This design comes from an exercise in tuning for small area on the open sky130 flow, not from production work.
Only simulation tests tie the RTL to the original design; equivalence was not proved.
Not every run is shown, and edits may drop behaviour that the tests do not exercise.
Power figures rest on the tool's default switching activity, not on a simulated workload.

### design/flow/design.v
module game_logic (input logic Clk, Reset,
						 input [7:0] keycode,
						 input [31:0] counter,
						 input [31:0] dots_left,
						 input logic [9:0] pX, pY, rgX, rgY, bgX, bgY, ogX, ogY,
						 input logic [9:0] pSize, gSize,
						 input logic [9:0] score_from_reg,
						 input logic [3:0] fruits_from_reg,
						 input logic [7:0] lives_from_reg,
						 output logic Load_S,
						 output logic Load_F,
						 output logic Load_L,
						 output logic win, lose, pause, lifeDown,
						 output logic [3:0] fruits_to_reg,
						 output logic [9:0] score_to_reg,
						 output logic [7:0] lives_to_reg
);
	enum logic [4:0] {  Pause, 
							  Restart,
							  Run,
							  Fruit,
							  LifeDown,
							  LifeDownHold,
							  Game_over,
							  Game_won
						  }   State, Next_state;
	always_ff @ (posedge Clk)
	begin
		if (Reset) 
			State <= Restart;
		else 
			State <= Next_state;
	end
	always_comb
	begin 
		win = 1'b0;
		lose = 1'b0;
		pause = 1'b0;
		lifeDown = 1'b0;
		fruits_to_reg = 4'b0000;
		score_to_reg = 10'b0000000000;
		lives_to_reg = 8'b0;
		Load_S = 1'b0;
		Load_F = 1'b0;
		Load_L = 1'b0;
		Next_state = State;
		unique case (State)
			Restart:
				Next_state = Pause;
			Pause:
				begin
					if(keycode == 8'h28)
						Next_state = Run;
					else
						Next_state = Pause;
				end
			Run: 
				begin
					if(dots_left == 32'b11111111111111111111111111111111)
						Next_state = Game_won;
					else if(((pY+pSize) == (rgY-gSize) || (pY+pSize + 10'd1) == (rgY-gSize) || (pY+pSize - 10'd1) == (rgY-gSize) || (pY+pSize+10'd2) == (rgY-gSize) || (pY+pSize-10'd2) == (rgY-gSize)) &&
						(pX == rgX || (pX + 10'd1) == rgX || (pX - 10'd1) == rgX || (pX+10'd2) == rgX || (pX-10'd2) == rgX))
							Next_state = LifeDown;
					else if(((pY-pSize) == (rgY+gSize) || (pY-pSize + 10'd1) == (rgY+gSize) || (pY-pSize - 10'd1) == (rgY+gSize) || (pY-pSize+10'd2) == (rgY+gSize) || (pY-pSize-10'd2) == (rgY+gSize)) &&
							  (pX == rgX || (pX + 10'd1) == rgX || (pX - 10'd1) == rgX || (pX+10'd2) == rgX || (pX-10'd2) == rgX))
							Next_state = LifeDown;
					else if(((pX-pSize) == (rgX+gSize) || (pX-pSize + 10'd1) == (rgX+gSize) || (pX-pSize - 10'd1) == (rgX+gSize) || (pX-pSize+10'd2) == (rgX+gSize) || (pX-pSize-10'd2) == (rgX+gSize)) &&
							  (pY == rgY || (pY + 10'd1) == rgY || (pY - 10'd1) == rgY || (pY+10'd2) == rgY || (pY-10'd2) == rgY))
							Next_state = LifeDown;
					else if(((pX+pSize) == (rgX-gSize) || (pX+pSize + 10'd1) == (rgX-gSize) || (pX+pSize - 10'd1) == (rgX-gSize) || (pX+pSize+10'd2) == (rgX-gSize) || (pX+pSize-10'd2) == (rgX-gSize)) &&
							  (pY == rgY || (pY + 10'd1) == rgY || (pY - 10'd1) == rgY || (pY+10'd2) == rgY || (pY-10'd2) == rgY))
							Next_state = LifeDown;
					else if(((pY+pSize) == (ogY-gSize) || (pY+pSize + 10'd1) == (ogY-gSize) || (pY+pSize - 10'd1) == (ogY-gSize) || (pY+pSize+10'd2) == (ogY-gSize) || (pY+pSize-10'd2) == (ogY-gSize)) &&
						(pX == ogX || (pX + 10'd1) == ogX || (pX - 10'd1) == ogX || (pX+10'd2) == ogX || (pX-10'd2) == ogX))
							Next_state = LifeDown;
					else if(((pY-pSize) == (ogY+gSize) || (pY-pSize + 10'd1) == (ogY+gSize) || (pY-pSize - 10'd1) == (ogY+gSize) || (pY-pSize+10'd2) == (ogY+gSize) || (pY-pSize-10'd2) == (ogY+gSize)) &&
							  (pX == ogX || (pX + 10'd1) == ogX || (pX - 10'd1) == ogX || (pX+10'd2) == ogX || (pX-10'd2) == ogX))
							Next_state = LifeDown;
					else if(((pX-pSize) == (ogX+gSize) || (pX-pSize + 10'd1) == (ogX+gSize) || (pX-pSize - 10'd1) == (ogX+gSize) || (pX-pSize+10'd2) == (ogX+gSize) || (pX-pSize-10'd2) == (ogX+gSize)) &&
							  (pY == ogY || (pY + 10'd1) == ogY || (pY - 10'd1) == ogY || (pY+10'd2) == ogY || (pY-10'd2) == ogY))
							Next_state = LifeDown;
					else if(((pX+pSize) == (ogX-gSize) || (pX+pSize + 10'd1) == (ogX-gSize) || (pX+pSize - 10'd1) == (ogX-gSize) || (pX+pSize+10'd2) == (ogX-gSize) || (pX+pSize-10'd2) == (ogX-gSize)) &&
							  (pY == ogY || (pY + 10'd1) == ogY || (pY - 10'd1) == ogY || (pY+10'd2) == ogY || (pY-10'd2) == ogY))
							Next_state = LifeDown;
					else if(((pY+pSize) == (bgY-gSize) || (pY+pSize + 10'd1) == (bgY-gSize) || (pY+pSize - 10'd1) == (bgY-gSize) || (pY+pSize+10'd2) == (bgY-gSize) || (pY+pSize-10'd2) == (bgY-gSize)) &&
						(pX == bgX || (pX + 10'd1) == bgX || (pX - 10'd1) == bgX || (pX+10'd2) == bgX || (pX-10'd2) == bgX))
							Next_state = LifeDown;
					else if(((pY-pSize) == (bgY+gSize) || (pY-pSize + 10'd1) == (bgY+gSize) || (pY-pSize - 10'd1) == (bgY+gSize) || (pY-pSize+10'd2) == (bgY+gSize) || (pY-pSize-10'd2) == (bgY+gSize)) &&
							  (pX == bgX || (pX + 10'd1) == bgX || (pX - 10'd1) == bgX || (pX+10'd2) == bgX || (pX-10'd2) == bgX))
							Next_state = LifeDown;
					else if(((pX-pSize) == (bgX+gSize) || (pX-pSize + 10'd1) == (bgX+gSize) || (pX-pSize - 10'd1) == (bgX+gSize) || (pX-pSize+10'd2) == (bgX+gSize) || (pX-pSize-10'd2) == (bgX+gSize)) &&
							  (pY == bgY || (pY + 10'd1) == bgY || (pY - 10'd1) == bgY || (pY+10'd2) == bgY || (pY-10'd2) == bgY))
							Next_state = LifeDown;
					else if(((pX+pSize) == (bgX-gSize) || (pX+pSize + 10'd1) == (bgX-gSize) || (pX+pSize - 10'd1) == (bgX-gSize) || (pX+pSize+10'd2) == (bgX-gSize) || (pX+pSize-10'd2) == (bgX-gSize)) &&
							  (pY == bgY || (pY + 10'd1) == bgY || (pY - 10'd1) == bgY || (pY+10'd2) == bgY || (pY-10'd2) == bgY))
							Next_state = LifeDown;
					else
						begin
							if(pX >= 12 && pX <= 37 && pY >= 10 && pY <= 35)
								Next_state = Fruit;
							if(pX >= 370 && pX <= 395 && pY >= 10 && pY <= 35)
								Next_state = Fruit;
							if(pX >= 12 && pX <= 37 && pY >= 413 && pY <= 438)
								Next_state = Fruit;
							if(pX >= 370 && pX <= 395 && pY >= 413 && pY <= 438)
								Next_state = Fruit;
						end
					if(counter == 32'd0)
						Next_state = Game_over;
				end
			LifeDown: 
				begin
					if(lives_from_reg == 8'd2)
						Next_state = Game_over;
					else
						Next_state = LifeDownHold;
				end
			LifeDownHold:
				begin
					if(((pY+pSize) == (rgY-gSize) || (pY+pSize + 10'd1) == (rgY-gSize) || (pY+pSize - 10'd1) == (rgY-gSize) || (pY+pSize+10'd2) == (rgY-gSize) || (pY+pSize-10'd2) == (rgY-gSize)) &&
						(pX == rgX || (pX + 10'd1) == rgX || (pX - 10'd1) == rgX || (pX+10'd2) == rgX || (pX-10'd2) == rgX))
							Next_state = LifeDownHold;
					else if(((pY-pSize) == (rgY+gSize) || (pY-pSize + 10'd1) == (rgY+gSize) || (pY-pSize - 10'd1) == (rgY+gSize) || (pY-pSize+10'd2) == (rgY+gSize) || (pY-pSize-10'd2) == (rgY+gSize)) &&
							  (pX == rgX || (pX + 10'd1) == rgX || (pX - 10'd1) == rgX || (pX+10'd2) == rgX || (pX-10'd2) == rgX))
							Next_state = LifeDownHold;
					else if(((pX-pSize) == (rgX+gSize) || (pX-pSize + 10'd1) == (rgX+gSize) || (pX-pSize - 10'd1) == (rgX+gSize) || (pX-pSize+10'd2) == (rgX+gSize) || (pX-pSize-10'd2) == (rgX+gSize)) &&
							  (pY == rgY || (pY + 10'd1) == rgY || (pY - 10'd1) == rgY || (pY+10'd2) == rgY || (pY-10'd2) == rgY))
							Next_state = LifeDownHold;
					else if(((pX+pSize) == (rgX-gSize) || (pX+pSize + 10'd1) == (rgX-gSize) || (pX+pSize - 10'd1) == (rgX-gSize) || (pX+pSize+10'd2) == (rgX-gSize) || (pX+pSize-10'd2) == (rgX-gSize)) &&
							  (pY == rgY || (pY + 10'd1) == rgY || (pY - 10'd1) == rgY || (pY+10'd2) == rgY || (pY-10'd2) == rgY))
							Next_state = LifeDownHold;
					else if(((pY+pSize) == (ogY-gSize) || (pY+pSize + 10'd1) == (ogY-gSize) || (pY+pSize - 10'd1) == (ogY-gSize) || (pY+pSize+10'd2) == (ogY-gSize) || (pY+pSize-10'd2) == (ogY-gSize)) &&
						(pX == ogX || (pX + 10'd1) == ogX || (pX - 10'd1) == ogX || (pX+10'd2) == ogX || (pX-10'd2) == ogX))
							Next_state = LifeDownHold;
					else if(((pY-pSize) == (ogY+gSize) || (pY-pSize + 10'd1) == (ogY+gSize) || (pY-pSize - 10'd1) == (ogY+gSize) || (pY-pSize+10'd2) == (ogY+gSize) || (pY-pSize-10'd2) == (ogY+gSize)) &&
							  (pX == ogX || (pX + 10'd1) == ogX || (pX - 10'd1) == ogX || (pX+10'd2) == ogX || (pX-10'd2) == ogX))
							Next_state = LifeDownHold;
					else if(((pX-pSize) == (ogX+gSize) || (pX-pSize + 10'd1) == (ogX+gSize) || (pX-pSize - 10'd1) == (ogX+gSize) || (pX-pSize+10'd2) == (ogX+gSize) || (pX-pSize-10'd2) == (ogX+gSize)) &&
							  (pY == ogY || (pY + 10'd1) == ogY || (pY - 10'd1) == ogY || (pY+10'd2) == ogY || (pY-10'd2) == ogY))
							Next_state = LifeDownHold;
					else if(((pX+pSize) == (ogX-gSize) || (pX+pSize + 10'd1) == (ogX-gSize) || (pX+pSize - 10'd1) == (ogX-gSize) || (pX+pSize+10'd2) == (ogX-gSize) || (pX+pSize-10'd2) == (ogX-gSize)) &&
							  (pY == ogY || (pY + 10'd1) == ogY || (pY - 10'd1) == ogY || (pY+10'd2) == ogY || (pY-10'd2) == ogY))
							Next_state = LifeDownHold;
					else if(((pY+pSize) == (bgY-gSize) || (pY+pSize + 10'd1) == (bgY-gSize) || (pY+pSize - 10'd1) == (bgY-gSize) || (pY+pSize+10'd2) == (bgY-gSize) || (pY+pSize-10'd2) == (bgY-gSize)) &&
						(pX == bgX || (pX + 10'd1) == bgX || (pX - 10'd1) == bgX || (pX+10'd2) == bgX || (pX-10'd2) == bgX))
							Next_state = LifeDownHold;
					else if(((pY-pSize) == (bgY+gSize) || (pY-pSize + 10'd1) == (bgY+gSize) || (pY-pSize - 10'd1) == (bgY+gSize) || (pY-pSize+10'd2) == (bgY+gSize) || (pY-pSize-10'd2) == (bgY+gSize)) &&
							  (pX == bgX || (pX + 10'd1) == bgX || (pX - 10'd1) == bgX || (pX+10'd2) == bgX || (pX-10'd2) == bgX))
							Next_state = LifeDownHold;
					else if(((pX-pSize) == (bgX+gSize) || (pX-pSize + 10'd1) == (bgX+gSize) || (pX-pSize - 10'd1) == (bgX+gSize) || (pX-pSize+10'd2) == (bgX+gSize) || (pX-pSize-10'd2) == (bgX+gSize)) &&
							  (pY == bgY || (pY + 10'd1) == bgY || (pY - 10'd1) == bgY || (pY+10'd2) == bgY || (pY-10'd2) == bgY))
							Next_state = LifeDownHold;
					else if(((pX+pSize) == (bgX-gSize) || (pX+pSize + 10'd1) == (bgX-gSize) || (pX+pSize - 10'd1) == (bgX-gSize) || (pX+pSize+10'd2) == (bgX-gSize) || (pX+pSize-10'd2) == (bgX-gSize)) &&
							  (pY == bgY || (pY + 10'd1) == bgY || (pY - 10'd1) == bgY || (pY+10'd2) == bgY || (pY-10'd2) == bgY))
							Next_state = LifeDownHold;
					else
						Next_state = Run;
				end
			Fruit:
				Next_state = Run;
			Game_over: ;
			Game_won: ;
			default: ;
		endcase
		case (State)
			Restart: ;
			Pause: 
				pause = 1'b1;
			LifeDown: 
				begin
					lives_to_reg = lives_from_reg + 8'd1;
					Load_L = 1'b1;
					lifeDown = 1'b1;
				end
			LifeDownHold: 
				lifeDown = 1'b1;
			Game_over:
				begin
					lose = 1'b1;
					pause = 1'b1;
				end
			Game_won:
				begin
					win = 1'b1;
					pause = 1'b1;
				end
			Run: ;
			Fruit:
				begin
					if (fruits_from_reg[0] == 0 && (pX >= 12 && pX <= 37 && pY >= 10 && pY <= 35))
						begin
							fruits_to_reg = fruits_from_reg + 4'b0001;
							Load_F = 1'b1;
							score_to_reg <= score_from_reg + 10'd50;
							Load_S <= 1'b1;
						end
					else if (fruits_from_reg[1] == 0 && (pX >= 370 && pX <= 395 && pY >= 10 && pY <= 35))
						begin
							fruits_to_reg = fruits_from_reg + 4'b0010;
							Load_F = 1'b1;
							score_to_reg <= score_from_reg + 10'd50;
							Load_S <= 1'b1;
						end
					else if (fruits_from_reg[2] == 0 && (pX >= 12 && pX <= 37 && pY >= 413 && pY <= 438))
						begin
							fruits_to_reg = fruits_from_reg + 4'b0100;
							Load_F = 1'b1;
							score_to_reg <= score_from_reg + 10'd50;
							Load_S <= 1'b1;
						end
					else if (fruits_from_reg[3] == 0 && (pX >= 370 && pX <= 395 && pY >= 413 && pY <= 438))
						begin
							fruits_to_reg = fruits_from_reg + 4'b1000;
							Load_F = 1'b1;
							score_to_reg <= score_from_reg + 10'd50;
							Load_S <= 1'b1;
						end
				end
			default: ;
		endcase
	end 
endmodule
module dot(input [9:0] x, y, pX, pY, pS,
			  input Clk, Reset,
			  output logic eaten
);
	logic Load_D, data_to_load;
	dot_reg dr(.Clk(Clk), .Reset(Reset), .Load(Load_D), .Data_in(data_to_load), .Data_out(eaten));
	always_comb
	begin
		Load_D = 1'b0;
		data_to_load = 1'b0;
		if((x == pX || x == pX+10'd1 || x == pX-10'd1 || x == pX+10'd2 || x == pX-10'd2 || x == pX+10'd3 || x == pX-10'd3 || x == pX+10'd4 || x == pX-10'd4 || x == pX+10'd5 || x == pX-10'd5) && 
			(y == pY || y == pY+10'd1 || y == pY-10'd1 || y == pY+10'd2 || y == pY-10'd2 || y == pY+10'd3 || y == pY-10'd3 || y == pY+10'd4 || y == pY-10'd4 || y == pY+10'd5 || y == pY-10'd5))
			begin
				data_to_load <= 1'b1;
				Load_D <= 1'b1;
			end
	end	  
endmodule
module dots(input Clk, Reset,
				input [9:0] pX, pY, pS,
				output logic [31:0] dots_left
);
	logic [0:31][9:0] dX;
	logic [0:31][9:0] dY;
	assign dX = {
		10'd90,    
		10'd175,
		10'd220,
		10'd307,
		10'd18,
		10'd90,
		10'd307,
		10'd379,
		10'd18,
		10'd135,
		10'd258,
		10'd379,
		10'd90,
		10'd307,
		10'd90,
		10'd307,
		10'd90,
		10'd307,
		10'd90,
		10'd307,
		10'd18,
		10'd135,
		10'd262,
		10'd379,
		10'd18,
		10'd135,
		10'd258,
		10'd379,
		10'd85,    
		10'd175,
		10'd220,
		10'd302
	};
	assign dY = {
		10'd20,
		10'd20,
		10'd20,
		10'd20,
		10'd48,
		10'd48,
		10'd48,
		10'd48,
		10'd120,
		10'd120,
		10'd120,
		10'd120,
		10'd148,
		10'd148,
		10'd186,
		10'd186,
		10'd228,
		10'd228,
		10'd258,
		10'd258,
		10'd292,
		10'd292,
		10'd292,
		10'd292,
		10'd380,
		10'd380,
		10'd380,
		10'd380,
		10'd423,
		10'd423,
		10'd423,
		10'd423
	};
	logic [31:0] data_to_dlr;
	logic [31:0] data_from_dlr;
	dot d0(.Clk(Clk), .Reset(Reset), .x(dX[0]), .y(dY[0]), .pX(pX), .pY(pY), .pS(pS), .eaten(data_to_dlr[0]));
	dot d1(.Clk(Clk), .Reset(Reset), .x(dX[1]), .y(dY[1]), .pX(pX), .pY(pY), .pS(pS), .eaten(data_to_dlr[1]));
	dot d2(.Clk(Clk), .Reset(Reset), .x(dX[2]), .y(dY[2]), .pX(pX), .pY(pY), .pS(pS), .eaten(data_to_dlr[2]));
	dot d3(.Clk(Clk), .Reset(Reset), .x(dX[3]), .y(dY[3]), .pX(pX), .pY(pY), .pS(pS), .eaten(data_to_dlr[3]));
	dot d4(.Clk(Clk), .Reset(Reset), .x(dX[4]), .y(dY[4]), .pX(pX), .pY(pY), .pS(pS), .eaten(data_to_dlr[4]));
	dot d5(.Clk(Clk), .Reset(Reset), .x(dX[5]), .y(dY[5]), .pX(pX), .pY(pY), .pS(pS), .eaten(data_to_dlr[5]));
	dot d6(.Clk(Clk), .Reset(Reset), .x(dX[6]), .y(dY[6]), .pX(pX), .pY(pY), .pS(pS), .eaten(data_to_dlr[6]));
	dot d7(.Clk(Clk), .Reset(Reset), .x(dX[7]), .y(dY[7]), .pX(pX), .pY(pY), .pS(pS), .eaten(data_to_dlr[7]));
	dot d8(.Clk(Clk), .Reset(Reset), .x(dX[8]), .y(dY[8]), .pX(pX), .pY(pY), .pS(pS), .eaten(data_to_dlr[8]));
	dot d9(.Clk(Clk), .Reset(Reset), .x(dX[9]), .y(dY[9]), .pX(pX), .pY(pY), .pS(pS), .eaten(data_to_dlr[9]));
	dot d10(.Clk(Clk), .Reset(Reset), .x(dX[10]), .y(dY[10]), .pX(pX), .pY(pY), .pS(pS), .eaten(data_to_dlr[10]));
	dot d11(.Clk(Clk), .Reset(Reset), .x(dX[11]), .y(dY[11]), .pX(pX), .pY(pY), .pS(pS), .eaten(data_to_dlr[11]));
	dot d12(.Clk(Clk), .Reset(Reset), .x(dX[12]), .y(dY[12]), .pX(pX), .pY(pY), .pS(pS), .eaten(data_to_dlr[12]));
	dot d13(.Clk(Clk), .Reset(Reset), .x(dX[13]), .y(dY[13]), .pX(pX), .pY(pY), .pS(pS), .eaten(data_to_dlr[13]));
	dot d14(.Clk(Clk), .Reset(Reset), .x(dX[14]), .y(dY[14]), .pX(pX), .pY(pY), .pS(pS), .eaten(data_to_dlr[14]));
	dot d15(.Clk(Clk), .Reset(Reset), .x(dX[15]), .y(dY[15]), .pX(pX), .pY(pY), .pS(pS), .eaten(data_to_dlr[15]));
	dot d16(.Clk(Clk), .Reset(Reset), .x(dX[16]), .y(dY[16]), .pX(pX), .pY(pY), .pS(pS), .eaten(data_to_dlr[16]));
	dot d17(.Clk(Clk), .Reset(Reset), .x(dX[17]), .y(dY[17]), .pX(pX), .pY(pY), .pS(pS), .eaten(data_to_dlr[17]));
	dot d18(.Clk(Clk), .Reset(Reset), .x(dX[18]), .y(dY[18]), .pX(pX), .pY(pY), .pS(pS), .eaten(data_to_dlr[18]));
	dot d19(.Clk(Clk), .Reset(Reset), .x(dX[19]), .y(dY[19]), .pX(pX), .pY(pY), .pS(pS), .eaten(data_to_dlr[19]));
	dot d20(.Clk(Clk), .Reset(Reset), .x(dX[20]), .y(dY[20]), .pX(pX), .pY(pY), .pS(pS), .eaten(data_to_dlr[20]));
	dot d21(.Clk(Clk), .Reset(Reset), .x(dX[21]), .y(dY[21]), .pX(pX), .pY(pY), .pS(pS), .eaten(data_to_dlr[21]));
	dot d22(.Clk(Clk), .Reset(Reset), .x(dX[22]), .y(dY[22]), .pX(pX), .pY(pY), .pS(pS), .eaten(data_to_dlr[22]));
	dot d23(.Clk(Clk), .Reset(Reset), .x(dX[23]), .y(dY[23]), .pX(pX), .pY(pY), .pS(pS), .eaten(data_to_dlr[23]));
	dot d24(.Clk(Clk), .Reset(Reset), .x(dX[24]), .y(dY[24]), .pX(pX), .pY(pY), .pS(pS), .eaten(data_to_dlr[24]));
	dot d25(.Clk(Clk), .Reset(Reset), .x(dX[25]), .y(dY[25]), .pX(pX), .pY(pY), .pS(pS), .eaten(data_to_dlr[25]));
	dot d26(.Clk(Clk), .Reset(Reset), .x(dX[26]), .y(dY[26]), .pX(pX), .pY(pY), .pS(pS), .eaten(data_to_dlr[26]));
	dot d27(.Clk(Clk), .Reset(Reset), .x(dX[27]), .y(dY[27]), .pX(pX), .pY(pY), .pS(pS), .eaten(data_to_dlr[27]));
	dot d28(.Clk(Clk), .Reset(Reset), .x(dX[28]), .y(dY[28]), .pX(pX), .pY(pY), .pS(pS), .eaten(data_to_dlr[28]));
	dot d29(.Clk(Clk), .Reset(Reset), .x(dX[29]), .y(dY[29]), .pX(pX), .pY(pY), .pS(pS), .eaten(data_to_dlr[29]));
	dot d30(.Clk(Clk), .Reset(Reset), .x(dX[30]), .y(dY[30]), .pX(pX), .pY(pY), .pS(pS), .eaten(data_to_dlr[30]));
	dot d31(.Clk(Clk), .Reset(Reset), .x(dX[31]), .y(dY[31]), .pX(pX), .pY(pY), .pS(pS), .eaten(data_to_dlr[31]));
	dots_left_reg dlr(.Clk(Clk), .Reset(Reset), .Load(1'b1), .Data_in(data_to_dlr), .Data_out(data_from_dlr));
	assign dots_left = data_from_dlr;
endmodule
module dot_reg (input Clk, Reset, Load,
					input Data_in,
					output logic Data_out
);
			always_ff @(posedge Clk)
			begin
				if(Reset)
					Data_out <= 1'b0;
				else if(Load)
					Data_out <= Data_in;
			end
endmodule
module dots_left_reg (input Clk, Reset, Load,
					input [31:0] Data_in,
					output logic [31:0] Data_out
);
			always_ff @(posedge Clk)
			begin
				if(Reset)
					Data_out <= 32'b0;
				else if(Load)
					Data_out <= Data_in;
			end
endmodule
module score_reg (input Clk, Reset, Load,
					input [9:0] Data_in,
					output logic [9:0] Data_out
);
			always_ff @(posedge Clk)
			begin
				if(Reset)
					Data_out <= 10'b0000000000;
				else if(Load)
					Data_out <= Data_in;
			end
endmodule
module lives_reg (input Clk, Reset, Load,
					input [7:0] Data_in,
					output logic [7:0] Data_out
);
			always_ff @(posedge Clk)
			begin
				if(Reset)
					Data_out <= 8'b0;
				else if(Load)
					Data_out <= Data_in;
			end
endmodule
module fruits_reg (input Clk, Reset, Load,
					input [3:0] Data_in,
					output logic [3:0] Data_out
);
			always_ff @(posedge Clk)
			begin
				if(Reset)
					Data_out <= 4'b0000;
				else if(Load)
					Data_out <= Data_in;
			end
endmodule
module pacman_rules (
	input  logic        clk,
	input  logic        reset,
	input  logic [7:0]  keycode,
	input  logic [31:0] timer,
	input  logic [9:0]  pac_x, pac_y,
	input  logic [9:0]  rg_x, rg_y,
	input  logic [9:0]  og_x, og_y,
	input  logic [9:0]  bg_x, bg_y,
	output logic        win, lose, pause, life_down,
	output logic [9:0]  score,
	output logic [3:0]  fruits,
	output logic [7:0]  lives,
	output logic [31:0] dots_left
);
	logic [9:0] pSize, gSize;
	assign pSize = 10'd13;
	assign gSize = 10'd13;
	logic Load_score, Load_fruits, Load_lives;
	logic [9:0] score_to_reg;
	logic [3:0] fruits_to_reg;
	logic [7:0] lives_to_reg;
	game_logic gl(.Clk(clk), .Reset(reset), .dots_left(dots_left), .counter(timer), .keycode(keycode),
		.pX(pac_x), .pY(pac_y), .pSize(pSize), .gSize(gSize),
		.rgX(rg_x), .rgY(rg_y), .ogX(og_x), .ogY(og_y), .bgX(bg_x), .bgY(bg_y),
		.win(win), .lose(lose), .lifeDown(life_down), .pause(pause),
		.fruits_to_reg(fruits_to_reg), .fruits_from_reg(fruits), .Load_F(Load_fruits),
		.score_to_reg(score_to_reg), .Load_S(Load_score), .score_from_reg(score),
		.lives_from_reg(lives), .Load_L(Load_lives), .lives_to_reg(lives_to_reg));
	dots d(.Clk(clk), .Reset(reset), .pX(pac_x), .pY(pac_y), .pS(pSize), .dots_left(dots_left));
	score_reg  sr(.Clk(clk), .Reset(reset), .Load(Load_score),  .Data_in(score_to_reg),  .Data_out(score));
	fruits_reg fr(.Clk(clk), .Reset(reset), .Load(Load_fruits), .Data_in(fruits_to_reg), .Data_out(fruits));
	lives_reg  lr(.Clk(clk), .Reset(reset), .Load(Load_lives),  .Data_in(lives_to_reg),  .Data_out(lives));
endmodule
### design/flow/run.sh
#!/bin/bash
# synth_recipe.tcl (not shown) runs the flow's synth.tcl, then flattens the netlist and writes it again
# the make line also repeats each setting of config.mk as NAME=value (left out here)
make -C /OpenROAD-flow-scripts/flow DESIGN_CONFIG=/design/flow/config.mk WORK_HOME=/design/flow/orfs CLKGATE_MAP_FILE= SYNTH_SCRIPT=/design/flow/synth_recipe.tcl finish
### design/flow/config.mk
export PLATFORM = sky130hd
export DESIGN_NAME = pacman_rules
export DESIGN_NICKNAME = pacman_rules
export VERILOG_FILES = /design/flow/design.v
export SDC_FILE = /design/flow/constraint.sdc
export NUM_CORES = 4
export LEC_CHECK = 0
export CAP_MARGIN = 20
export CORE_MARGIN = 2
export CORE_UTILIZATION = 40
export PLACE_DENSITY = 0.6
export SLEW_MARGIN = 20
### design/flow/constraint.sdc
create_clock -name core_clock -period 10.0 [get_ports {clk}]
set_input_delay 2.0000 -clock core_clock [delete_from_list [all_inputs] [get_ports {clk}]]
set_output_delay 2.0000 -clock core_clock [all_outputs]
set_load 0.01 [all_outputs]
### Signal wires by layer, run 1

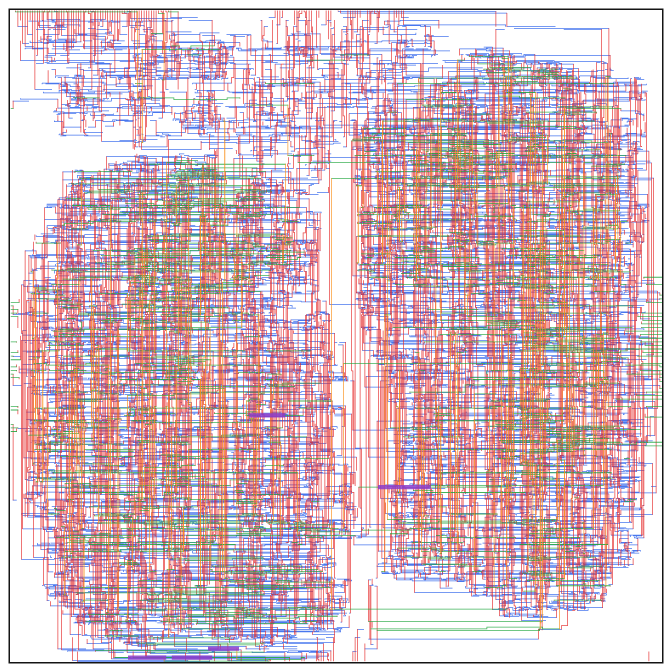
legend:
  orange:
    layer: M4
    wire_length: 9420 µm
  red:
    layer: M2
    wire_length: 54.0 mm
  green:
    layer: M3
    wire_length: 13200 µm
  purple:
    layer: M5
    wire_length: 67.2 µm
  blue:
    layer: M1
    wire_length: 47.6 mm
Routed WL: 124 mm
GRT Overall Usage: 39.3%
drt wl/cell: 29.8 µm
total vias in the final route: 27758

### Cells colored by class, run 1

The bar under the picture is 50 µm long.
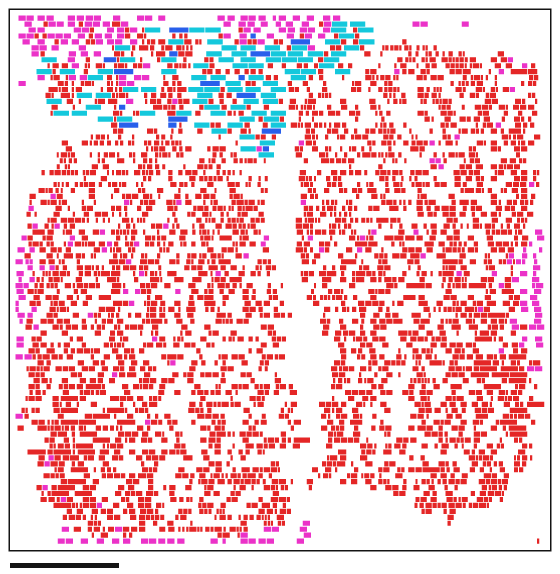
legend:
  magenta:
    class: remaining buffers and delay cells
    cells: 256
    share_of_their_area: 9.0%
  blue:
    class: clock drivers and dummy loads
    cells: 16
    share_of_their_area: 1.2%
  cyan:
    class: sequential cells
    cells: 88
    share_of_their_area: 6.9%
  red:
    class: remaining logic cells
    cells: 3035
    share_of_their_area: 83%

==> impl_metrics.env, run 1 <==
export IMPL_multi_input_cells=2972
export IMPL_num_antenna_cells=1
export IMPL_critPathBufInv=5
export IMPL_max_stage_delay_ns=0.88
export IMPL_multi_input_area_share_pct=78.9
export IMPL_post_route_util_pct=44.9
export IMPL_cp_depth=19
export IMPL_cp_cell_sequence="clkdlybuf4s50_1 -> inv_1 -> ha_1 -> xnor2_1 -> buf_4 -> inv_2 -> ha_1 -> clkinv_1 -> nor4_2 -> nand3_1 -> xnor2_1 -> nor4_1 -> a2111oi_0 -> a31oi_1 -> a221o_1 -> nor4_4 -> a41o_1 -> nor3b_1 -> a221o_1"
export IMPL_maxCapViolations=0
export IMPL_die_x_um=247
export IMPL_p_int_w=0.00108
export IMPL_drive_gt1_share_pct=5.77
export IMPL_grtUsageMet1_pct=48.9
export IMPL_highest_layer="met5"
export IMPL_maxPowerGroup="combinational cells"
export IMPL_final_hold_viol_count=0
export IMPL_n_all_buffers=256
export IMPL_status="complete, no violations"
export IMPL_fp_dieH_um=247
export IMPL_inverters_excl_clock=63
export IMPL_drv_slew=0
export IMPL_wl_met1_mm=47.6
export IMPL_syn_avg_cell_area_um2=7.06
export IMPL_synthFlopType="dfxtp_1"
export IMPL_p_leak_nw=8.50
export IMPL_fin_setup_tns_ns=0
export IMPL_wl_met2_mm=54.0
### M3 wires, run 1

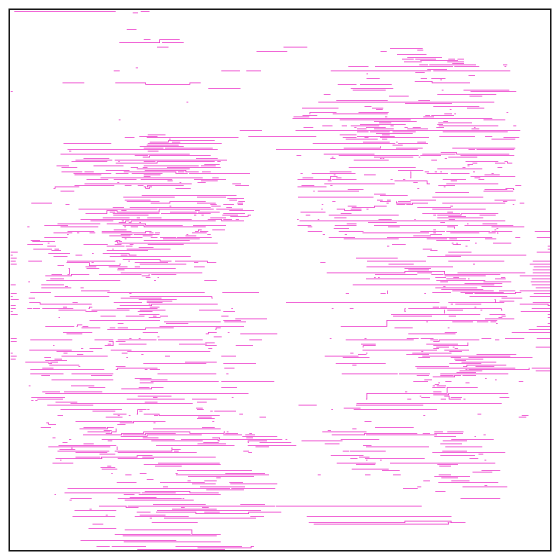
nets with wire on the layer: 646
longest straight run: 103 µm
wire length on this layer: 13200 µm
share of all routed wire: 11%
main direction: horizontal
M3 GR Usage: 8.70%

## run 1: stage by stage
stage	hold WS (ns)	cell area [µm²]	total power, W	cells	setup slack (ns)
global route	0.462	26300	0.00239	4168	1.62
floorplan	0.416	23700	0.00141	3351	3.01
global placement	0.431	26000	0.00193	4152	1.69
finish	0.446	26300	0.00230	4169	1.88
detailed placement	0.444	26000	0.00190	4152	1.66
CTS	0.451	26300	0.00224	4168	2.00
## run 1: placed cells by master (no fill, tap or decap), drive strengths merged, types with 63 or more instances in the layout
master	count
xnor2	525
nand2	268
nor2	256
xor2	232
nand3	182
nor3	173
clkdlybuf4s50	162
o21ai	121
nand4	117
nor4	109
buf	94
dfxtp	88
a21oi	87
inv	65
nor2b	63
## run 1: sequential cells by signal, indices dropped and copies added, names as in the netlist, 3 cells and up
name            count
lr.Data_out         8
gl.State            3
sr.Data_out         9
fr.Data_out         4
d.dlr.Data_out     32
## run 1: cell families after synthesis
family / synth area share [%]
fa+ha+maj: 2.75
simple gates: 33.0
compound gates: 18.8
flops: 7.45
buf+inv: 4.96
xor+xnor: 31.8
mux: 1.17
other cells: 0.0159
--- run 2 (changed files replaced; the others as in run 1) ---
removed: design/flow/run.sh
==> design/flow/design.v <==
module pacman_rules (
	input  logic        clk,
	input  logic        reset,
	input  logic [7:0]  keycode,
	input  logic [31:0] timer,
	input  logic [9:0]  pac_x, pac_y,
	input  logic [9:0]  rg_x, rg_y,
	input  logic [9:0]  og_x, og_y,
	input  logic [9:0]  bg_x, bg_y,
	output logic        win, lose, pause, life_down,
	output logic [9:0]  score,
	output logic [3:0]  fruits,
	output logic [7:0]  lives,
	output logic [31:0] dots_left
);
	localparam logic [2:0] S_RUN     = 3'b000,
	                       S_FRUIT   = 3'b001,
	                       S_LD      = 3'b010,
	                       S_LDH     = 3'b011,
	                       S_PAUSE   = 3'b100,
	                       S_GWON    = 3'b101,
	                       S_GOVER   = 3'b110,
	                       S_RESTART = 3'b111;
	logic [2:0] state, state_n;
	logic [1:0] lv;
	function automatic logic [9:0] rsub(input logic [9:0] a, b);
		logic br;
		br = 1'b0;
		for (int i = 0; i < 10; i++) begin
			rsub[i] = a[i] ^ b[i] ^ br;
			br = (~a[i] & b[i]) | (~(a[i] ^ b[i]) & br);
		end
	endfunction
	function automatic logic ge_c(input logic [9:0] p, input logic [9:0] c);
		ge_c = 1'b1;
		for (int i = 0; i < 10; i++)
			ge_c = c[i] ? (p[i] & ge_c) : (p[i] | ge_c);
	endfunction
	function automatic logic le_c(input logic [9:0] p, input logic [9:0] c);
		le_c = 1'b1;
		for (int i = 0; i < 10; i++)
			le_c = c[i] ? (~p[i] | le_c) : (~p[i] & le_c);
	endfunction
	function automatic logic near2(input logic [9:0] d);
		near2 = (d[9:2] == 8'h00 && !(d[1] && d[0])) || (d[9:1] == 9'h1ff);
	endfunction
	function automatic logic side26(input logic [9:0] d);
		side26 = (d[9:3] == 7'b0000011 && (!d[2] || d[1:0] == 2'b00)) ||
		         (d[9:5] == 5'b11111 && ((d[4:3] == 2'b00 && d[2]) || d[4:0] == 5'b01000));
	endfunction
	function automatic logic ghost_hit(input logic [9:0] gx, gy, px, py);
		logic [9:0] dx, dy;
		dx = rsub(gx, px);
		dy = rsub(gy, py);
		ghost_hit = (near2(dx) && side26(dy)) || (near2(dy) && side26(dx));
	endfunction
	logic hit;
	assign hit = ghost_hit(rg_x, rg_y, pac_x, pac_y) ||
	             ghost_hit(og_x, og_y, pac_x, pac_y) ||
	             ghost_hit(bg_x, bg_y, pac_x, pac_y);
	logic xl, xr, yt, yb;
	assign xl = ge_c(pac_x, 10'd12)  && le_c(pac_x, 10'd37);
	assign xr = ge_c(pac_x, 10'd370) && le_c(pac_x, 10'd395);
	assign yt = ge_c(pac_y, 10'd10)  && le_c(pac_y, 10'd35);
	assign yb = ge_c(pac_y, 10'd413) && le_c(pac_y, 10'd438);
	logic [3:0] box;
	assign box = {xr & yb, xl & yb, xr & yt, xl & yt};
	logic all_dots, time_up, go_key;
	assign all_dots = &dots_left;
	assign time_up  = timer == 32'd0;
	assign go_key   = keycode == 8'h28;
	always_comb begin
		state_n = state;
		case (state)
			S_RESTART: state_n = S_PAUSE;
			S_PAUSE:   if (go_key) state_n = S_RUN;
			S_RUN: begin
				if (time_up)       state_n = S_GOVER;
				else if (all_dots) state_n = S_GWON;
				else if (hit)      state_n = S_LD;
				else if (|box)     state_n = S_FRUIT;
			end
			S_FRUIT:   state_n = S_RUN;
			S_LD:      state_n = (lv == 2'd2) ? S_GOVER : S_LDH;
			S_LDH:     state_n = hit ? S_LDH : S_RUN;
			default:   state_n = state;
		endcase
	end
	always_ff @(posedge clk) begin
		if (reset) begin
			state  <= S_RESTART;
			lv     <= 2'd0;
			fruits <= 4'd0;
		end else begin
			state <= state_n;
			if (state == S_LD) lv <= lv + 2'd1;
			if (state == S_FRUIT) fruits <= fruits | box;
		end
	end
	assign pause     = state[2] & ~(state[1] & state[0]);
	assign lose      = state == S_GOVER;
	assign win       = state == S_GWON;
	assign life_down = ~state[2] & state[1];
	assign lives     = {6'd0, lv};
	logic [2:0] nf;
	assign nf = {2'd0, fruits[0]} + {2'd0, fruits[1]} + {2'd0, fruits[2]} + {2'd0, fruits[3]};
	always_comb begin
		case (nf)
			3'd0: score = 10'd0;
			3'd1: score = 10'd50;
			3'd2: score = 10'd100;
			3'd3: score = 10'd150;
			default: score = 10'd200;
		endcase
	end
	function automatic logic win5(input logic [9:0] p, input logic [9:0] c);
		win5 = ge_c(p, c - 10'd5) && le_c(p, c + 10'd5);
	endfunction
	localparam logic [319:0] DX = {
		10'd90, 10'd175, 10'd220, 10'd307,
		10'd18, 10'd90, 10'd307, 10'd379,
		10'd18, 10'd135, 10'd258, 10'd379,
		10'd90, 10'd307, 10'd90, 10'd307,
		10'd90, 10'd307, 10'd90, 10'd307,
		10'd18, 10'd135, 10'd262, 10'd379,
		10'd18, 10'd135, 10'd258, 10'd379,
		10'd85, 10'd175, 10'd220, 10'd302};
	localparam logic [319:0] DY = {
		10'd20, 10'd20, 10'd20, 10'd20,
		10'd48, 10'd48, 10'd48, 10'd48,
		10'd120, 10'd120, 10'd120, 10'd120,
		10'd148, 10'd148, 10'd186, 10'd186,
		10'd228, 10'd228, 10'd258, 10'd258,
		10'd292, 10'd292, 10'd292, 10'd292,
		10'd380, 10'd380, 10'd380, 10'd380,
		10'd423, 10'd423, 10'd423, 10'd423};
	logic [31:0] dhit;
	logic [4:0]  didx;
	always_comb begin
		didx = 5'd0;
		for (int i = 0; i < 32; i++) begin
			dhit[i] = win5(pac_x, DX[(31-i)*10 +: 10]) && win5(pac_y, DY[(31-i)*10 +: 10]);
			if (dhit[i]) didx = didx | 5'(i);
		end
	end
	logic       pend_v;
	logic [4:0] pend_i;
	always_ff @(posedge clk) begin
		if (reset) pend_v <= 1'b0;
		else       pend_v <= |dhit;
		pend_i <= didx;
	end
	always_ff @(posedge clk) begin
		for (int i = 0; i < 32; i++) begin
			if (reset) dots_left[i] <= 1'b0;
			else if (pend_v && pend_i == 5'(i)) dots_left[i] <= 1'b1;
		end
	end
endmodule
==> design/flow/flow/run.sh <==
#!/bin/bash
set -o pipefail
export BUFFER_PORTS_ARGS="-buffer_cell sky130_fd_sc_hd__buf_1"
export CTS_ARGS="-sink_clustering_enable -repair_clock_nets -dont_use_dummy_load -buf_list sky130_fd_sc_hd__clkbuf_8"
bash standard.sh > standard.log 2>&1
==> design/flow/standard.sh <==
#!/bin/bash
# synth_recipe.tcl (not shown) runs the flow's synth.tcl, then flattens the netlist and writes it again
# the make line also repeats each setting of config.mk as NAME=value (left out here)
make -C /OpenROAD-flow-scripts/flow DESIGN_CONFIG=/design/flow/config.mk WORK_HOME=/design/flow/orfs CLKGATE_MAP_FILE= SYNTH_SCRIPT=/design/flow/synth_recipe.tcl "${@:-finish}"
### Signal wires by layer, run 2

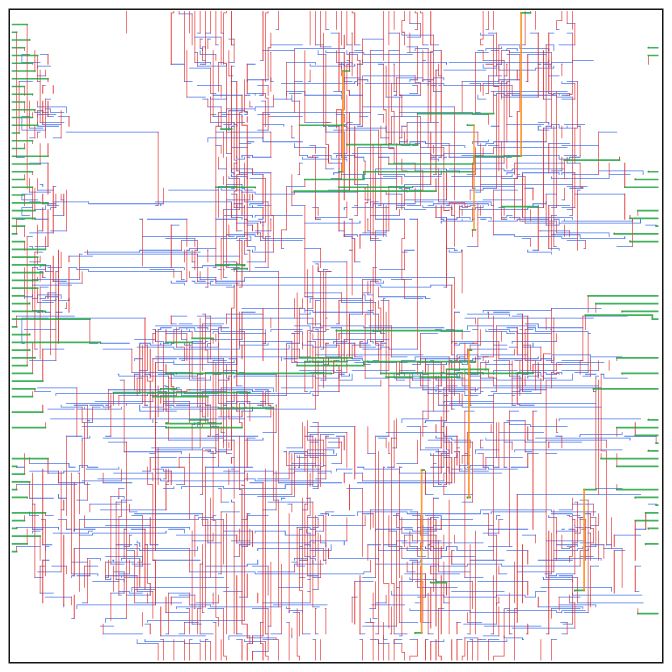
legend:
  blue:
    layer: M1
    wire_length: 5990 µm
  green:
    layer: M3
    wire_length: 791 µm
  orange:
    layer: M4
    wire_length: 133 µm
  red:
    layer: M2
    wire_length: 6360 µm
Routed WL: 13.3 mm
total vias in the final route: 4765
GRT Overall Usage: 20.6%
drt wl/cell: 15.2 µm

### Final layout, run 2

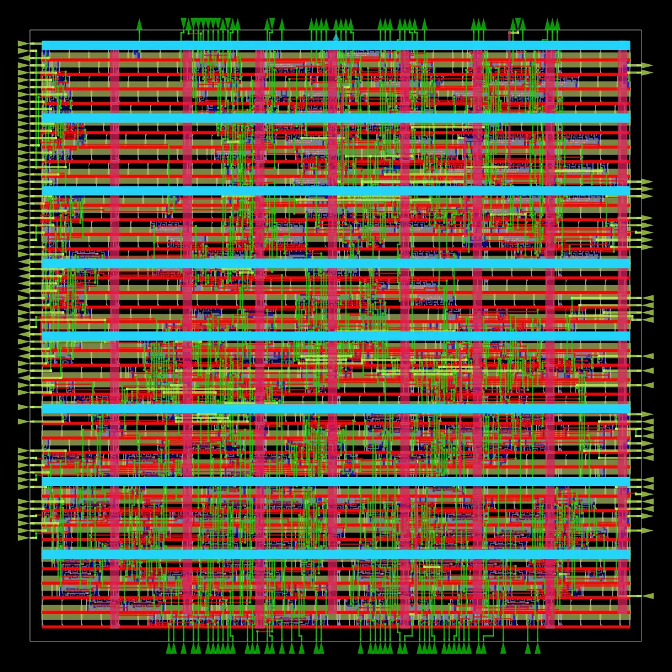
row cnt: 40
area of the die: 13100 µm²
die width: 114 µm

==> impl_metrics.env, run 2 <==
export IMPL_p_leak_nw=2.03
export IMPL_use_met3_pct=3.55
export IMPL_synth_xor_area_share_pct=2.51
export IMPL_maxCapViolations=0
export IMPL_regMostFlops="dots_left"
export IMPL_pg_comb_w=0.000181
export IMPL_synthMuxAreaShare_pct=2.08
export IMPL_place_hpwl_mm=11.1
export IMPL_status="complete, no violations"
export IMPL_drive_gt1_share_pct=3.30
export IMPL_fin_setup_tns_ns=0
export IMPL_syn_avg_cell_area_um2=8.47
export IMPL_synth_compound_area_share_pct=17.0
export IMPL_num_antenna_cells=0
export IMPL_final_common_cell="buf_1"
export IMPL_largest_reg_flops=32
export IMPL_cts_hold_buffers=0
export IMPL_synthSimpleGateAreaFrac_pct=27.5
export IMPL_final_hold_viol_count=0
export IMPL_power_w=0.000471
export IMPL_layout_common_cells="buf_1 (170), nor2_1 (65), a21oi_1 (55)"
export IMPL_wl_met2_mm=6.36
export IMPL_synth_top_family_by_area="simple AND/OR/NAND/NOR gates"
export IMPL_max_stage_delay_ns=0.54
export IMPL_drv_slew=0
export IMPL_synthArstFlopShare_pct=0
export IMPL_highest_layer="met4"
export IMPL_wl_met1_mm=5.99
export IMPL_grtUsageMet1_pct=28.4
export IMPL_synthAdderAreaFrac_pct=22.4
-- run 2: stage by stage --
step           cells  setup WS (ns)  instance area, µm²  hold WS, ns  utilization (%)
2_1_floorplan    584           3.46                4910        0.523                -
3_3_place_gp     869           2.89                5490        0.474             45.9
3_5_place_dp     869           2.72                5490        0.484             45.9
4_1_cts          874           3.04                5560        0.501             46.5
5_1_grt          874           2.73                5560        0.532             46.5
6_report         874           3.07                5560        0.494             46.5
-- run 2: cell type report --
cell class	count	share of cell area, %
Multi-Input combinational cell	451	63.3
Sequential cell	47	16.9
Timing Repair Buffer	171	11.6
Inverter	53	3.58
Tap cell	147	3.31
Clock buffer	5	1.24
-- run 2: how the worst max path moves through the flow --
stage	endpoint	start	depth (start not counted)	slack, ns
floorplan	state[1]	pac_y[1]	18	3.46
global placement	state[1]	pac_x[1]	18	2.89
detailed placement	state[0]	pac_x[1]	17	2.72
CTS	state[0]	pac_x[1]	17	3.04
global route	state[0]	pac_x[1]	18	2.73
finish	state[0]	pac_x[1]	18	3.07
-- run 2: tightest hold or removal path, stage by stage, from the launching register on --
cell and delay, ns:
dfxtp_1 0.35, a21oi_1 0.05, nor2_1 0.07
==> run 3: changes to the inputs <==
==> design/flow/run.sh (new file) <==
#!/bin/bash
# synth_recipe.tcl (not shown) runs the flow's synth.tcl, then flattens the netlist and writes it again
# the make line also repeats each setting of config.mk as NAME=value (left out here)
make -C /OpenROAD-flow-scripts/flow DESIGN_CONFIG=/design/flow/config.mk WORK_HOME=/design/flow/orfs CLKGATE_MAP_FILE= SYNTH_SCRIPT=/design/flow/synth_recipe.tcl finish
removed: design/flow/flow/run.sh
removed: design/flow/standard.sh
### Where the registers sit, run 3

Other sequential cells in the stronger gray, the rest of the logic in the fainter gray.
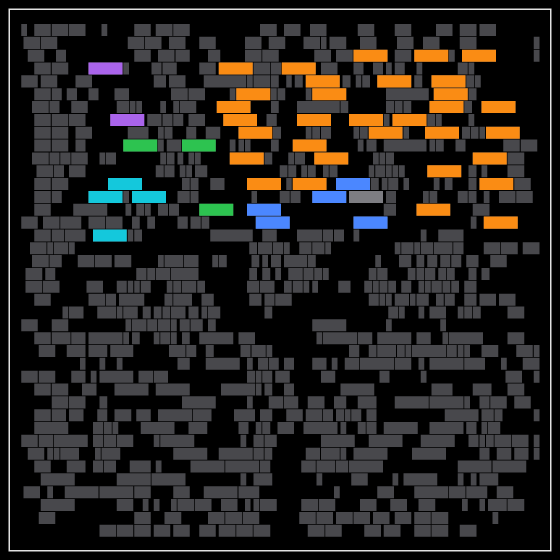
legend:
  green:
    netlist_name: `state`
    flops: 3
  cyan:
    netlist_name: `fruits`
    flops: 4
  blue:
    netlist_name: `pend_i`
    flops: 5
  purple:
    netlist_name: `lv`
    flops: 2
  orange:
    netlist_name: `dots_left`
    flops: 32
not colored: 1

### Cells colored by class, run 3

The bar under the picture is 20 µm long.
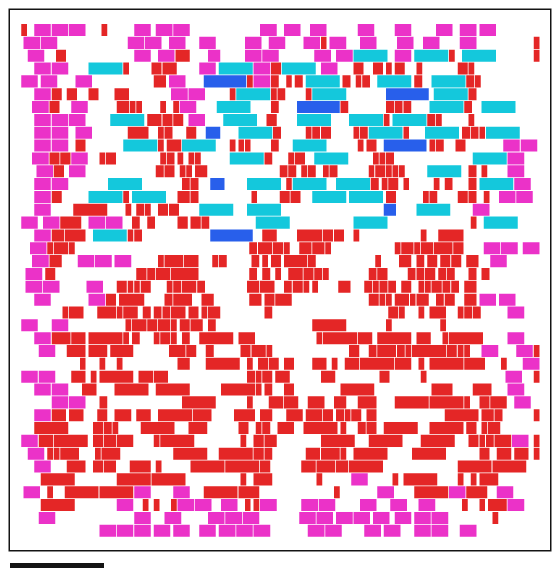
legend:
  magenta:
    class: remaining buffers and delay cells
    cells: 171
    share_of_their_area: 26%
  cyan:
    class: sequential cells
    cells: 47
    share_of_their_area: 14%
  red:
    class: remaining logic cells
    cells: 504
    share_of_their_area: 57%
  blue:
    class: clock drivers and dummy loads
    cells: 8
    share_of_their_area: 2.3%

==> impl_metrics.env, run 3 <==
export IMPL_p_leak_nw=2.50
export IMPL_synthAdderAreaFrac_pct=22.4
export IMPL_fin_cells=877
export IMPL_holdWs_ns=0.495
export IMPL_num_rows=40
export IMPL_synthMuxAreaShare_pct=2.08
export IMPL_status="complete, no violations"
export IMPL_biggestRegsByFlops="dots_left: 32 flops, pend_i: 5 flops, fruits: 4 flops"
export IMPL_place_hpwl_mm=11.4
export IMPL_dp_cells=869
export IMPL_synth_xor_area_share_pct=2.51
export IMPL_cts_hold_buffers=0
export IMPL_maxPowerGroup="combinational cells"
export IMPL_largest_reg_flops=32
export IMPL_power_w=0.000568
export IMPL_grt_use_total_pct=21.1
export IMPL_crit_start="pac_x[1]"
export IMPL_synthArstFlopShare_pct=0
export IMPL_synth_top_family_by_area="simple AND/OR/NAND/NOR gates"
export IMPL_synthFlopType="dfxtp_1"
export IMPL_p_int_w=0.000391
export IMPL_layout_common_cells="clkdlybuf4s50_1 (170), nor2_1 (65), a21oi_1 (55)"
export IMPL_drive_gt1_share_pct=3.70
export IMPL_die_area_um2=13100
export IMPL_fin_setup_tns_ns=0
export IMPL_vias=4792
export IMPL_fp_dieH_um=114
export IMPL_num_antenna_cells=0
export IMPL_final_hold_viol_count=0
[run 3: cell counts after synthesis]
Identical to the previous run, type by type.
[run 3: worst min path at each step]
stage,endpoint,startpoint,cells after the start
6_report,dots_left[8],dots_left[8],2
3_3_place_gp,dots_left[9],dots_left[9],2
4_1_cts,dots_left[8],dots_left[8],2
2_1_floorplan,dots_left[14],dots_left[14],2
3_5_place_dp,dots_left[8],dots_left[8],2
5_1_grt,dots_left[31],dots_left[31],2
[run 3: area by class of cell]
type	count	area, µm²	area share, %
flip-flops and latches	47	941	14.0
clock buffers	5	125	1.87
clock inverters	3	25.0	0.373
repair buffers	171	1710	25.5
well taps	147	184	2.74
inverters	53	199	2.97
multi-input cells	451	3520	52.5
[run 3: per-stage QoR]
stage	setup WS [ns]	area [µm²]	utilization [%]
3_5_place_dp	2.46	6560	54.8
3_3_place_gp	2.61	6560	54.8
4_1_cts	2.79	6710	56.1
5_1_grt	2.46	6710	56.1
6_report	2.79	6710	56.1
2_1_floorplan	3.46	4910	-
[run 3: metal layers]
layer	track usage, %	share of wire (%)	up-vias
li1	-	-	2343
met1	28.0	44	2250
met2	37.1	48	192
met3	3.49	7.1	7
met4	2.76	0.46	0
met5	0	0	-
==> run 4: a larger rewrite; changed files in full <==
removed: design/flow/run.sh
==> design/flow/design.v <==
module pacman_rules (
	input  logic        clk,
	input  logic        reset,
	input  logic [7:0]  keycode,
	input  logic [31:0] timer,
	input  logic [9:0]  pac_x, pac_y,
	input  logic [9:0]  rg_x, rg_y,
	input  logic [9:0]  og_x, og_y,
	input  logic [9:0]  bg_x, bg_y,
	output logic        win, lose, pause, life_down,
	output logic [9:0]  score,
	output logic [3:0]  fruits,
	output logic [7:0]  lives,
	output logic [31:0] dots_left
);
	function automatic logic ge_c(input logic [9:0] p, input logic [9:0] c);
		ge_c = 1'b1;
		for (int i = 0; i < 10; i++)
			ge_c = c[i] ? (p[i] & ge_c) : (p[i] | ge_c);
	endfunction
	function automatic logic le_c(input logic [9:0] p, input logic [9:0] c);
		le_c = 1'b1;
		for (int i = 0; i < 10; i++)
			le_c = c[i] ? (~p[i] | le_c) : (~p[i] & le_c);
	endfunction
	function automatic logic rng(input logic [9:0] p, input logic [9:0] lo, input logic [9:0] hi);
		logic [9:0] pl, lol, hil;
		pl  = {6'd0, p[3:0]};
		lol = {6'd0, lo[3:0]};
		hil = {6'd0, hi[3:0]};
		if (lo[9:4] == hi[9:4])
			rng = p[9:4] == lo[9:4] && ge_c(pl, lol) && le_c(pl, hil);
		else
			rng = (p[9:4] == lo[9:4] && ge_c(pl, lol)) ||
			      (p[9:4] == hi[9:4] && le_c(pl, hil)) ||
			      (p[9:4] > lo[9:4] && p[9:4] < hi[9:4]);
	endfunction
	function automatic logic win5(input logic [9:0] p, input logic [9:0] c);
		win5 = rng(p, c - 10'd5, c + 10'd5);
	endfunction
	function automatic logic [9:0] rsub(input logic [9:0] a, b);
		logic br;
		br = 1'b0;
		for (int i = 0; i < 10; i++) begin
			rsub[i] = a[i] ^ b[i] ^ br;
			br = (~a[i] & b[i]) | (~(a[i] ^ b[i]) & br);
		end
	endfunction
	function automatic logic [1:0] cls(input logic [9:0] d);
		logic z, o;
		logic [4:0] l;
		z = ~|d[9:5];
		o = &d[9:5];
		l = d[4:0];
		cls[0] = z & (l[4:2] == 3'b000 & ~(l[1] & l[0])) | o & (l[4:1] == 4'b1111);
		cls[1] = z & (l[4:3] == 2'b11 & ~(l[2] & (l[1] | l[0]))) |
		         o & (l[4:3] == 2'b00 & l[2] | l == 5'b01000);
	endfunction
	function automatic logic ghost_hit(input logic [9:0] gx, gy, px, py);
		logic [1:0] cx, cy;
		cx = cls(rsub(gx, px));
		cy = cls(rsub(gy, py));
		ghost_hit = cx[0] & cy[1] | cx[1] & cy[0];
	endfunction
	logic hit;
	assign hit = ghost_hit(rg_x, rg_y, pac_x, pac_y) |
	             ghost_hit(og_x, og_y, pac_x, pac_y) |
	             ghost_hit(bg_x, bg_y, pac_x, pac_y);
	localparam logic [2:0] S_RUN     = 3'b000,
	                       S_FRUIT   = 3'b001,
	                       S_LD      = 3'b010,
	                       S_LDH     = 3'b011,
	                       S_PAUSE   = 3'b100,
	                       S_GWON    = 3'b101,
	                       S_GOVER   = 3'b110,
	                       S_RESTART = 3'b111;
	logic [2:0] state, state_n;
	logic [1:0] lv;
	logic xl, xr, yt, yb;
	assign xl = rng(pac_x, 10'd12, 10'd37);
	assign xr = rng(pac_x, 10'd370, 10'd395);
	assign yt = rng(pac_y, 10'd10, 10'd35);
	assign yb = rng(pac_y, 10'd413, 10'd438);
	logic [3:0] box;
	assign box = {xr & yb, xl & yb, xr & yt, xl & yt};
	logic all_dots, time_up, go_key;
	assign all_dots = &dots_left;
	assign time_up  = timer == 32'd0;
	assign go_key   = keycode == 8'h28;
	always_comb begin
		state_n = state;
		case (state)
			S_RESTART: state_n = S_PAUSE;
			S_PAUSE:   if (go_key) state_n = S_RUN;
			S_RUN: begin
				if (time_up)       state_n = S_GOVER;
				else if (all_dots) state_n = S_GWON;
				else if (hit)      state_n = S_LD;
				else if (|box)     state_n = S_FRUIT;
			end
			S_FRUIT:   state_n = S_RUN;
			S_LD:      state_n = (lv == 2'd2) ? S_GOVER : S_LDH;
			S_LDH:     state_n = hit ? S_LDH : S_RUN;
			default:   state_n = state;
		endcase
	end
	always_ff @(posedge clk) begin
		if (reset) begin
			state  <= S_RESTART;
			lv     <= 2'd0;
			fruits <= 4'd0;
		end else begin
			state <= state_n;
			if (state == S_LD) lv <= lv + 2'd1;
			if (state == S_FRUIT) fruits <= fruits | box;
		end
	end
	assign pause     = state[2] & ~(state[1] & state[0]);
	assign lose      = state == S_GOVER;
	assign win       = state == S_GWON;
	assign life_down = ~state[2] & state[1];
	assign lives     = {6'd0, lv};
	logic odd, ge1, ge2, ge3, all4;
	assign odd  = ^fruits;
	assign ge1  = |fruits;
	assign ge2  = (fruits[0] & (fruits[1] | fruits[2] | fruits[3])) | (fruits[1] & (fruits[2] | fruits[3])) | (fruits[2] & fruits[3]);
	assign ge3  = (fruits[0] & fruits[1] & (fruits[2] | fruits[3])) | (fruits[2] & fruits[3] & (fruits[0] | fruits[1]));
	assign all4 = &fruits;
	assign score = {2'b00, ge3, ge2 & ~odd, ge1 & ~ge3, odd, all4, ge2 & ~all4, odd, 1'b0};
	localparam logic [159:0] DCODE = {
		5'd2, 5'd0, 5'd1, 5'd3,
		5'd4, 5'd6, 5'd7, 5'd5,
		5'd8, 5'd10, 5'd11, 5'd9,
		5'd12, 5'd13, 5'd14, 5'd15,
		5'd16, 5'd17, 5'd18, 5'd19,
		5'd20, 5'd22, 5'd23, 5'd21,
		5'd24, 5'd26, 5'd27, 5'd25,
		5'd30, 5'd28, 5'd29, 5'd31};
	logic y20, y48, y120, y148, y186, y228, y258, y292, y380, y423;
	assign y20  = win5(pac_y, 10'd20);
	assign y48  = win5(pac_y, 10'd48);
	assign y120 = win5(pac_y, 10'd120);
	assign y148 = win5(pac_y, 10'd148);
	assign y186 = win5(pac_y, 10'd186);
	assign y228 = win5(pac_y, 10'd228);
	assign y258 = win5(pac_y, 10'd258);
	assign y292 = win5(pac_y, 10'd292);
	assign y380 = win5(pac_y, 10'd380);
	assign y423 = win5(pac_y, 10'd423);
	logic x18, x85, x90, x135, x175, x220, x258, x262, x302, x307, x379;
	assign x18  = win5(pac_x, 10'd18);
	assign x85  = win5(pac_x, 10'd85);
	assign x90  = win5(pac_x, 10'd90);
	assign x135 = win5(pac_x, 10'd135);
	assign x175 = win5(pac_x, 10'd175);
	assign x220 = win5(pac_x, 10'd220);
	assign x258 = win5(pac_x, 10'd258);
	assign x262 = win5(pac_x, 10'd262);
	assign x302 = win5(pac_x, 10'd302);
	assign x307 = win5(pac_x, 10'd307);
	assign x379 = win5(pac_x, 10'd379);
	logic dvalid;
	assign dvalid = y20 & (x90 | x175 | x220 | x307) | y48 & (x18 | x90 | x307 | x379) |
	                (y120 | y380) & (x18 | x135 | x258 | x379) | (y148 | y186 | y228 | y258) & (x90 | x307) |
	                y292 & (x18 | x135 | x262 | x379) | y423 & (x85 | x175 | x220 | x302);
	logic xB, xC, xE, xF, xG, xH;
	assign xB = rng(pac_x, 10'd80, 10'd95);
	assign xC = x135;
	assign xE = x220;
	assign xF = rng(pac_x, 10'd253, 10'd267);
	assign xG = rng(pac_x, 10'd297, 10'd312);
	assign xH = x379;
	logic [4:0] didx;
	assign didx[4] = y228 | y258 | y292 | y380 | y423;
	assign didx[3] = y120 | y148 | y186 | y380 | y423;
	assign didx[2] = y48 | y148 | y186 | y292 | y423;
	assign didx[1] = y186 | y258 | (~y148 & ~y228 & (xB | xC | xF | xG));
	assign didx[0] = xE | xF | xG | xH;
	logic       pend_v;
	logic [4:0] pend_i;
	always_ff @(posedge clk) begin
		if (reset) pend_v <= 1'b0;
		else       pend_v <= dvalid;
		pend_i <= didx;
	end
	always_ff @(posedge clk) begin
		for (int i = 0; i < 32; i++) begin
			if (reset) dots_left[i] <= 1'b0;
			else if (pend_v && pend_i == DCODE[(31-i)*5 +: 5]) dots_left[i] <= 1'b1;
		end
	end
endmodule
==> design/flow/flow/run.sh <==
#!/bin/bash
# The standard ORFS layout (standard.sh, synthesis included), with
# two changes that only pick smaller cells:
# - the port buffers that buffer_ports inserts are sky130_fd_sc_hd__buf_1
#   instead of the larger cell it picks by default;
# - clock tree synthesis uses sky130_fd_sc_hd__clkbuf_8 (instead of
#   clkbuf_16) and adds no dummy loads.
# All of ORFS's output goes to standard.log in this folder; ORFS's own
# per-step logs are under orfs/logs/.
set -o pipefail
export BUFFER_PORTS_ARGS="-buffer_cell sky130_fd_sc_hd__buf_1"
export CTS_ARGS="-sink_clustering_enable -repair_clock_nets -dont_use_dummy_load -buf_list sky130_fd_sc_hd__clkbuf_8"
bash standard.sh > standard.log 2>&1
==> design/flow/standard.sh <==
#!/bin/bash
# synth_recipe.tcl (not shown) runs the flow's synth.tcl, then flattens the netlist and writes it again
# the make line also repeats each setting of config.mk as NAME=value (left out here)
make -C /OpenROAD-flow-scripts/flow DESIGN_CONFIG=/design/flow/config.mk WORK_HOME=/design/flow/orfs CLKGATE_MAP_FILE= SYNTH_SCRIPT=/design/flow/synth_recipe.tcl "${@:-finish}"
### Where the registers sit, run 4

Other sequential cells in the stronger gray, the rest of the logic in the fainter gray.
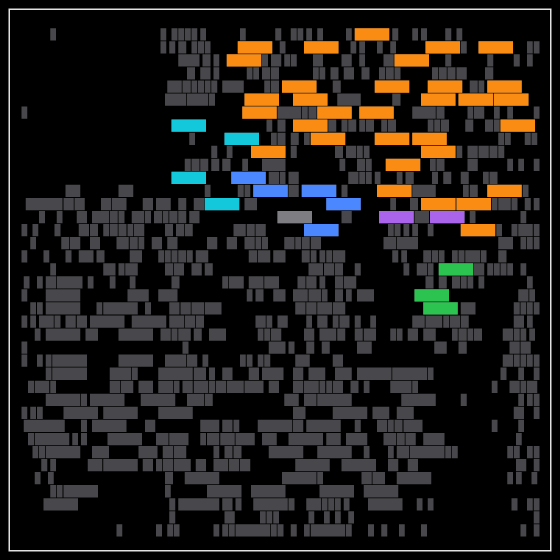
legend:
  green:
    netlist_name: `state`
    flops: 3
  cyan:
    netlist_name: `fruits`
    flops: 4
  blue:
    netlist_name: `pend_i`
    flops: 5
  purple:
    netlist_name: `lv`
    flops: 2
  orange:
    netlist_name: `dots_left`
    flops: 32
not colored: 1

### M3 wires, run 4

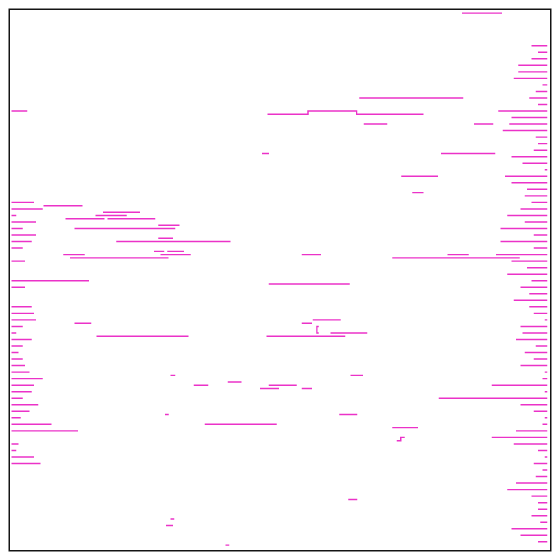
share of all routed wire: 6.4%
longest straight run: 26.2 µm
nets with wire on the layer: 153

==> impl_metrics.env, run 4 <==
export IMPL_multi_input_area_um2=3410
export IMPL_p_leak_nw=1.93
export IMPL_grtUsageMet2_pct=36.9
export IMPL_biggestRegsByFlops="dots_left: 32 flops, pend_i: 5 flops, fruits: 4 flops"
export IMPL_min_to="dots_left[0]"
export IMPL_cp_cell_sequence="buf_1 -> inv_1 -> fa_1 -> fa_1 -> fa_1 -> fa_1 -> fa_1 -> fa_1 -> fa_1 -> fa_1 -> or4_1 -> or4_1 -> nor3_2 -> o22ai_1 -> nand4_2 -> a31oi_1 -> a22oi_1"
export IMPL_die_x_um=113
export IMPL_holdWs_ns=0.499
export IMPL_holdPathStages=2
export IMPL_die_area_um2=12700
export IMPL_cts_hold_buffers=0
export IMPL_status="complete, no violations"
export IMPL_maxPowerGroup="registers"
export IMPL_post_place_ws_ns=2.35
export IMPL_fin_ws_ns=2.60
export IMPL_fin_cells=859
export IMPL_dp_cells=854
export IMPL_final_hold_viol_count=0
export IMPL_crit_start="pac_x[1]"
export IMPL_drive_gt1_share_pct=2.65
export IMPL_grt_busiest_layer="met2"
export IMPL_cp_depth=17
export IMPL_place_hpwl_mm=11.4
export IMPL_grt_use_total_pct=20.9
export IMPL_fin_setup_tns_ns=0
export IMPL_final_common_cell="buf_1"
export IMPL_regMostFlops="dots_left"
-- run 4: changes by cell type after synthesis, moves of 6 or more --
cell | previous run | this run
nor3_1 | 20 | 13
nand4bb_1 | 8 | 0
and3_1 | 8 | 2
clkbuf_1 | 10 | 17
or4_1 | 1 | 8
nand4_1 | 14 | 20
nand2_1 | 27 | 33
o21ai_0 | 6 | 12
-- run 4: per-layer routing --
layer	vias to the layer above	wire, µm
met5	-	0
met4	0	155
met3	16	868
met2	208	6580
met1	2255	5870
li1	2314	-
-- run 4: cells by family (layout without fill, tap and decap cells) --
logic type                 Yosys count  after routing  share of synthesized area [%]
other                                1              9                         0.0796
AOI/OAI and AO/OA                  123            123                           16.5
buffers and inverters               84            224                           8.16
DFF                                 47             47                           20.0
muxes                                5              5                           1.09
and+or+nand+nor                    234            234                           27.4
adders and majority gates           59             59                           23.3
xor gates and xnor gates            15             15                           3.43
-- run 4: final cells by class --
class                   instances  area share [%]
flip-flops and latches         47            17.3
well taps                     143            3.30
clock buffers                   5            1.27
inverters                      48            3.32
repair buffers                171            11.9
multi-input cells             445            62.9
-- run 4: tightest hold or removal path: stages (launching register included) --
cell and delay, ns:
dfxtp_1 0.35, a21oi_1 0.05, nor2_1 0.07
==> run 5: changes to the inputs <==
--- a/design/flow/design.v
+++ b/design/flow/design.v
@@ -120,13 +120,19 @@
 	assign win       = state == S_GWON;
 	assign life_down = ~state[2] & state[1];
 	assign lives     = {6'd0, lv};
-	logic odd, ge1, ge2, ge3, all4;
-	assign odd  = ^fruits;
-	assign ge1  = |fruits;
-	assign ge2  = (fruits[0] & (fruits[1] | fruits[2] | fruits[3])) | (fruits[1] & (fruits[2] | fruits[3])) | (fruits[2] & fruits[3]);
-	assign ge3  = (fruits[0] & fruits[1] & (fruits[2] | fruits[3])) | (fruits[2] & fruits[3] & (fruits[0] | fruits[1]));
-	assign all4 = &fruits;
-	assign score = {2'b00, ge3, ge2 & ~odd, ge1 & ~ge3, odd, all4, ge2 & ~all4, odd, 1'b0};
+	logic [2:0] n;
+	always_comb begin
+		logic s1, c1, s2, c2, c3;
+		s1 = fruits[0] ^ fruits[1];
+		c1 = fruits[0] & fruits[1];
+		s2 = fruits[2] ^ fruits[3];
+		c2 = fruits[2] & fruits[3];
+		c3 = s1 & s2;
+		n[0] = s1 ^ s2;
+		n[1] = c1 ^ c2 ^ c3;
+		n[2] = (c1 & c2) | (c1 & c3) | (c2 & c3);
+	end
+	assign score = {2'b00, n[2] | (n[1] & n[0]), n[2] | (n[1] & ~n[0]), n[1] ^ n[0], n[0], n[2], n[1], n[0], 1'b0};
 	localparam logic [159:0] DCODE = {
 		5'd2, 5'd0, 5'd1, 5'd3,
 		5'd4, 5'd6, 5'd7, 5'd5,
@@ -164,11 +170,11 @@
 	                (y120 | y380) & (x18 | x135 | x258 | x379) | (y148 | y186 | y228 | y258) & (x90 | x307) |
 	                y292 & (x18 | x135 | x262 | x379) | y423 & (x85 | x175 | x220 | x302);
 	logic xB, xC, xE, xF, xG, xH;
-	assign xB = rng(pac_x, 10'd80, 10'd95);
+	assign xB = x85 | x90;
 	assign xC = x135;
 	assign xE = x220;
-	assign xF = rng(pac_x, 10'd253, 10'd267);
-	assign xG = rng(pac_x, 10'd297, 10'd312);
+	assign xF = x258 | x262;
+	assign xG = x302 | x307;
 	assign xH = x379;
 	logic [4:0] didx;
 	assign didx[4] = y228 | y258 | y292 | y380 | y423;
==> design/flow/flow/run.sh (replaced) <==
#!/bin/bash
# Layout flow: the standard ORFS flow (standard.sh) with three changes
# that only affect which cells implement the same netlist:
# 1. synthesis is ORFS's synth.tcl, run exactly as standard.sh runs it (same
#    front end, -nofsm -noshare, flattening, register mapping and renaming),
#    except that the final ABC technology mapping uses the area-oriented
#    script flow/abc_area.script instead of abc_speed.script. ABC only maps
#    the combinational logic, so the registers are the standard synthesis's;
# 2. the port buffers that buffer_ports inserts are sky130_fd_sc_hd__buf_1
#    instead of the larger cell it picks by default;
# 3. clock tree synthesis uses sky130_fd_sc_hd__clkbuf_8 (instead of
#    clkbuf_16) and adds no dummy loads.
# Logs: make's full output goes to flow.log here; ORFS's per-step logs are
# under orfs/logs/.
set -euo pipefail
HERE=$(pwd)

# synthesis script: ORFS's synth.tcl with the ABC script swapped
python3 - "$FLOW_HOME/scripts/synth.tcl" "$HERE/synth_area.tcl" "$HERE/flow/abc_area.script" <<'PY'
import sys
src, dst, script = sys.argv[1:4]
s = open(src).read()
anchor = 'source $::env(SCRIPTS_DIR)/synth_preamble.tcl\n'
assert s.count(anchor) == 1
s = s.replace(anchor, anchor + 'set abc_args [lreplace $abc_args 1 1 {%s}]\nputs "ABC script: [lindex $abc_args 1]"\n' % script)
open(dst, 'w').write(s)
PY
sed 's|source $::env(SCRIPTS_DIR)/synth.tcl|source '"$HERE"'/synth_area.tcl|' synth_recipe.tcl > synth_top.tcl
grep -q "synth_area.tcl" synth_top.tcl
sed 's|SYNTH_SCRIPT=[^ ]*synth_recipe.tcl|SYNTH_SCRIPT='"$HERE"'/synth_top.tcl|' standard.sh > flow_std.sh
grep -q "synth_top.tcl" flow_std.sh

export BUFFER_PORTS_ARGS="-buffer_cell sky130_fd_sc_hd__buf_1"
export CTS_ARGS="-sink_clustering_enable -repair_clock_nets -dont_use_dummy_load -buf_list sky130_fd_sc_hd__clkbuf_8"
bash flow_std.sh > flow.log 2>&1
==> design/flow/flow/abc_area.script (new file) <==
&get -n
&st
&st; &dc2; &dch -f; &nf -R 1000; &st; &dc2; &dch -f; &nf -R 1000; &st; &dc2; &dch -f; &nf -R 1000
&put
topo
stime -c
dnsize -c
--- a/design/flow/config.mk
+++ b/design/flow/config.mk
@@ -7,6 +7,6 @@
 export LEC_CHECK = 0
 export CAP_MARGIN = 20
 export CORE_MARGIN = 2
-export CORE_UTILIZATION = 40
-export PLACE_DENSITY = 0.6
+export CORE_UTILIZATION = 60
+export PLACE_DENSITY = 0.75
 export SLEW_MARGIN = 20
### Where the registers sit, run 5

Other sequential cells in the stronger gray, the rest of the logic in the fainter gray.
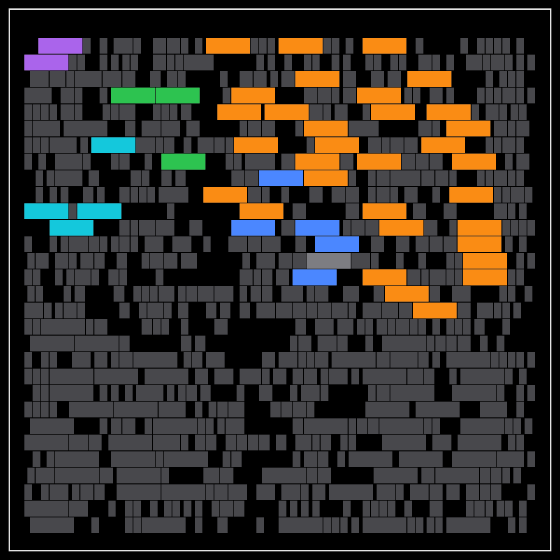
sequential power: 0.000190 W
final core occ: 74.5%

### Cells colored by class, run 5

The bar under the picture is 20 µm long.
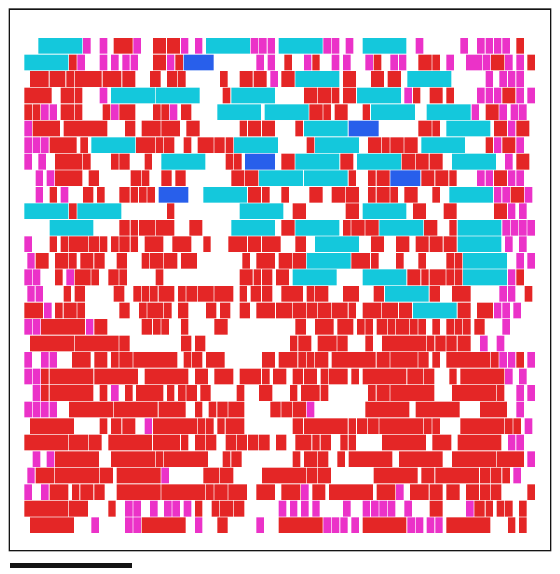
Core Box Area: 6870 µm²
row cnt: 30
design area: 5110 µm²
sequential cell area share: 18.4%

==> impl_metrics.env, run 5 <==
export IMPL_drive_gt1_share_pct=1.00
export IMPL_place_hpwl_mm=10.4
export IMPL_maxCapViolations=0
export IMPL_largest_reg_flops=32
export IMPL_synthFlopType="dfxtp_1"
export IMPL_status="complete, no violations"
export IMPL_drv_slew=0
export IMPL_layout_common_cells="buf_1 (170), nor2_1 (66), clkinv_1 (50)"
export IMPL_rsz0062_at_grt="no"
export IMPL_syn_avg_cell_area_um2=8.27
export IMPL_final_hold_viol_count=0
export IMPL_fp_dieH_um=88.9
export IMPL_num_antenna_cells=0
export IMPL_power_w=0.000469
export IMPL_synth_top_family_by_area="adder cells"
export IMPL_seq_area_um2=941
export IMPL_clock_sinks=47
export IMPL_holdPathStages=2
export IMPL_maxPowerGroup="registers"
export IMPL_drtIter0Drc=376
export IMPL_critPathBufInv=3
export IMPL_grt_use_total_pct=31.5
export IMPL_multi_input_area_um2=3150
export IMPL_vias=4805
export IMPL_cp_depth=22
export IMPL_grt_pass1_wl_mm=19.5
export IMPL_fin_setup_tns_ns=0
export IMPL_wl_mm=12.5
export IMPL_final_common_cell="buf_1"
export IMPL_cp_endpoint="state[0]"
export IMPL_clkPwrFrac_pct=22.0
export IMPL_die_x_um=88.9
export IMPL_p_leak_nw=1.69
export IMPL_p_int_w=0.000303
export IMPL_crit_start="pac_y[1]"
export IMPL_max_stage_delay_ns=0.50
export IMPL_synthAdderAreaFrac_pct=26.2
export IMPL_worstHoldStart="dots_left[4]"
export IMPL_synth_compound_area_share_pct=18.6
export IMPL_synthSimpleGateAreaFrac_pct=24.7
export IMPL_avgRoutedWirePerCell_um=15.7
export IMPL_regMostFlops="dots_left"
export IMPL_cp_cell_sequence="buf_1 -> clkinv_1 -> fa_1 -> fa_1 -> fa_1 -> fa_1 -> fa_1 -> fa_1 -> fa_1 -> fa_1 -> xnor2_1 -> xnor2_1 -> or2_0 -> a2111oi_0 -> a31oi_1 -> nor2_1 -> a221o_1 -> nor2_1 -> clkinv_1 -> nand4_1 -> o221ai_1 -> a211o_1"
export IMPL_crit_family="adder cells"
export IMPL_cts_resized=0
export IMPL_synthArstFlopShare_pct=0
export IMPL_final_antenna_net_count=0
export IMPL_synthMuxAreaShare_pct=0
export IMPL_die_area_um2=7900
export IMPL_biggestRegsByFlops="dots_left: 32 flops, pend_i: 5 flops, fruits: 4 flops"
export IMPL_min_to="dots_left[4]"
export IMPL_port_buffers=170
export IMPL_pg_comb_w=0.000175
export IMPL_synth_xor_area_share_pct=2.63
export IMPL_grt_max_degree=43
export IMPL_ir_worst_vdd_v=0.0000574
## run 5: changes by cell type in the layout (fill, tap and decap cells not counted), sizes merged, moves of 5 or more
cell,previous run,this run
nand2,33,38
or4,8,1
a21oi,52,19
o21ai,12,23
inv,48,0
a31oi,8,39
clkinv,0,50
nand2b,16,8
## run 5: metal layers
layer	vias up	wire (µm)	global-route usage [%]
met5	-	0	0
met4	0	158	7.30
met3	23	1120	5.13
met2	282	6130	54.0
met1	2260	5050	41.8
li1	2240	-	-
## run 5: metrics by stage
| step | hold slack [ns] | setup WS (ns) | instances | cell area, µm² |
|---|---|---|---|---|
| floorplan | 0.523 | 2.93 | 531 | 4350 |
| global placement | 0.475 | 2.38 | 788 | 5040 |
| detailed placement | 0.484 | 2.15 | 788 | 5040 |
| CTS | 0.506 | 2.45 | 793 | 5110 |
| global route | 0.533 | 2.05 | 793 | 5110 |
| finish | 0.505 | 2.41 | 793 | 5110 |
## run 5: area by class of cell
| class | instances | share of cell area [%] |
|---|---|---|
| Sequential cell | 47 | 18.4 |
| Clock buffer | 5 | 1.35 |
| Inverter | 50 | 3.67 |
| Multi-Input combinational cell | 424 | 61.6 |
| Timing Repair Buffer | 171 | 12.6 |
| Tap cell | 96 | 2.35 |
==> run 6: changes to the inputs <==
--- a/design/flow/flow/run.sh
+++ b/design/flow/flow/run.sh
@@ -31,5 +31,6 @@
 grep -q "synth_top.tcl" flow_std.sh
 
 export BUFFER_PORTS_ARGS="-buffer_cell sky130_fd_sc_hd__buf_1"
+export SKIP_REPAIR_TIE_FANOUT=1
 export CTS_ARGS="-sink_clustering_enable -repair_clock_nets -dont_use_dummy_load -buf_list sky130_fd_sc_hd__clkbuf_8"
 bash flow_std.sh > flow.log 2>&1
--- a/design/flow/config.mk
+++ b/design/flow/config.mk
@@ -7,6 +7,6 @@
 export LEC_CHECK = 0
 export CAP_MARGIN = 20
 export CORE_MARGIN = 2
-export CORE_UTILIZATION = 60
-export PLACE_DENSITY = 0.75
+export CORE_UTILIZATION = 40
+export PLACE_DENSITY = 0.6
 export SLEW_MARGIN = 20
### Where the registers sit, run 6

Other sequential cells in the stronger gray, the rest of the logic in the fainter gray.
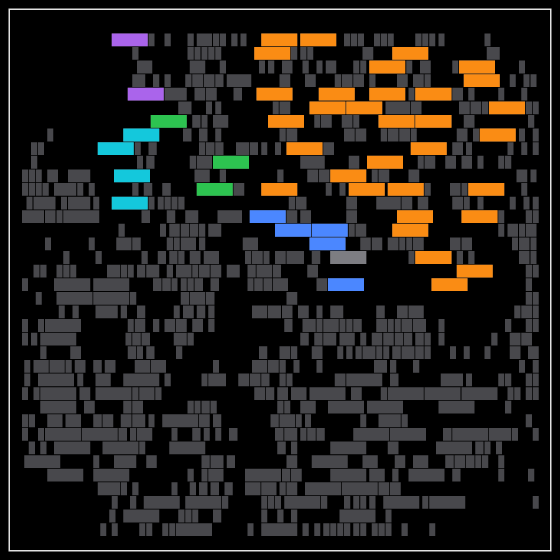
legend:
  blue:
    netlist_name: `pend_i`
    flops: 5
    where: middle
  purple:
    netlist_name: `lv`
    flops: 2
  cyan:
    netlist_name: `fruits`
    flops: 4
    where: top left
  orange:
    netlist_name: `dots_left`
    flops: 32
  green:
    netlist_name: `state`
    flops: 3
not colored: 1
sequential cell area share: 18.3%
register area: 941 µm²
final core occ: 49.3%

### Static IR drop, run 6

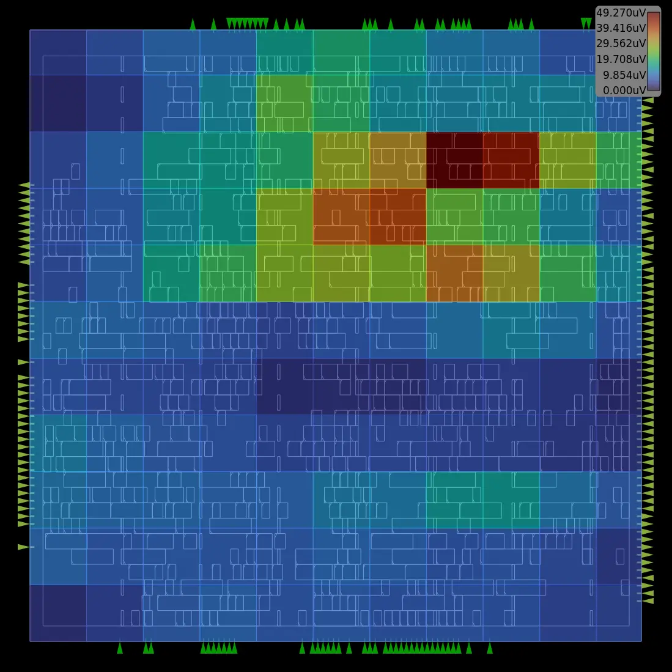
P_int: 0.000303 W
Net Sw Power: 0.000164 W
PD cells: 90.9 nW/µm²
Tot Pwr: 0.000467 W

==> impl_metrics.env, run 6 <==
export IMPL_status="complete, no violations"
export IMPL_drive_gt1_share_pct=0.871
export IMPL_post_place_ws_ns=2.14
export IMPL_regMostFlops="dots_left"
export IMPL_final_antenna_net_count=0
export IMPL_holdPathStages=2
export IMPL_cp_cell_sequence="buf_1 -> clkinv_1 -> fa_1 -> fa_1 -> fa_1 -> fa_1 -> fa_1 -> fa_1 -> fa_1 -> fa_1 -> xnor2_1 -> xnor2_1 -> or2_0 -> a2111oi_0 -> a31oi_1 -> nor2_1 -> a221o_1 -> nor2_1 -> clkinv_1 -> nand4_1 -> o221ai_1 -> a211o_1"
export IMPL_wl_mm=12.7
export IMPL_synthSimpleGateAreaFrac_pct=24.7
export IMPL_stdcell_area_um2=5130
export IMPL_final_common_cell="buf_1"
export IMPL_biggestRegsByFlops="dots_left: 32 flops, pend_i: 5 flops, fruits: 4 flops"
export IMPL_fin_setup_tns_ns=0
export IMPL_die_x_um=108
export IMPL_port_buffers=170
export IMPL_crit_start="pac_y[1]"
export IMPL_critPathBufInv=3
export IMPL_synthAdderAreaFrac_pct=26.2
export IMPL_place_area_um2=5060
export IMPL_p_leak_nw=1.66
export IMPL_final_hold_viol_count=0
export IMPL_synth_top_family_by_area="adder cells"
export IMPL_synth_compound_area_share_pct=18.6
export IMPL_grt_pass1_wl_mm=20.3
export IMPL_synth_xor_area_share_pct=2.63
export IMPL_clock_sinks=47
export IMPL_die_area_um2=11700
export IMPL_crit_family="adder cells"
export IMPL_coreArea_um2=10400
export IMPL_avgRoutedWirePerCell_um=15.4
-- run 6: cell counts after synthesis --
No cell type changed its count.
-- run 6: cell type report --
class                           count  area [µm²]  share of cell area [%]
Sequential cell                    47         941                    18.3
Multi-Input combinational cell    416        3120                    60.8
Clock buffer                        5        68.8                    1.34
Timing Repair Buffer              171         646                    12.6
Tap cell                          136         170                    3.32
Inverter                           50         188                    3.66
-- run 6: routing by layer --
layer / global-route usage [%] / wire, µm
met4: 5.04 / 209
met5: 0 / 0
met2: 36.9 / 5930
met1: 29.3 / 5580
met3: 3.80 / 985
-- run 6: worst register-to-register path, stage by stage, from the launching register on --
cell and delay, ns:
dfxtp_1 0.38, nand4_1 0.11, nor4_1 0.52, nand2_1 0.11, a21o_1 0.21, o221ai_1 0.19, a211o_1 0.15
-- run 6: power by group --
group	switching [W]	leakage, nW	total, W	internal [W]
Sequential	0.00000168	0.380	0.000190	0.000189
Clock	0.0000572	0.0359	0.000102	0.0000451
Combinational	0.000105	1.25	0.000174	0.0000692
==> run 7: changes to the inputs <==
--- a/design/flow/flow/run.sh
+++ b/design/flow/flow/run.sh
@@ -31,6 +31,5 @@
 grep -q "synth_top.tcl" flow_std.sh
 
 export BUFFER_PORTS_ARGS="-buffer_cell sky130_fd_sc_hd__buf_1"
-export SKIP_REPAIR_TIE_FANOUT=1
 export CTS_ARGS="-sink_clustering_enable -repair_clock_nets -dont_use_dummy_load -buf_list sky130_fd_sc_hd__clkbuf_8"
 bash flow_std.sh > flow.log 2>&1
### Final layout, run 7

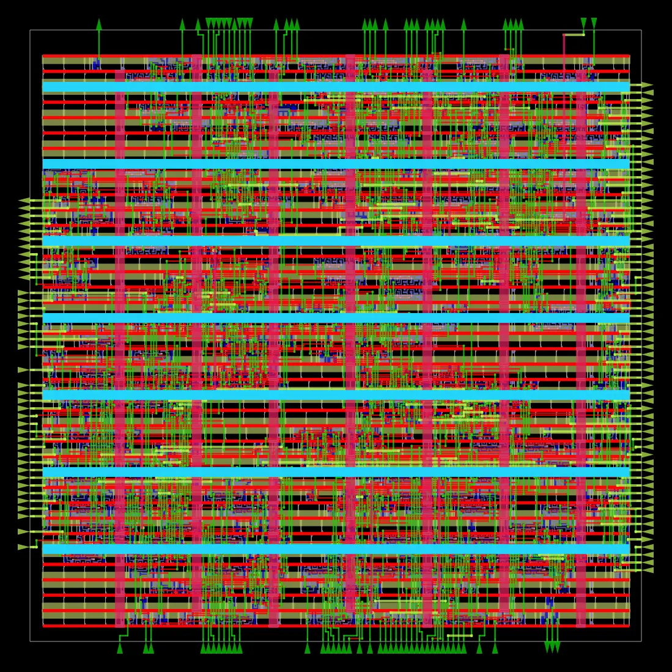
Layout Cells excl Fill: 833
die width: 108 µm
final core occ: 49.6%

### Cells colored by class, run 7

The bar under the picture is 20 µm long.
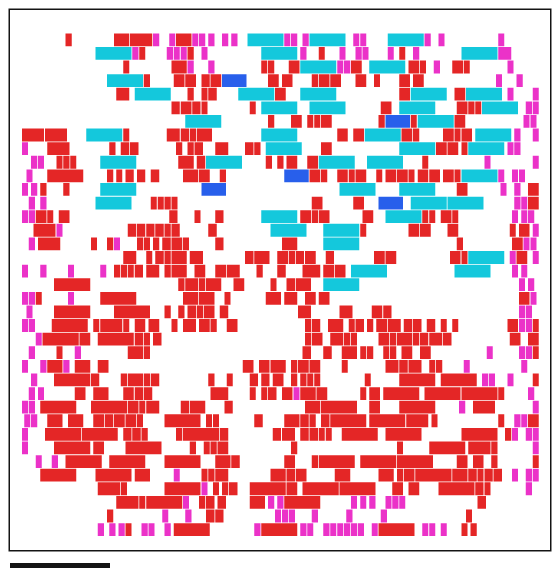
legend:
  blue:
    class: clock-net drivers
    cells: 5
    share_of_their_area: 1.4%
  red:
    class: remaining logic cells
    cells: 474
    share_of_their_area: 67%
  cyan:
    class: sequential cells
    cells: 47
    share_of_their_area: 19%
  magenta:
    class: remaining buffers and delay cells
    cells: 171
    share_of_their_area: 13%

==> impl_metrics.env, run 7 <==
export IMPL_synthArstFlopShare_pct=0
export IMPL_post_place_ws_ns=2.13
export IMPL_cp_endpoint="state[0]"
export IMPL_largest_reg_flops=32
export IMPL_holdPathStages=2
export IMPL_crit_start="pac_y[1]"
export IMPL_synth_compound_area_share_pct=18.6
export IMPL_vias=4660
export IMPL_fin_ws_ns=2.40
export IMPL_synth_xor_area_share_pct=2.63
export IMPL_synthFlopType="dfxtp_1"
export IMPL_ir_worst_vdd_v=0.0000510
export IMPL_num_rows=37
export IMPL_rsz0062_at_grt="no"
export IMPL_critPathBufInv=3
export IMPL_cp_depth=20
export IMPL_status="complete, no violations"
export IMPL_max_stage_delay_ns=0.55
export IMPL_dp_cells=828
export IMPL_grt_use_total_pct=22.5
export IMPL_fin_setup_tns_ns=0
export IMPL_synth_top_family_by_area="adder cells"
export IMPL_maxCapViolations=0
export IMPL_cp_cell_sequence="buf_1 -> clkinv_1 -> fa_1 -> fa_1 -> fa_1 -> fa_1 -> fa_1 -> fa_1 -> fa_1 -> fa_1 -> xnor2_1 -> xnor2_1 -> or2_0 -> o32ai_1 -> a221o_1 -> nor2_1 -> clkinv_1 -> a21o_1 -> o221ai_1 -> a211o_1"
export IMPL_drtIter0Drc=234
export IMPL_num_antenna_cells=0
export IMPL_synthSimpleGateAreaFrac_pct=24.7
export IMPL_crit_family="adder cells"
export IMPL_drive_gt1_share_pct=0.861
export IMPL_grt_max_degree=43
export IMPL_layout_common_cells="buf_1 (170), nor2_1 (66), clkinv_1 (50)"
export IMPL_place_hpwl_mm=11.0
export IMPL_cts_resized=0
export IMPL_coreArea_um2=10400
export IMPL_synthAdderAreaFrac_pct=26.2
[run 7: power breakdown]
part,leakage (nW),internal (W),switching [W]
clock network,0.0359,0.0000451,0.0000563
logic,1.27,0.0000695,0.000106
registers,0.380,0.000189,0.00000173
total,1.69,0.000303,0.000164
[run 7: stage by stage]
step | utilization (%) | hold WS [ns]
2_1_floorplan | - | 0.523
3_3_place_gp | 48.9 | 0.477
3_5_place_dp | 48.9 | 0.486
4_1_cts | 49.6 | 0.505
5_1_grt | 49.6 | 0.539
6_report | 49.6 | 0.501
[run 7: cell families after synthesis]
family | Yosys count
and+or+nand+nor | 216
AOI/OAI and AO/OA | 125
adders and majority gates | 61
buffers and inverters | 60
DFF | 47
xor gates and xnor gates | 13
other | 1
[run 7: cell type report]
class	count	area, µm²
clock buffers	5	68.8
fillers	1062	5250
multi-input cells	424	3150
well taps	136	170
repair buffers	171	646
inverters	50	188
flip-flops and latches	47	941
[run 7: routing by layer]
metal	up-vias	share of wire (%)	GRT usage, %
met3	12	8.2	4.82
met2	226	47	37.3
met5	-	0	0
met4	0	1.2	5.13
met1	2169	44	30.2
li1	2253	-	-
==> run 8: changes to the inputs <==
--- a/design/flow/flow/run.sh
+++ b/design/flow/flow/run.sh
@@ -31,5 +31,6 @@
 grep -q "synth_top.tcl" flow_std.sh
 
 export BUFFER_PORTS_ARGS="-buffer_cell sky130_fd_sc_hd__buf_1"
-export CTS_ARGS="-sink_clustering_enable -repair_clock_nets -dont_use_dummy_load -buf_list sky130_fd_sc_hd__clkbuf_8"
+export SKIP_REPAIR_TIE_FANOUT=1
+export CTS_ARGS="-sink_clustering_enable -repair_clock_nets -dont_use_dummy_load -buf_list {sky130_fd_sc_hd__clkbuf_2 sky130_fd_sc_hd__clkbuf_4 sky130_fd_sc_hd__clkbuf_8}"
 bash flow_std.sh > flow.log 2>&1
### Final layout, run 8

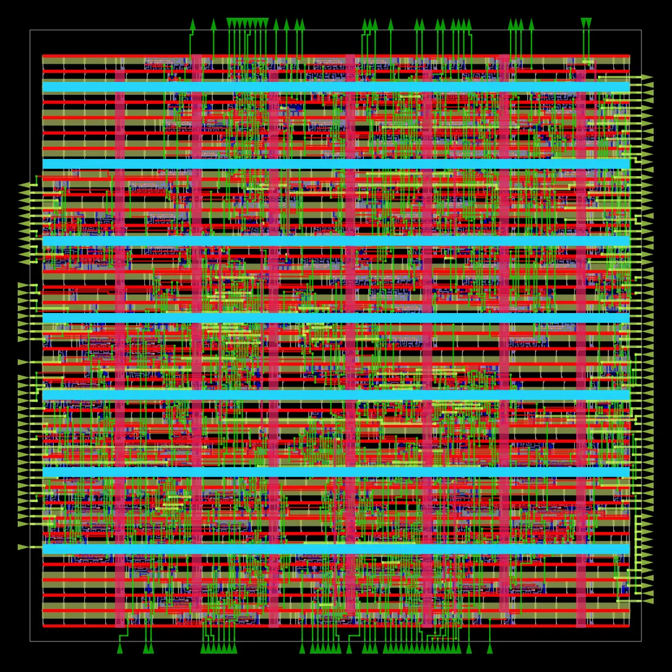
boundary pin count: 180
final core occ: 49.3%
Layout Cells excl Fill: 825

### M3 wires, run 8

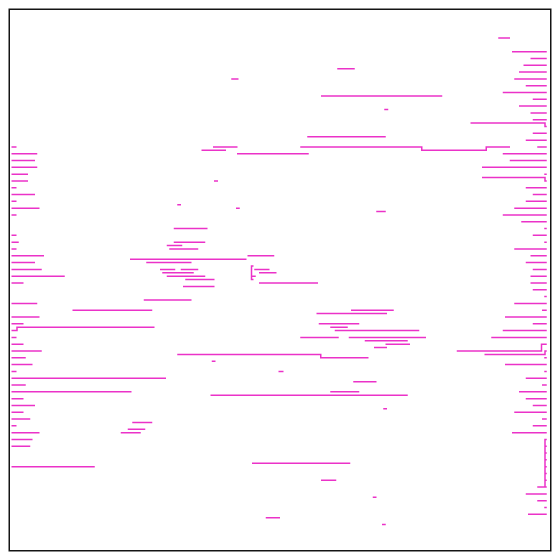
longest straight run: 39.1 µm
wire length on this layer: 986 µm
share of all routed wire: 7.8%
main direction: horizontal

==> impl_metrics.env, run 8 <==
export IMPL_drive_gt1_share_pct=0.871
export IMPL_die_area_um2=11700
export IMPL_clkPwrFrac_pct=21.9
export IMPL_p_comb_share_pct=37.3
export IMPL_avgRoutedWirePerCell_um=15.4
export IMPL_wl_met2_mm=5.93
export IMPL_switchingPower_w=0.000164
export IMPL_use_met3_pct=3.80
export IMPL_synth_xor_area_share_pct=2.63
export IMPL_worstHoldStart="dots_left[12]"
export IMPL_maxPowerGroup="registers"
export IMPL_seq_cells=47
export IMPL_fill_cells=1070
export IMPL_synthMuxAreaShare_pct=0
export IMPL_port_buffers=170
export IMPL_synth_compound_area_share_pct=18.6
export IMPL_final_common_cell="buf_1"
export IMPL_grtUsageMet1_pct=29.3
export IMPL_cts_hold_buffers=0
export IMPL_clock_sinks=47
export IMPL_cts_resized=0
export IMPL_final_antenna_net_count=0
export IMPL_synthSimpleGateAreaFrac_pct=24.7
export IMPL_seq_power_share_pct=40.8
export IMPL_grt_max_degree=43
export IMPL_pg_seq_w=0.000190
export IMPL_synthFlopType="dfxtp_1"
export IMPL_fp_dieH_um=108
export IMPL_num_antenna_cells=0
export IMPL_drtIter0Drc=217
export IMPL_synthAdderAreaFrac_pct=26.2
export IMPL_holdPathStages=2
export IMPL_power_density_nw_per_um2=90.9
export IMPL_inverters_excl_clock=50
export IMPL_ir_worst_vdd_v=0.0000519
export IMPL_seq_area_share_pct=18.3
export IMPL_stdcell_area_um2=5130
export IMPL_maxCapViolations=0
export IMPL_multi_input_cells=416
export IMPL_clock_buffers=5
export IMPL_wl_met1_mm=5.58
export IMPL_p_int_w=0.000303
export IMPL_biggestRegsByFlops="dots_left: 32 flops, pend_i: 5 flops, fruits: 4 flops"
export IMPL_multi_input_area_um2=3120
export IMPL_cp_endpoint="state[0]"
export IMPL_place_area_um2=5060
export IMPL_met3WireLength_um=985
export IMPL_status="complete, no violations"
export IMPL_coreArea_um2=10400
export IMPL_vias=4636
[run 8: cell counts after synthesis]
Identical to the previous run, type by type.
[run 8: per-stage QoR]
| stage | utilization (%) | total power (W) | worst slack [ns] |
|---|---|---|---|
| 6_report | 49.3 | 0.000467 | 2.46 |
| 5_1_grt | 49.3 | 0.000501 | 2.10 |
| 4_1_cts | 49.3 | 0.000468 | 2.46 |
| 3_5_place_dp | 48.6 | 0.000367 | 2.14 |
| 3_3_place_gp | 48.6 | 0.000360 | 2.37 |
| 2_1_floorplan | - | 0.000309 | 2.93 |
[run 8: worst max-delay path, stage by stage]
cell	delay, ns
buf_1	0.25
clkinv_1	0.31
fa_1	0.49
fa_1	0.39
fa_1	0.38
fa_1	0.39
fa_1	0.39
fa_1	0.39
fa_1	0.39
fa_1	0.38
xnor2_1	0.19
xnor2_1	0.16
or2_0	0.18
a2111oi_0	0.08
a31oi_1	0.18
nor2_1	0.06
a221o_1	0.26
nor2_1	0.20
clkinv_1	0.13
nand4_1	0.14
o221ai_1	0.13
a211o_1	0.26
==> run 9: changes to the inputs <==
==> design/flow/flow/run.sh (replaced) <==
#!/bin/bash
set -euo pipefail
HERE=$(pwd)

# synthesis script: ORFS's synth.tcl with the ABC script swapped
python3 - "$FLOW_HOME/scripts/synth.tcl" "$HERE/synth_area.tcl" "$HERE/flow/abc_area.script" <<'PY'
import sys
src, dst, script = sys.argv[1:4]
s = open(src).read()
anchor = 'source $::env(SCRIPTS_DIR)/synth_preamble.tcl\n'
assert s.count(anchor) == 1
s = s.replace(anchor, anchor + 'set abc_args [lreplace $abc_args 1 1 {%s}]\nputs "ABC script: [lindex $abc_args 1]"\n' % script)
open(dst, 'w').write(s)
PY
sed 's|source $::env(SCRIPTS_DIR)/synth.tcl|source '"$HERE"'/synth_area.tcl|' synth_recipe.tcl > synth_top.tcl
grep -q "synth_area.tcl" synth_top.tcl
sed 's|SYNTH_SCRIPT=[^ ]*synth_recipe.tcl|SYNTH_SCRIPT='"$HERE"'/synth_top.tcl|' standard.sh > flow_std.sh
grep -q "synth_top.tcl" flow_std.sh

export BUFFER_PORTS_ARGS="-buffer_cell sky130_fd_sc_hd__buf_1"
export SKIP_REPAIR_TIE_FANOUT=1
export CTS_ARGS="-sink_clustering_enable -repair_clock_nets -dont_use_dummy_load -buf_list sky130_fd_sc_hd__clkbuf_8"
bash flow_std.sh > flow.log 2>&1
--- a/design/flow/config.mk
+++ b/design/flow/config.mk
@@ -5,8 +5,8 @@
 export SDC_FILE = /design/flow/constraint.sdc
 export NUM_CORES = 4
 export LEC_CHECK = 0
-export CAP_MARGIN = 20
+export CAP_MARGIN = 0
 export CORE_MARGIN = 2
 export CORE_UTILIZATION = 40
 export PLACE_DENSITY = 0.6
-export SLEW_MARGIN = 20
+export SLEW_MARGIN = 0
### Cells colored by class, run 9

The bar under the picture is 20 µm long.
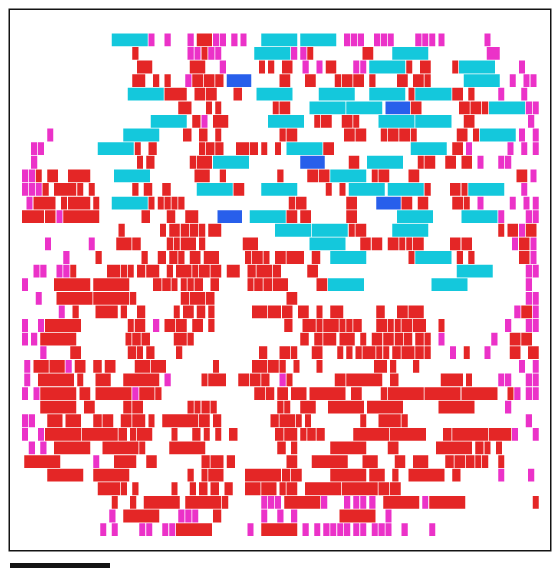
legend:
  blue:
    class: clock-net drivers
    cells: 5
    share_of_their_area: 1.4%
  red:
    class: remaining logic cells
    cells: 466
    share_of_their_area: 67%
  magenta:
    class: remaining buffers and delay cells
    cells: 171
    share_of_their_area: 13%
  cyan:
    class: sequential cells
    cells: 47
    share_of_their_area: 19%
design area: 5130 µm²
row cnt: 37
Core Box Area: 10400 µm²

### Signal wires by layer, run 9

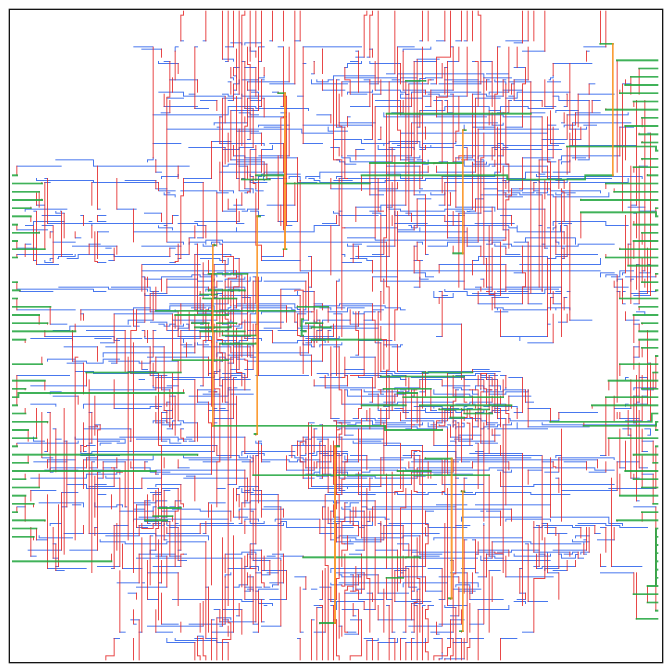
GRT Overall Usage: 21.8%
drt wl/cell: 15.4 µm
Routed WL: 12.7 mm

==> impl_metrics.env, run 9 <==
export IMPL_ir_worst_vdd_v=0.0000519
export IMPL_vias=4636
export IMPL_maxPowerGroup="registers"
export IMPL_synth_compound_area_share_pct=18.6
export IMPL_grt_max_degree=43
export IMPL_seq_area_share_pct=18.3
export IMPL_worstHoldStart="dots_left[12]"
export IMPL_swShare_pct=35.1
export IMPL_synthFlopType="dfxtp_1"
export IMPL_seq_power_share_pct=40.8
export IMPL_clock_buffers=5
export IMPL_dp_cells=820
export IMPL_fin_setup_tns_ns=0
export IMPL_fill_cells=1070
export IMPL_port_buffers=170
export IMPL_maxCapViolations=0
export IMPL_clock_sinks=47
export IMPL_min_to="dots_left[12]"
export IMPL_final_antenna_net_count=0
export IMPL_seq_area_um2=941
export IMPL_power_density_nw_per_um2=90.9
export IMPL_final_hold_viol_count=0
export IMPL_tap_cells=136
export IMPL_n_all_buffers=171
export IMPL_multi_input_area_share_pct=60.8
export IMPL_rsz0062_at_grt="no"
export IMPL_holdWs_ns=0.500
export IMPL_fin_ws_ns=2.46
export IMPL_multi_input_area_um2=3120
export IMPL_seq_cells=47
export IMPL_fp_dieH_um=108
export IMPL_fin_cells=825
export IMPL_synthMuxAreaShare_pct=0
export IMPL_ioPinCount=180
export IMPL_num_antenna_cells=0
export IMPL_p_int_w=0.000303
export IMPL_post_place_ws_ns=2.14
export IMPL_layout_common_cells="buf_1 (170), nor2_1 (66), clkinv_1 (50)"
export IMPL_switchingPower_w=0.000164
export IMPL_drv_slew=0
export IMPL_powerClk_w=0.000102
export IMPL_synthSimpleGateAreaFrac_pct=24.7
export IMPL_cts_hold_buffers=0
export IMPL_pg_comb_w=0.000174
export IMPL_synthAdderAreaFrac_pct=26.2
export IMPL_place_hpwl_mm=10.7
export IMPL_final_clk_cell_share_pct=1.34
export IMPL_status="complete, no violations"
export IMPL_regMostFlops="dots_left"
export IMPL_grt_pass1_wl_mm=20.3
export IMPL_synth_xor_area_share_pct=2.63
export IMPL_place_area_um2=5060
export IMPL_cts_resized=0
export IMPL_pg_seq_w=0.000190
export IMPL_p_comb_share_pct=37.3
export IMPL_largest_reg_flops=32
export IMPL_synthArstFlopShare_pct=0
export IMPL_holdPathStages=2
export IMPL_final_common_cell="buf_1"
export IMPL_synth_top_family_by_area="adder cells"
-- run 9: cell counts in the layout (fill, tap and decap cells not counted) --
Identical to the previous run, type by type.
-- run 9: worst max-delay path, cell delays in order --
cell and delay, ns:
buf_1 0.25, clkinv_1 0.31, fa_1 0.49, fa_1 0.39, fa_1 0.38, fa_1 0.39
fa_1 0.39, fa_1 0.39, fa_1 0.39, fa_1 0.38, xnor2_1 0.19, xnor2_1 0.16
or2_0 0.18, a2111oi_0 0.08, a31oi_1 0.18, nor2_1 0.06, a221o_1 0.26, nor2_1 0.20
clkinv_1 0.13, nand4_1 0.14, o221ai_1 0.13, a211o_1 0.26
-- run 9: how the worst max path moves through the flow --
stage	from	endpoint	slack [ns]	cells past startpoint
2_1_floorplan	pac_y[1]	state[0]	2.93	21
3_3_place_gp	pac_y[1]	state[0]	2.37	22
3_5_place_dp	pac_y[1]	state[0]	2.14	22
4_1_cts	pac_y[1]	state[0]	2.46	22
5_1_grt	pac_y[1]	state[0]	2.10	22
6_report	pac_y[1]	state[0]	2.46	22
-- run 9: metal layers --
layer  wire length, µm  global-route usage [%]
met1              5580                    29.3
met2              5930                    36.9
met5                 0                       0
met3               985                    3.80
met4               209                    5.04
==> run 10: changes to the inputs <==
--- a/design/flow/config.mk
+++ b/design/flow/config.mk
@@ -5,8 +5,8 @@
 export SDC_FILE = /design/flow/constraint.sdc
 export NUM_CORES = 4
 export LEC_CHECK = 0
-export CAP_MARGIN = 0
+export CAP_MARGIN = 20
 export CORE_MARGIN = 2
 export CORE_UTILIZATION = 40
 export PLACE_DENSITY = 0.6
-export SLEW_MARGIN = 0
+export SLEW_MARGIN = 20
==> impl_metrics.env, run 10 <==
export IMPL_pg_comb_w=0.000174
export IMPL_dp_cells=820
export IMPL_multi_input_area_share_pct=60.8
export IMPL_n_all_buffers=171
export IMPL_power_w=0.000467
export IMPL_fin_cells=825
export IMPL_port_buffers=170
export IMPL_wl_met1_mm=5.58
export IMPL_seq_power_share_pct=40.8
export IMPL_stdcell_area_um2=5130
export IMPL_synthFlopType="dfxtp_1"
export IMPL_wl_mm=12.7
export IMPL_inverters_excl_clock=50
export IMPL_switchingPower_w=0.000164
export IMPL_fp_dieH_um=108
export IMPL_grtUsageMet1_pct=29.3
export IMPL_status="complete, no violations"
export IMPL_ir_worst_vdd_v=0.0000519
export IMPL_post_route_util_pct=49.3
export IMPL_largest_reg_flops=32
export IMPL_num_rows=37
export IMPL_clock_sinks=47
export IMPL_seq_cells=47
export IMPL_biggestRegsByFlops="dots_left: 32 flops, pend_i: 5 flops, fruits: 4 flops"
export IMPL_grt_max_degree=43
export IMPL_place_area_um2=5060
export IMPL_cts_hold_buffers=0
export IMPL_num_antenna_cells=0
export IMPL_clkPwrFrac_pct=21.9
export IMPL_fill_cells=1070
export IMPL_coreArea_um2=10400
export IMPL_vias=4636
export IMPL_die_x_um=108
export IMPL_tap_cells=136
export IMPL_p_int_w=0.000303
run 10: cell counts after synthesis:
Identical to the previous run, type by type.
run 10: worst max-delay path, stage by stage:
cell and delay [ns]:
buf_1 0.25, clkinv_1 0.31, fa_1 0.49, fa_1 0.39, fa_1 0.38, fa_1 0.39
fa_1 0.39, fa_1 0.39, fa_1 0.39, fa_1 0.38, xnor2_1 0.19, xnor2_1 0.16
or2_0 0.18, a2111oi_0 0.08, a31oi_1 0.18, nor2_1 0.06, a221o_1 0.26, nor2_1 0.20
clkinv_1 0.13, nand4_1 0.14, o221ai_1 0.13, a211o_1 0.26
run 10: worst paths after layout:
kind	endpoint	slack (ns)	start
setup / recovery	state[0]	2.46	pac_y[1]
hold / removal	dots_left[12]	0.50	dots_left[12]
setup reg to reg	state[0]	8.27	dots_left[23]
hold reg to reg	dots_left[12]	0.50	dots_left[12]
run 10: cells by family after synthesis:
family / share of synthesized area, %
AOI/OAI and AO/OA: 18.6
adders and majority gates: 26.2
buffers and inverters: 6.08
other: 0.0867
and+or+nand+nor: 24.7
xor gates and xnor gates: 2.63
DFF: 21.8

==> layout pictures side by side <==
Static IR drop.
panel A
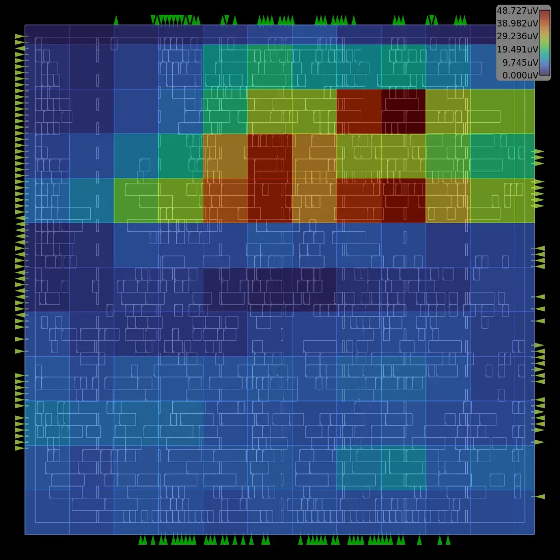
panel B
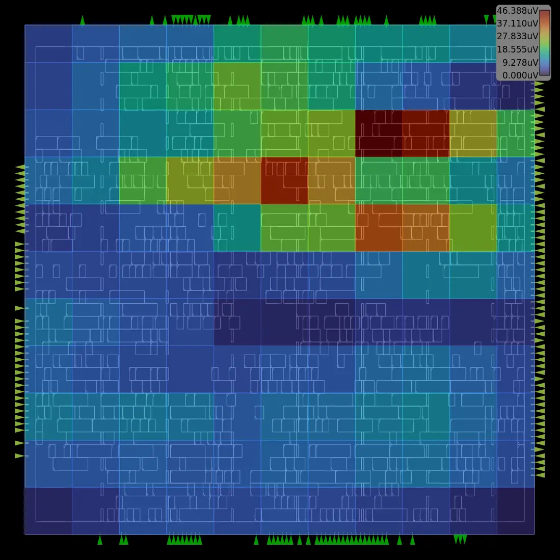
panel C
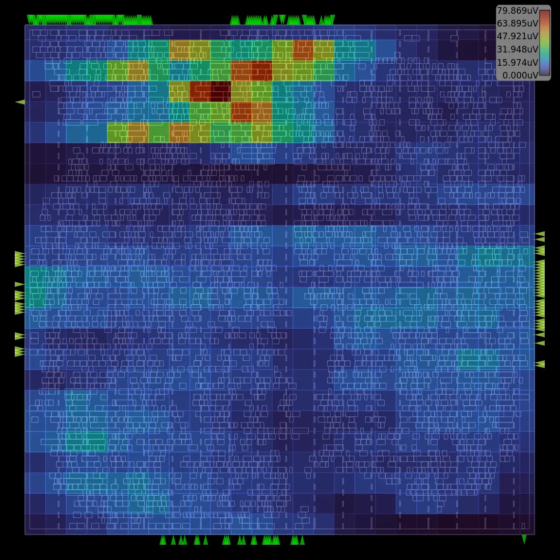
panel D
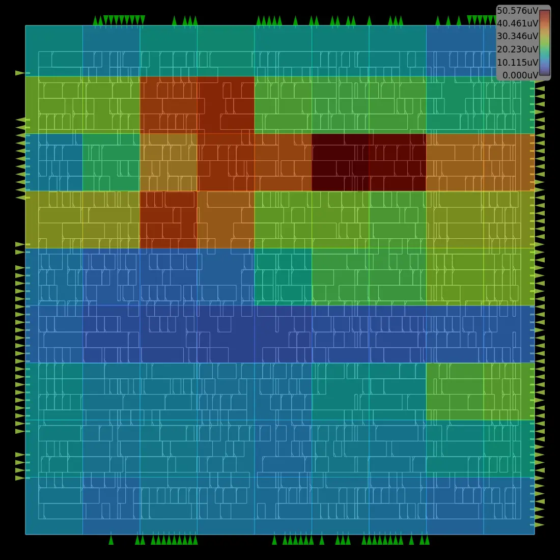
run 5: panel D
run 2: panel A
run 1: panel C
run 7: panel B


==> screenshots <==
M3 wires.
Plate I
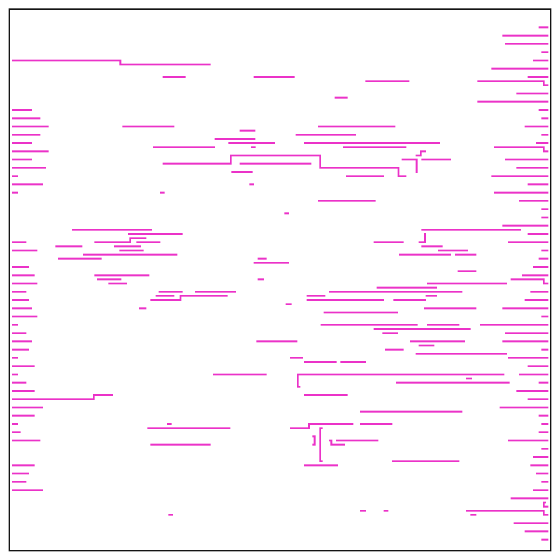
Plate II
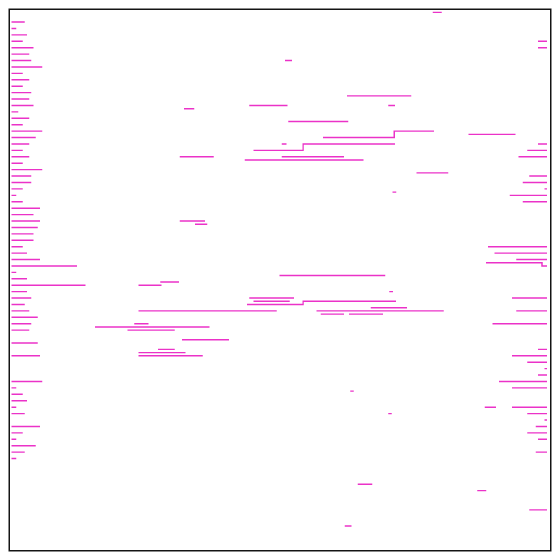
Plate III
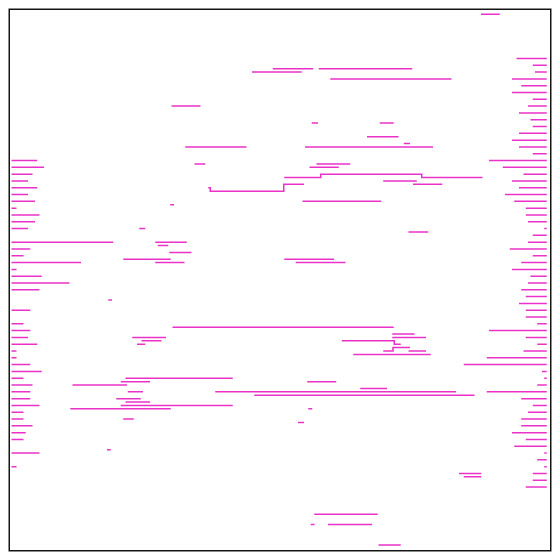
Plate III comes from run 7.
Plate II comes from run 2.
Plate I comes from run 5.

Key to Plate I:
share of all routed wire: 9.0%
nets with wire on the layer: 173
wire length on this layer: 1120 µm
main direction: horizontal

## port drivers added, routing unchanged
Ports are ideal in the flow. The routed layouts listed here were re-timed in OpenROAD.
Step 1 sets driving cells, clkbuf_16 on the clock port and buf_2 on the other inputs (assumed; they add their load-dependent delay and slew).
Step 2 adds t to the input delays and takes it off the output delays; t is the mean of the earliest and latest rising clock arrival at the registers after step 1. Input paths then give back, and output paths get back, about the clock's delay inside the block.
Three values: ideal ports, drivers, drivers and shift; two values: the first two.
run | t (ns) | setup slack, ns | hold WS [ns]
run 1 | 0.385 | 1.878 / 1.898 / 1.514 | 0.446 / 0.446 / 0.446
run 2 | 0.314 | 3.069 / 3.060 / 2.746 | 0.494 / 0.494 / 0.494
run 3 | 0.317 | 2.793 / 2.789 / 2.472 | 0.495 / 0.495 / 0.495
run 4 | 0.309 | 2.603 / 2.607 / 2.297 | 0.499 / 0.499 / 0.499
run 5 | 0.319 | 2.415 / 2.417 / 2.098 | 0.505 / 0.505 / 0.505
run 6 | 0.326 | 2.455 / 2.457 / 2.132 | 0.500 / 0.500 / 0.500
run 7 | 0.321 | 2.405 / 2.403 / 2.082 | 0.501 / 0.501 / 0.501
run 8 | 0.326 | 2.455 / 2.457 / 2.132 | 0.500 / 0.500 / 0.500
run 9 | 0.326 | 2.455 / 2.457 / 2.132 | 0.500 / 0.500 / 0.500
run 10 | 0.326 | 2.455 / 2.457 / 2.132 | 0.500 / 0.500 / 0.500
After both steps every run listed still meets setup and hold. For run 1, which loses most, drivers alone change the setup slack by +0.020 ns; drivers and shift together by -0.364 ns.
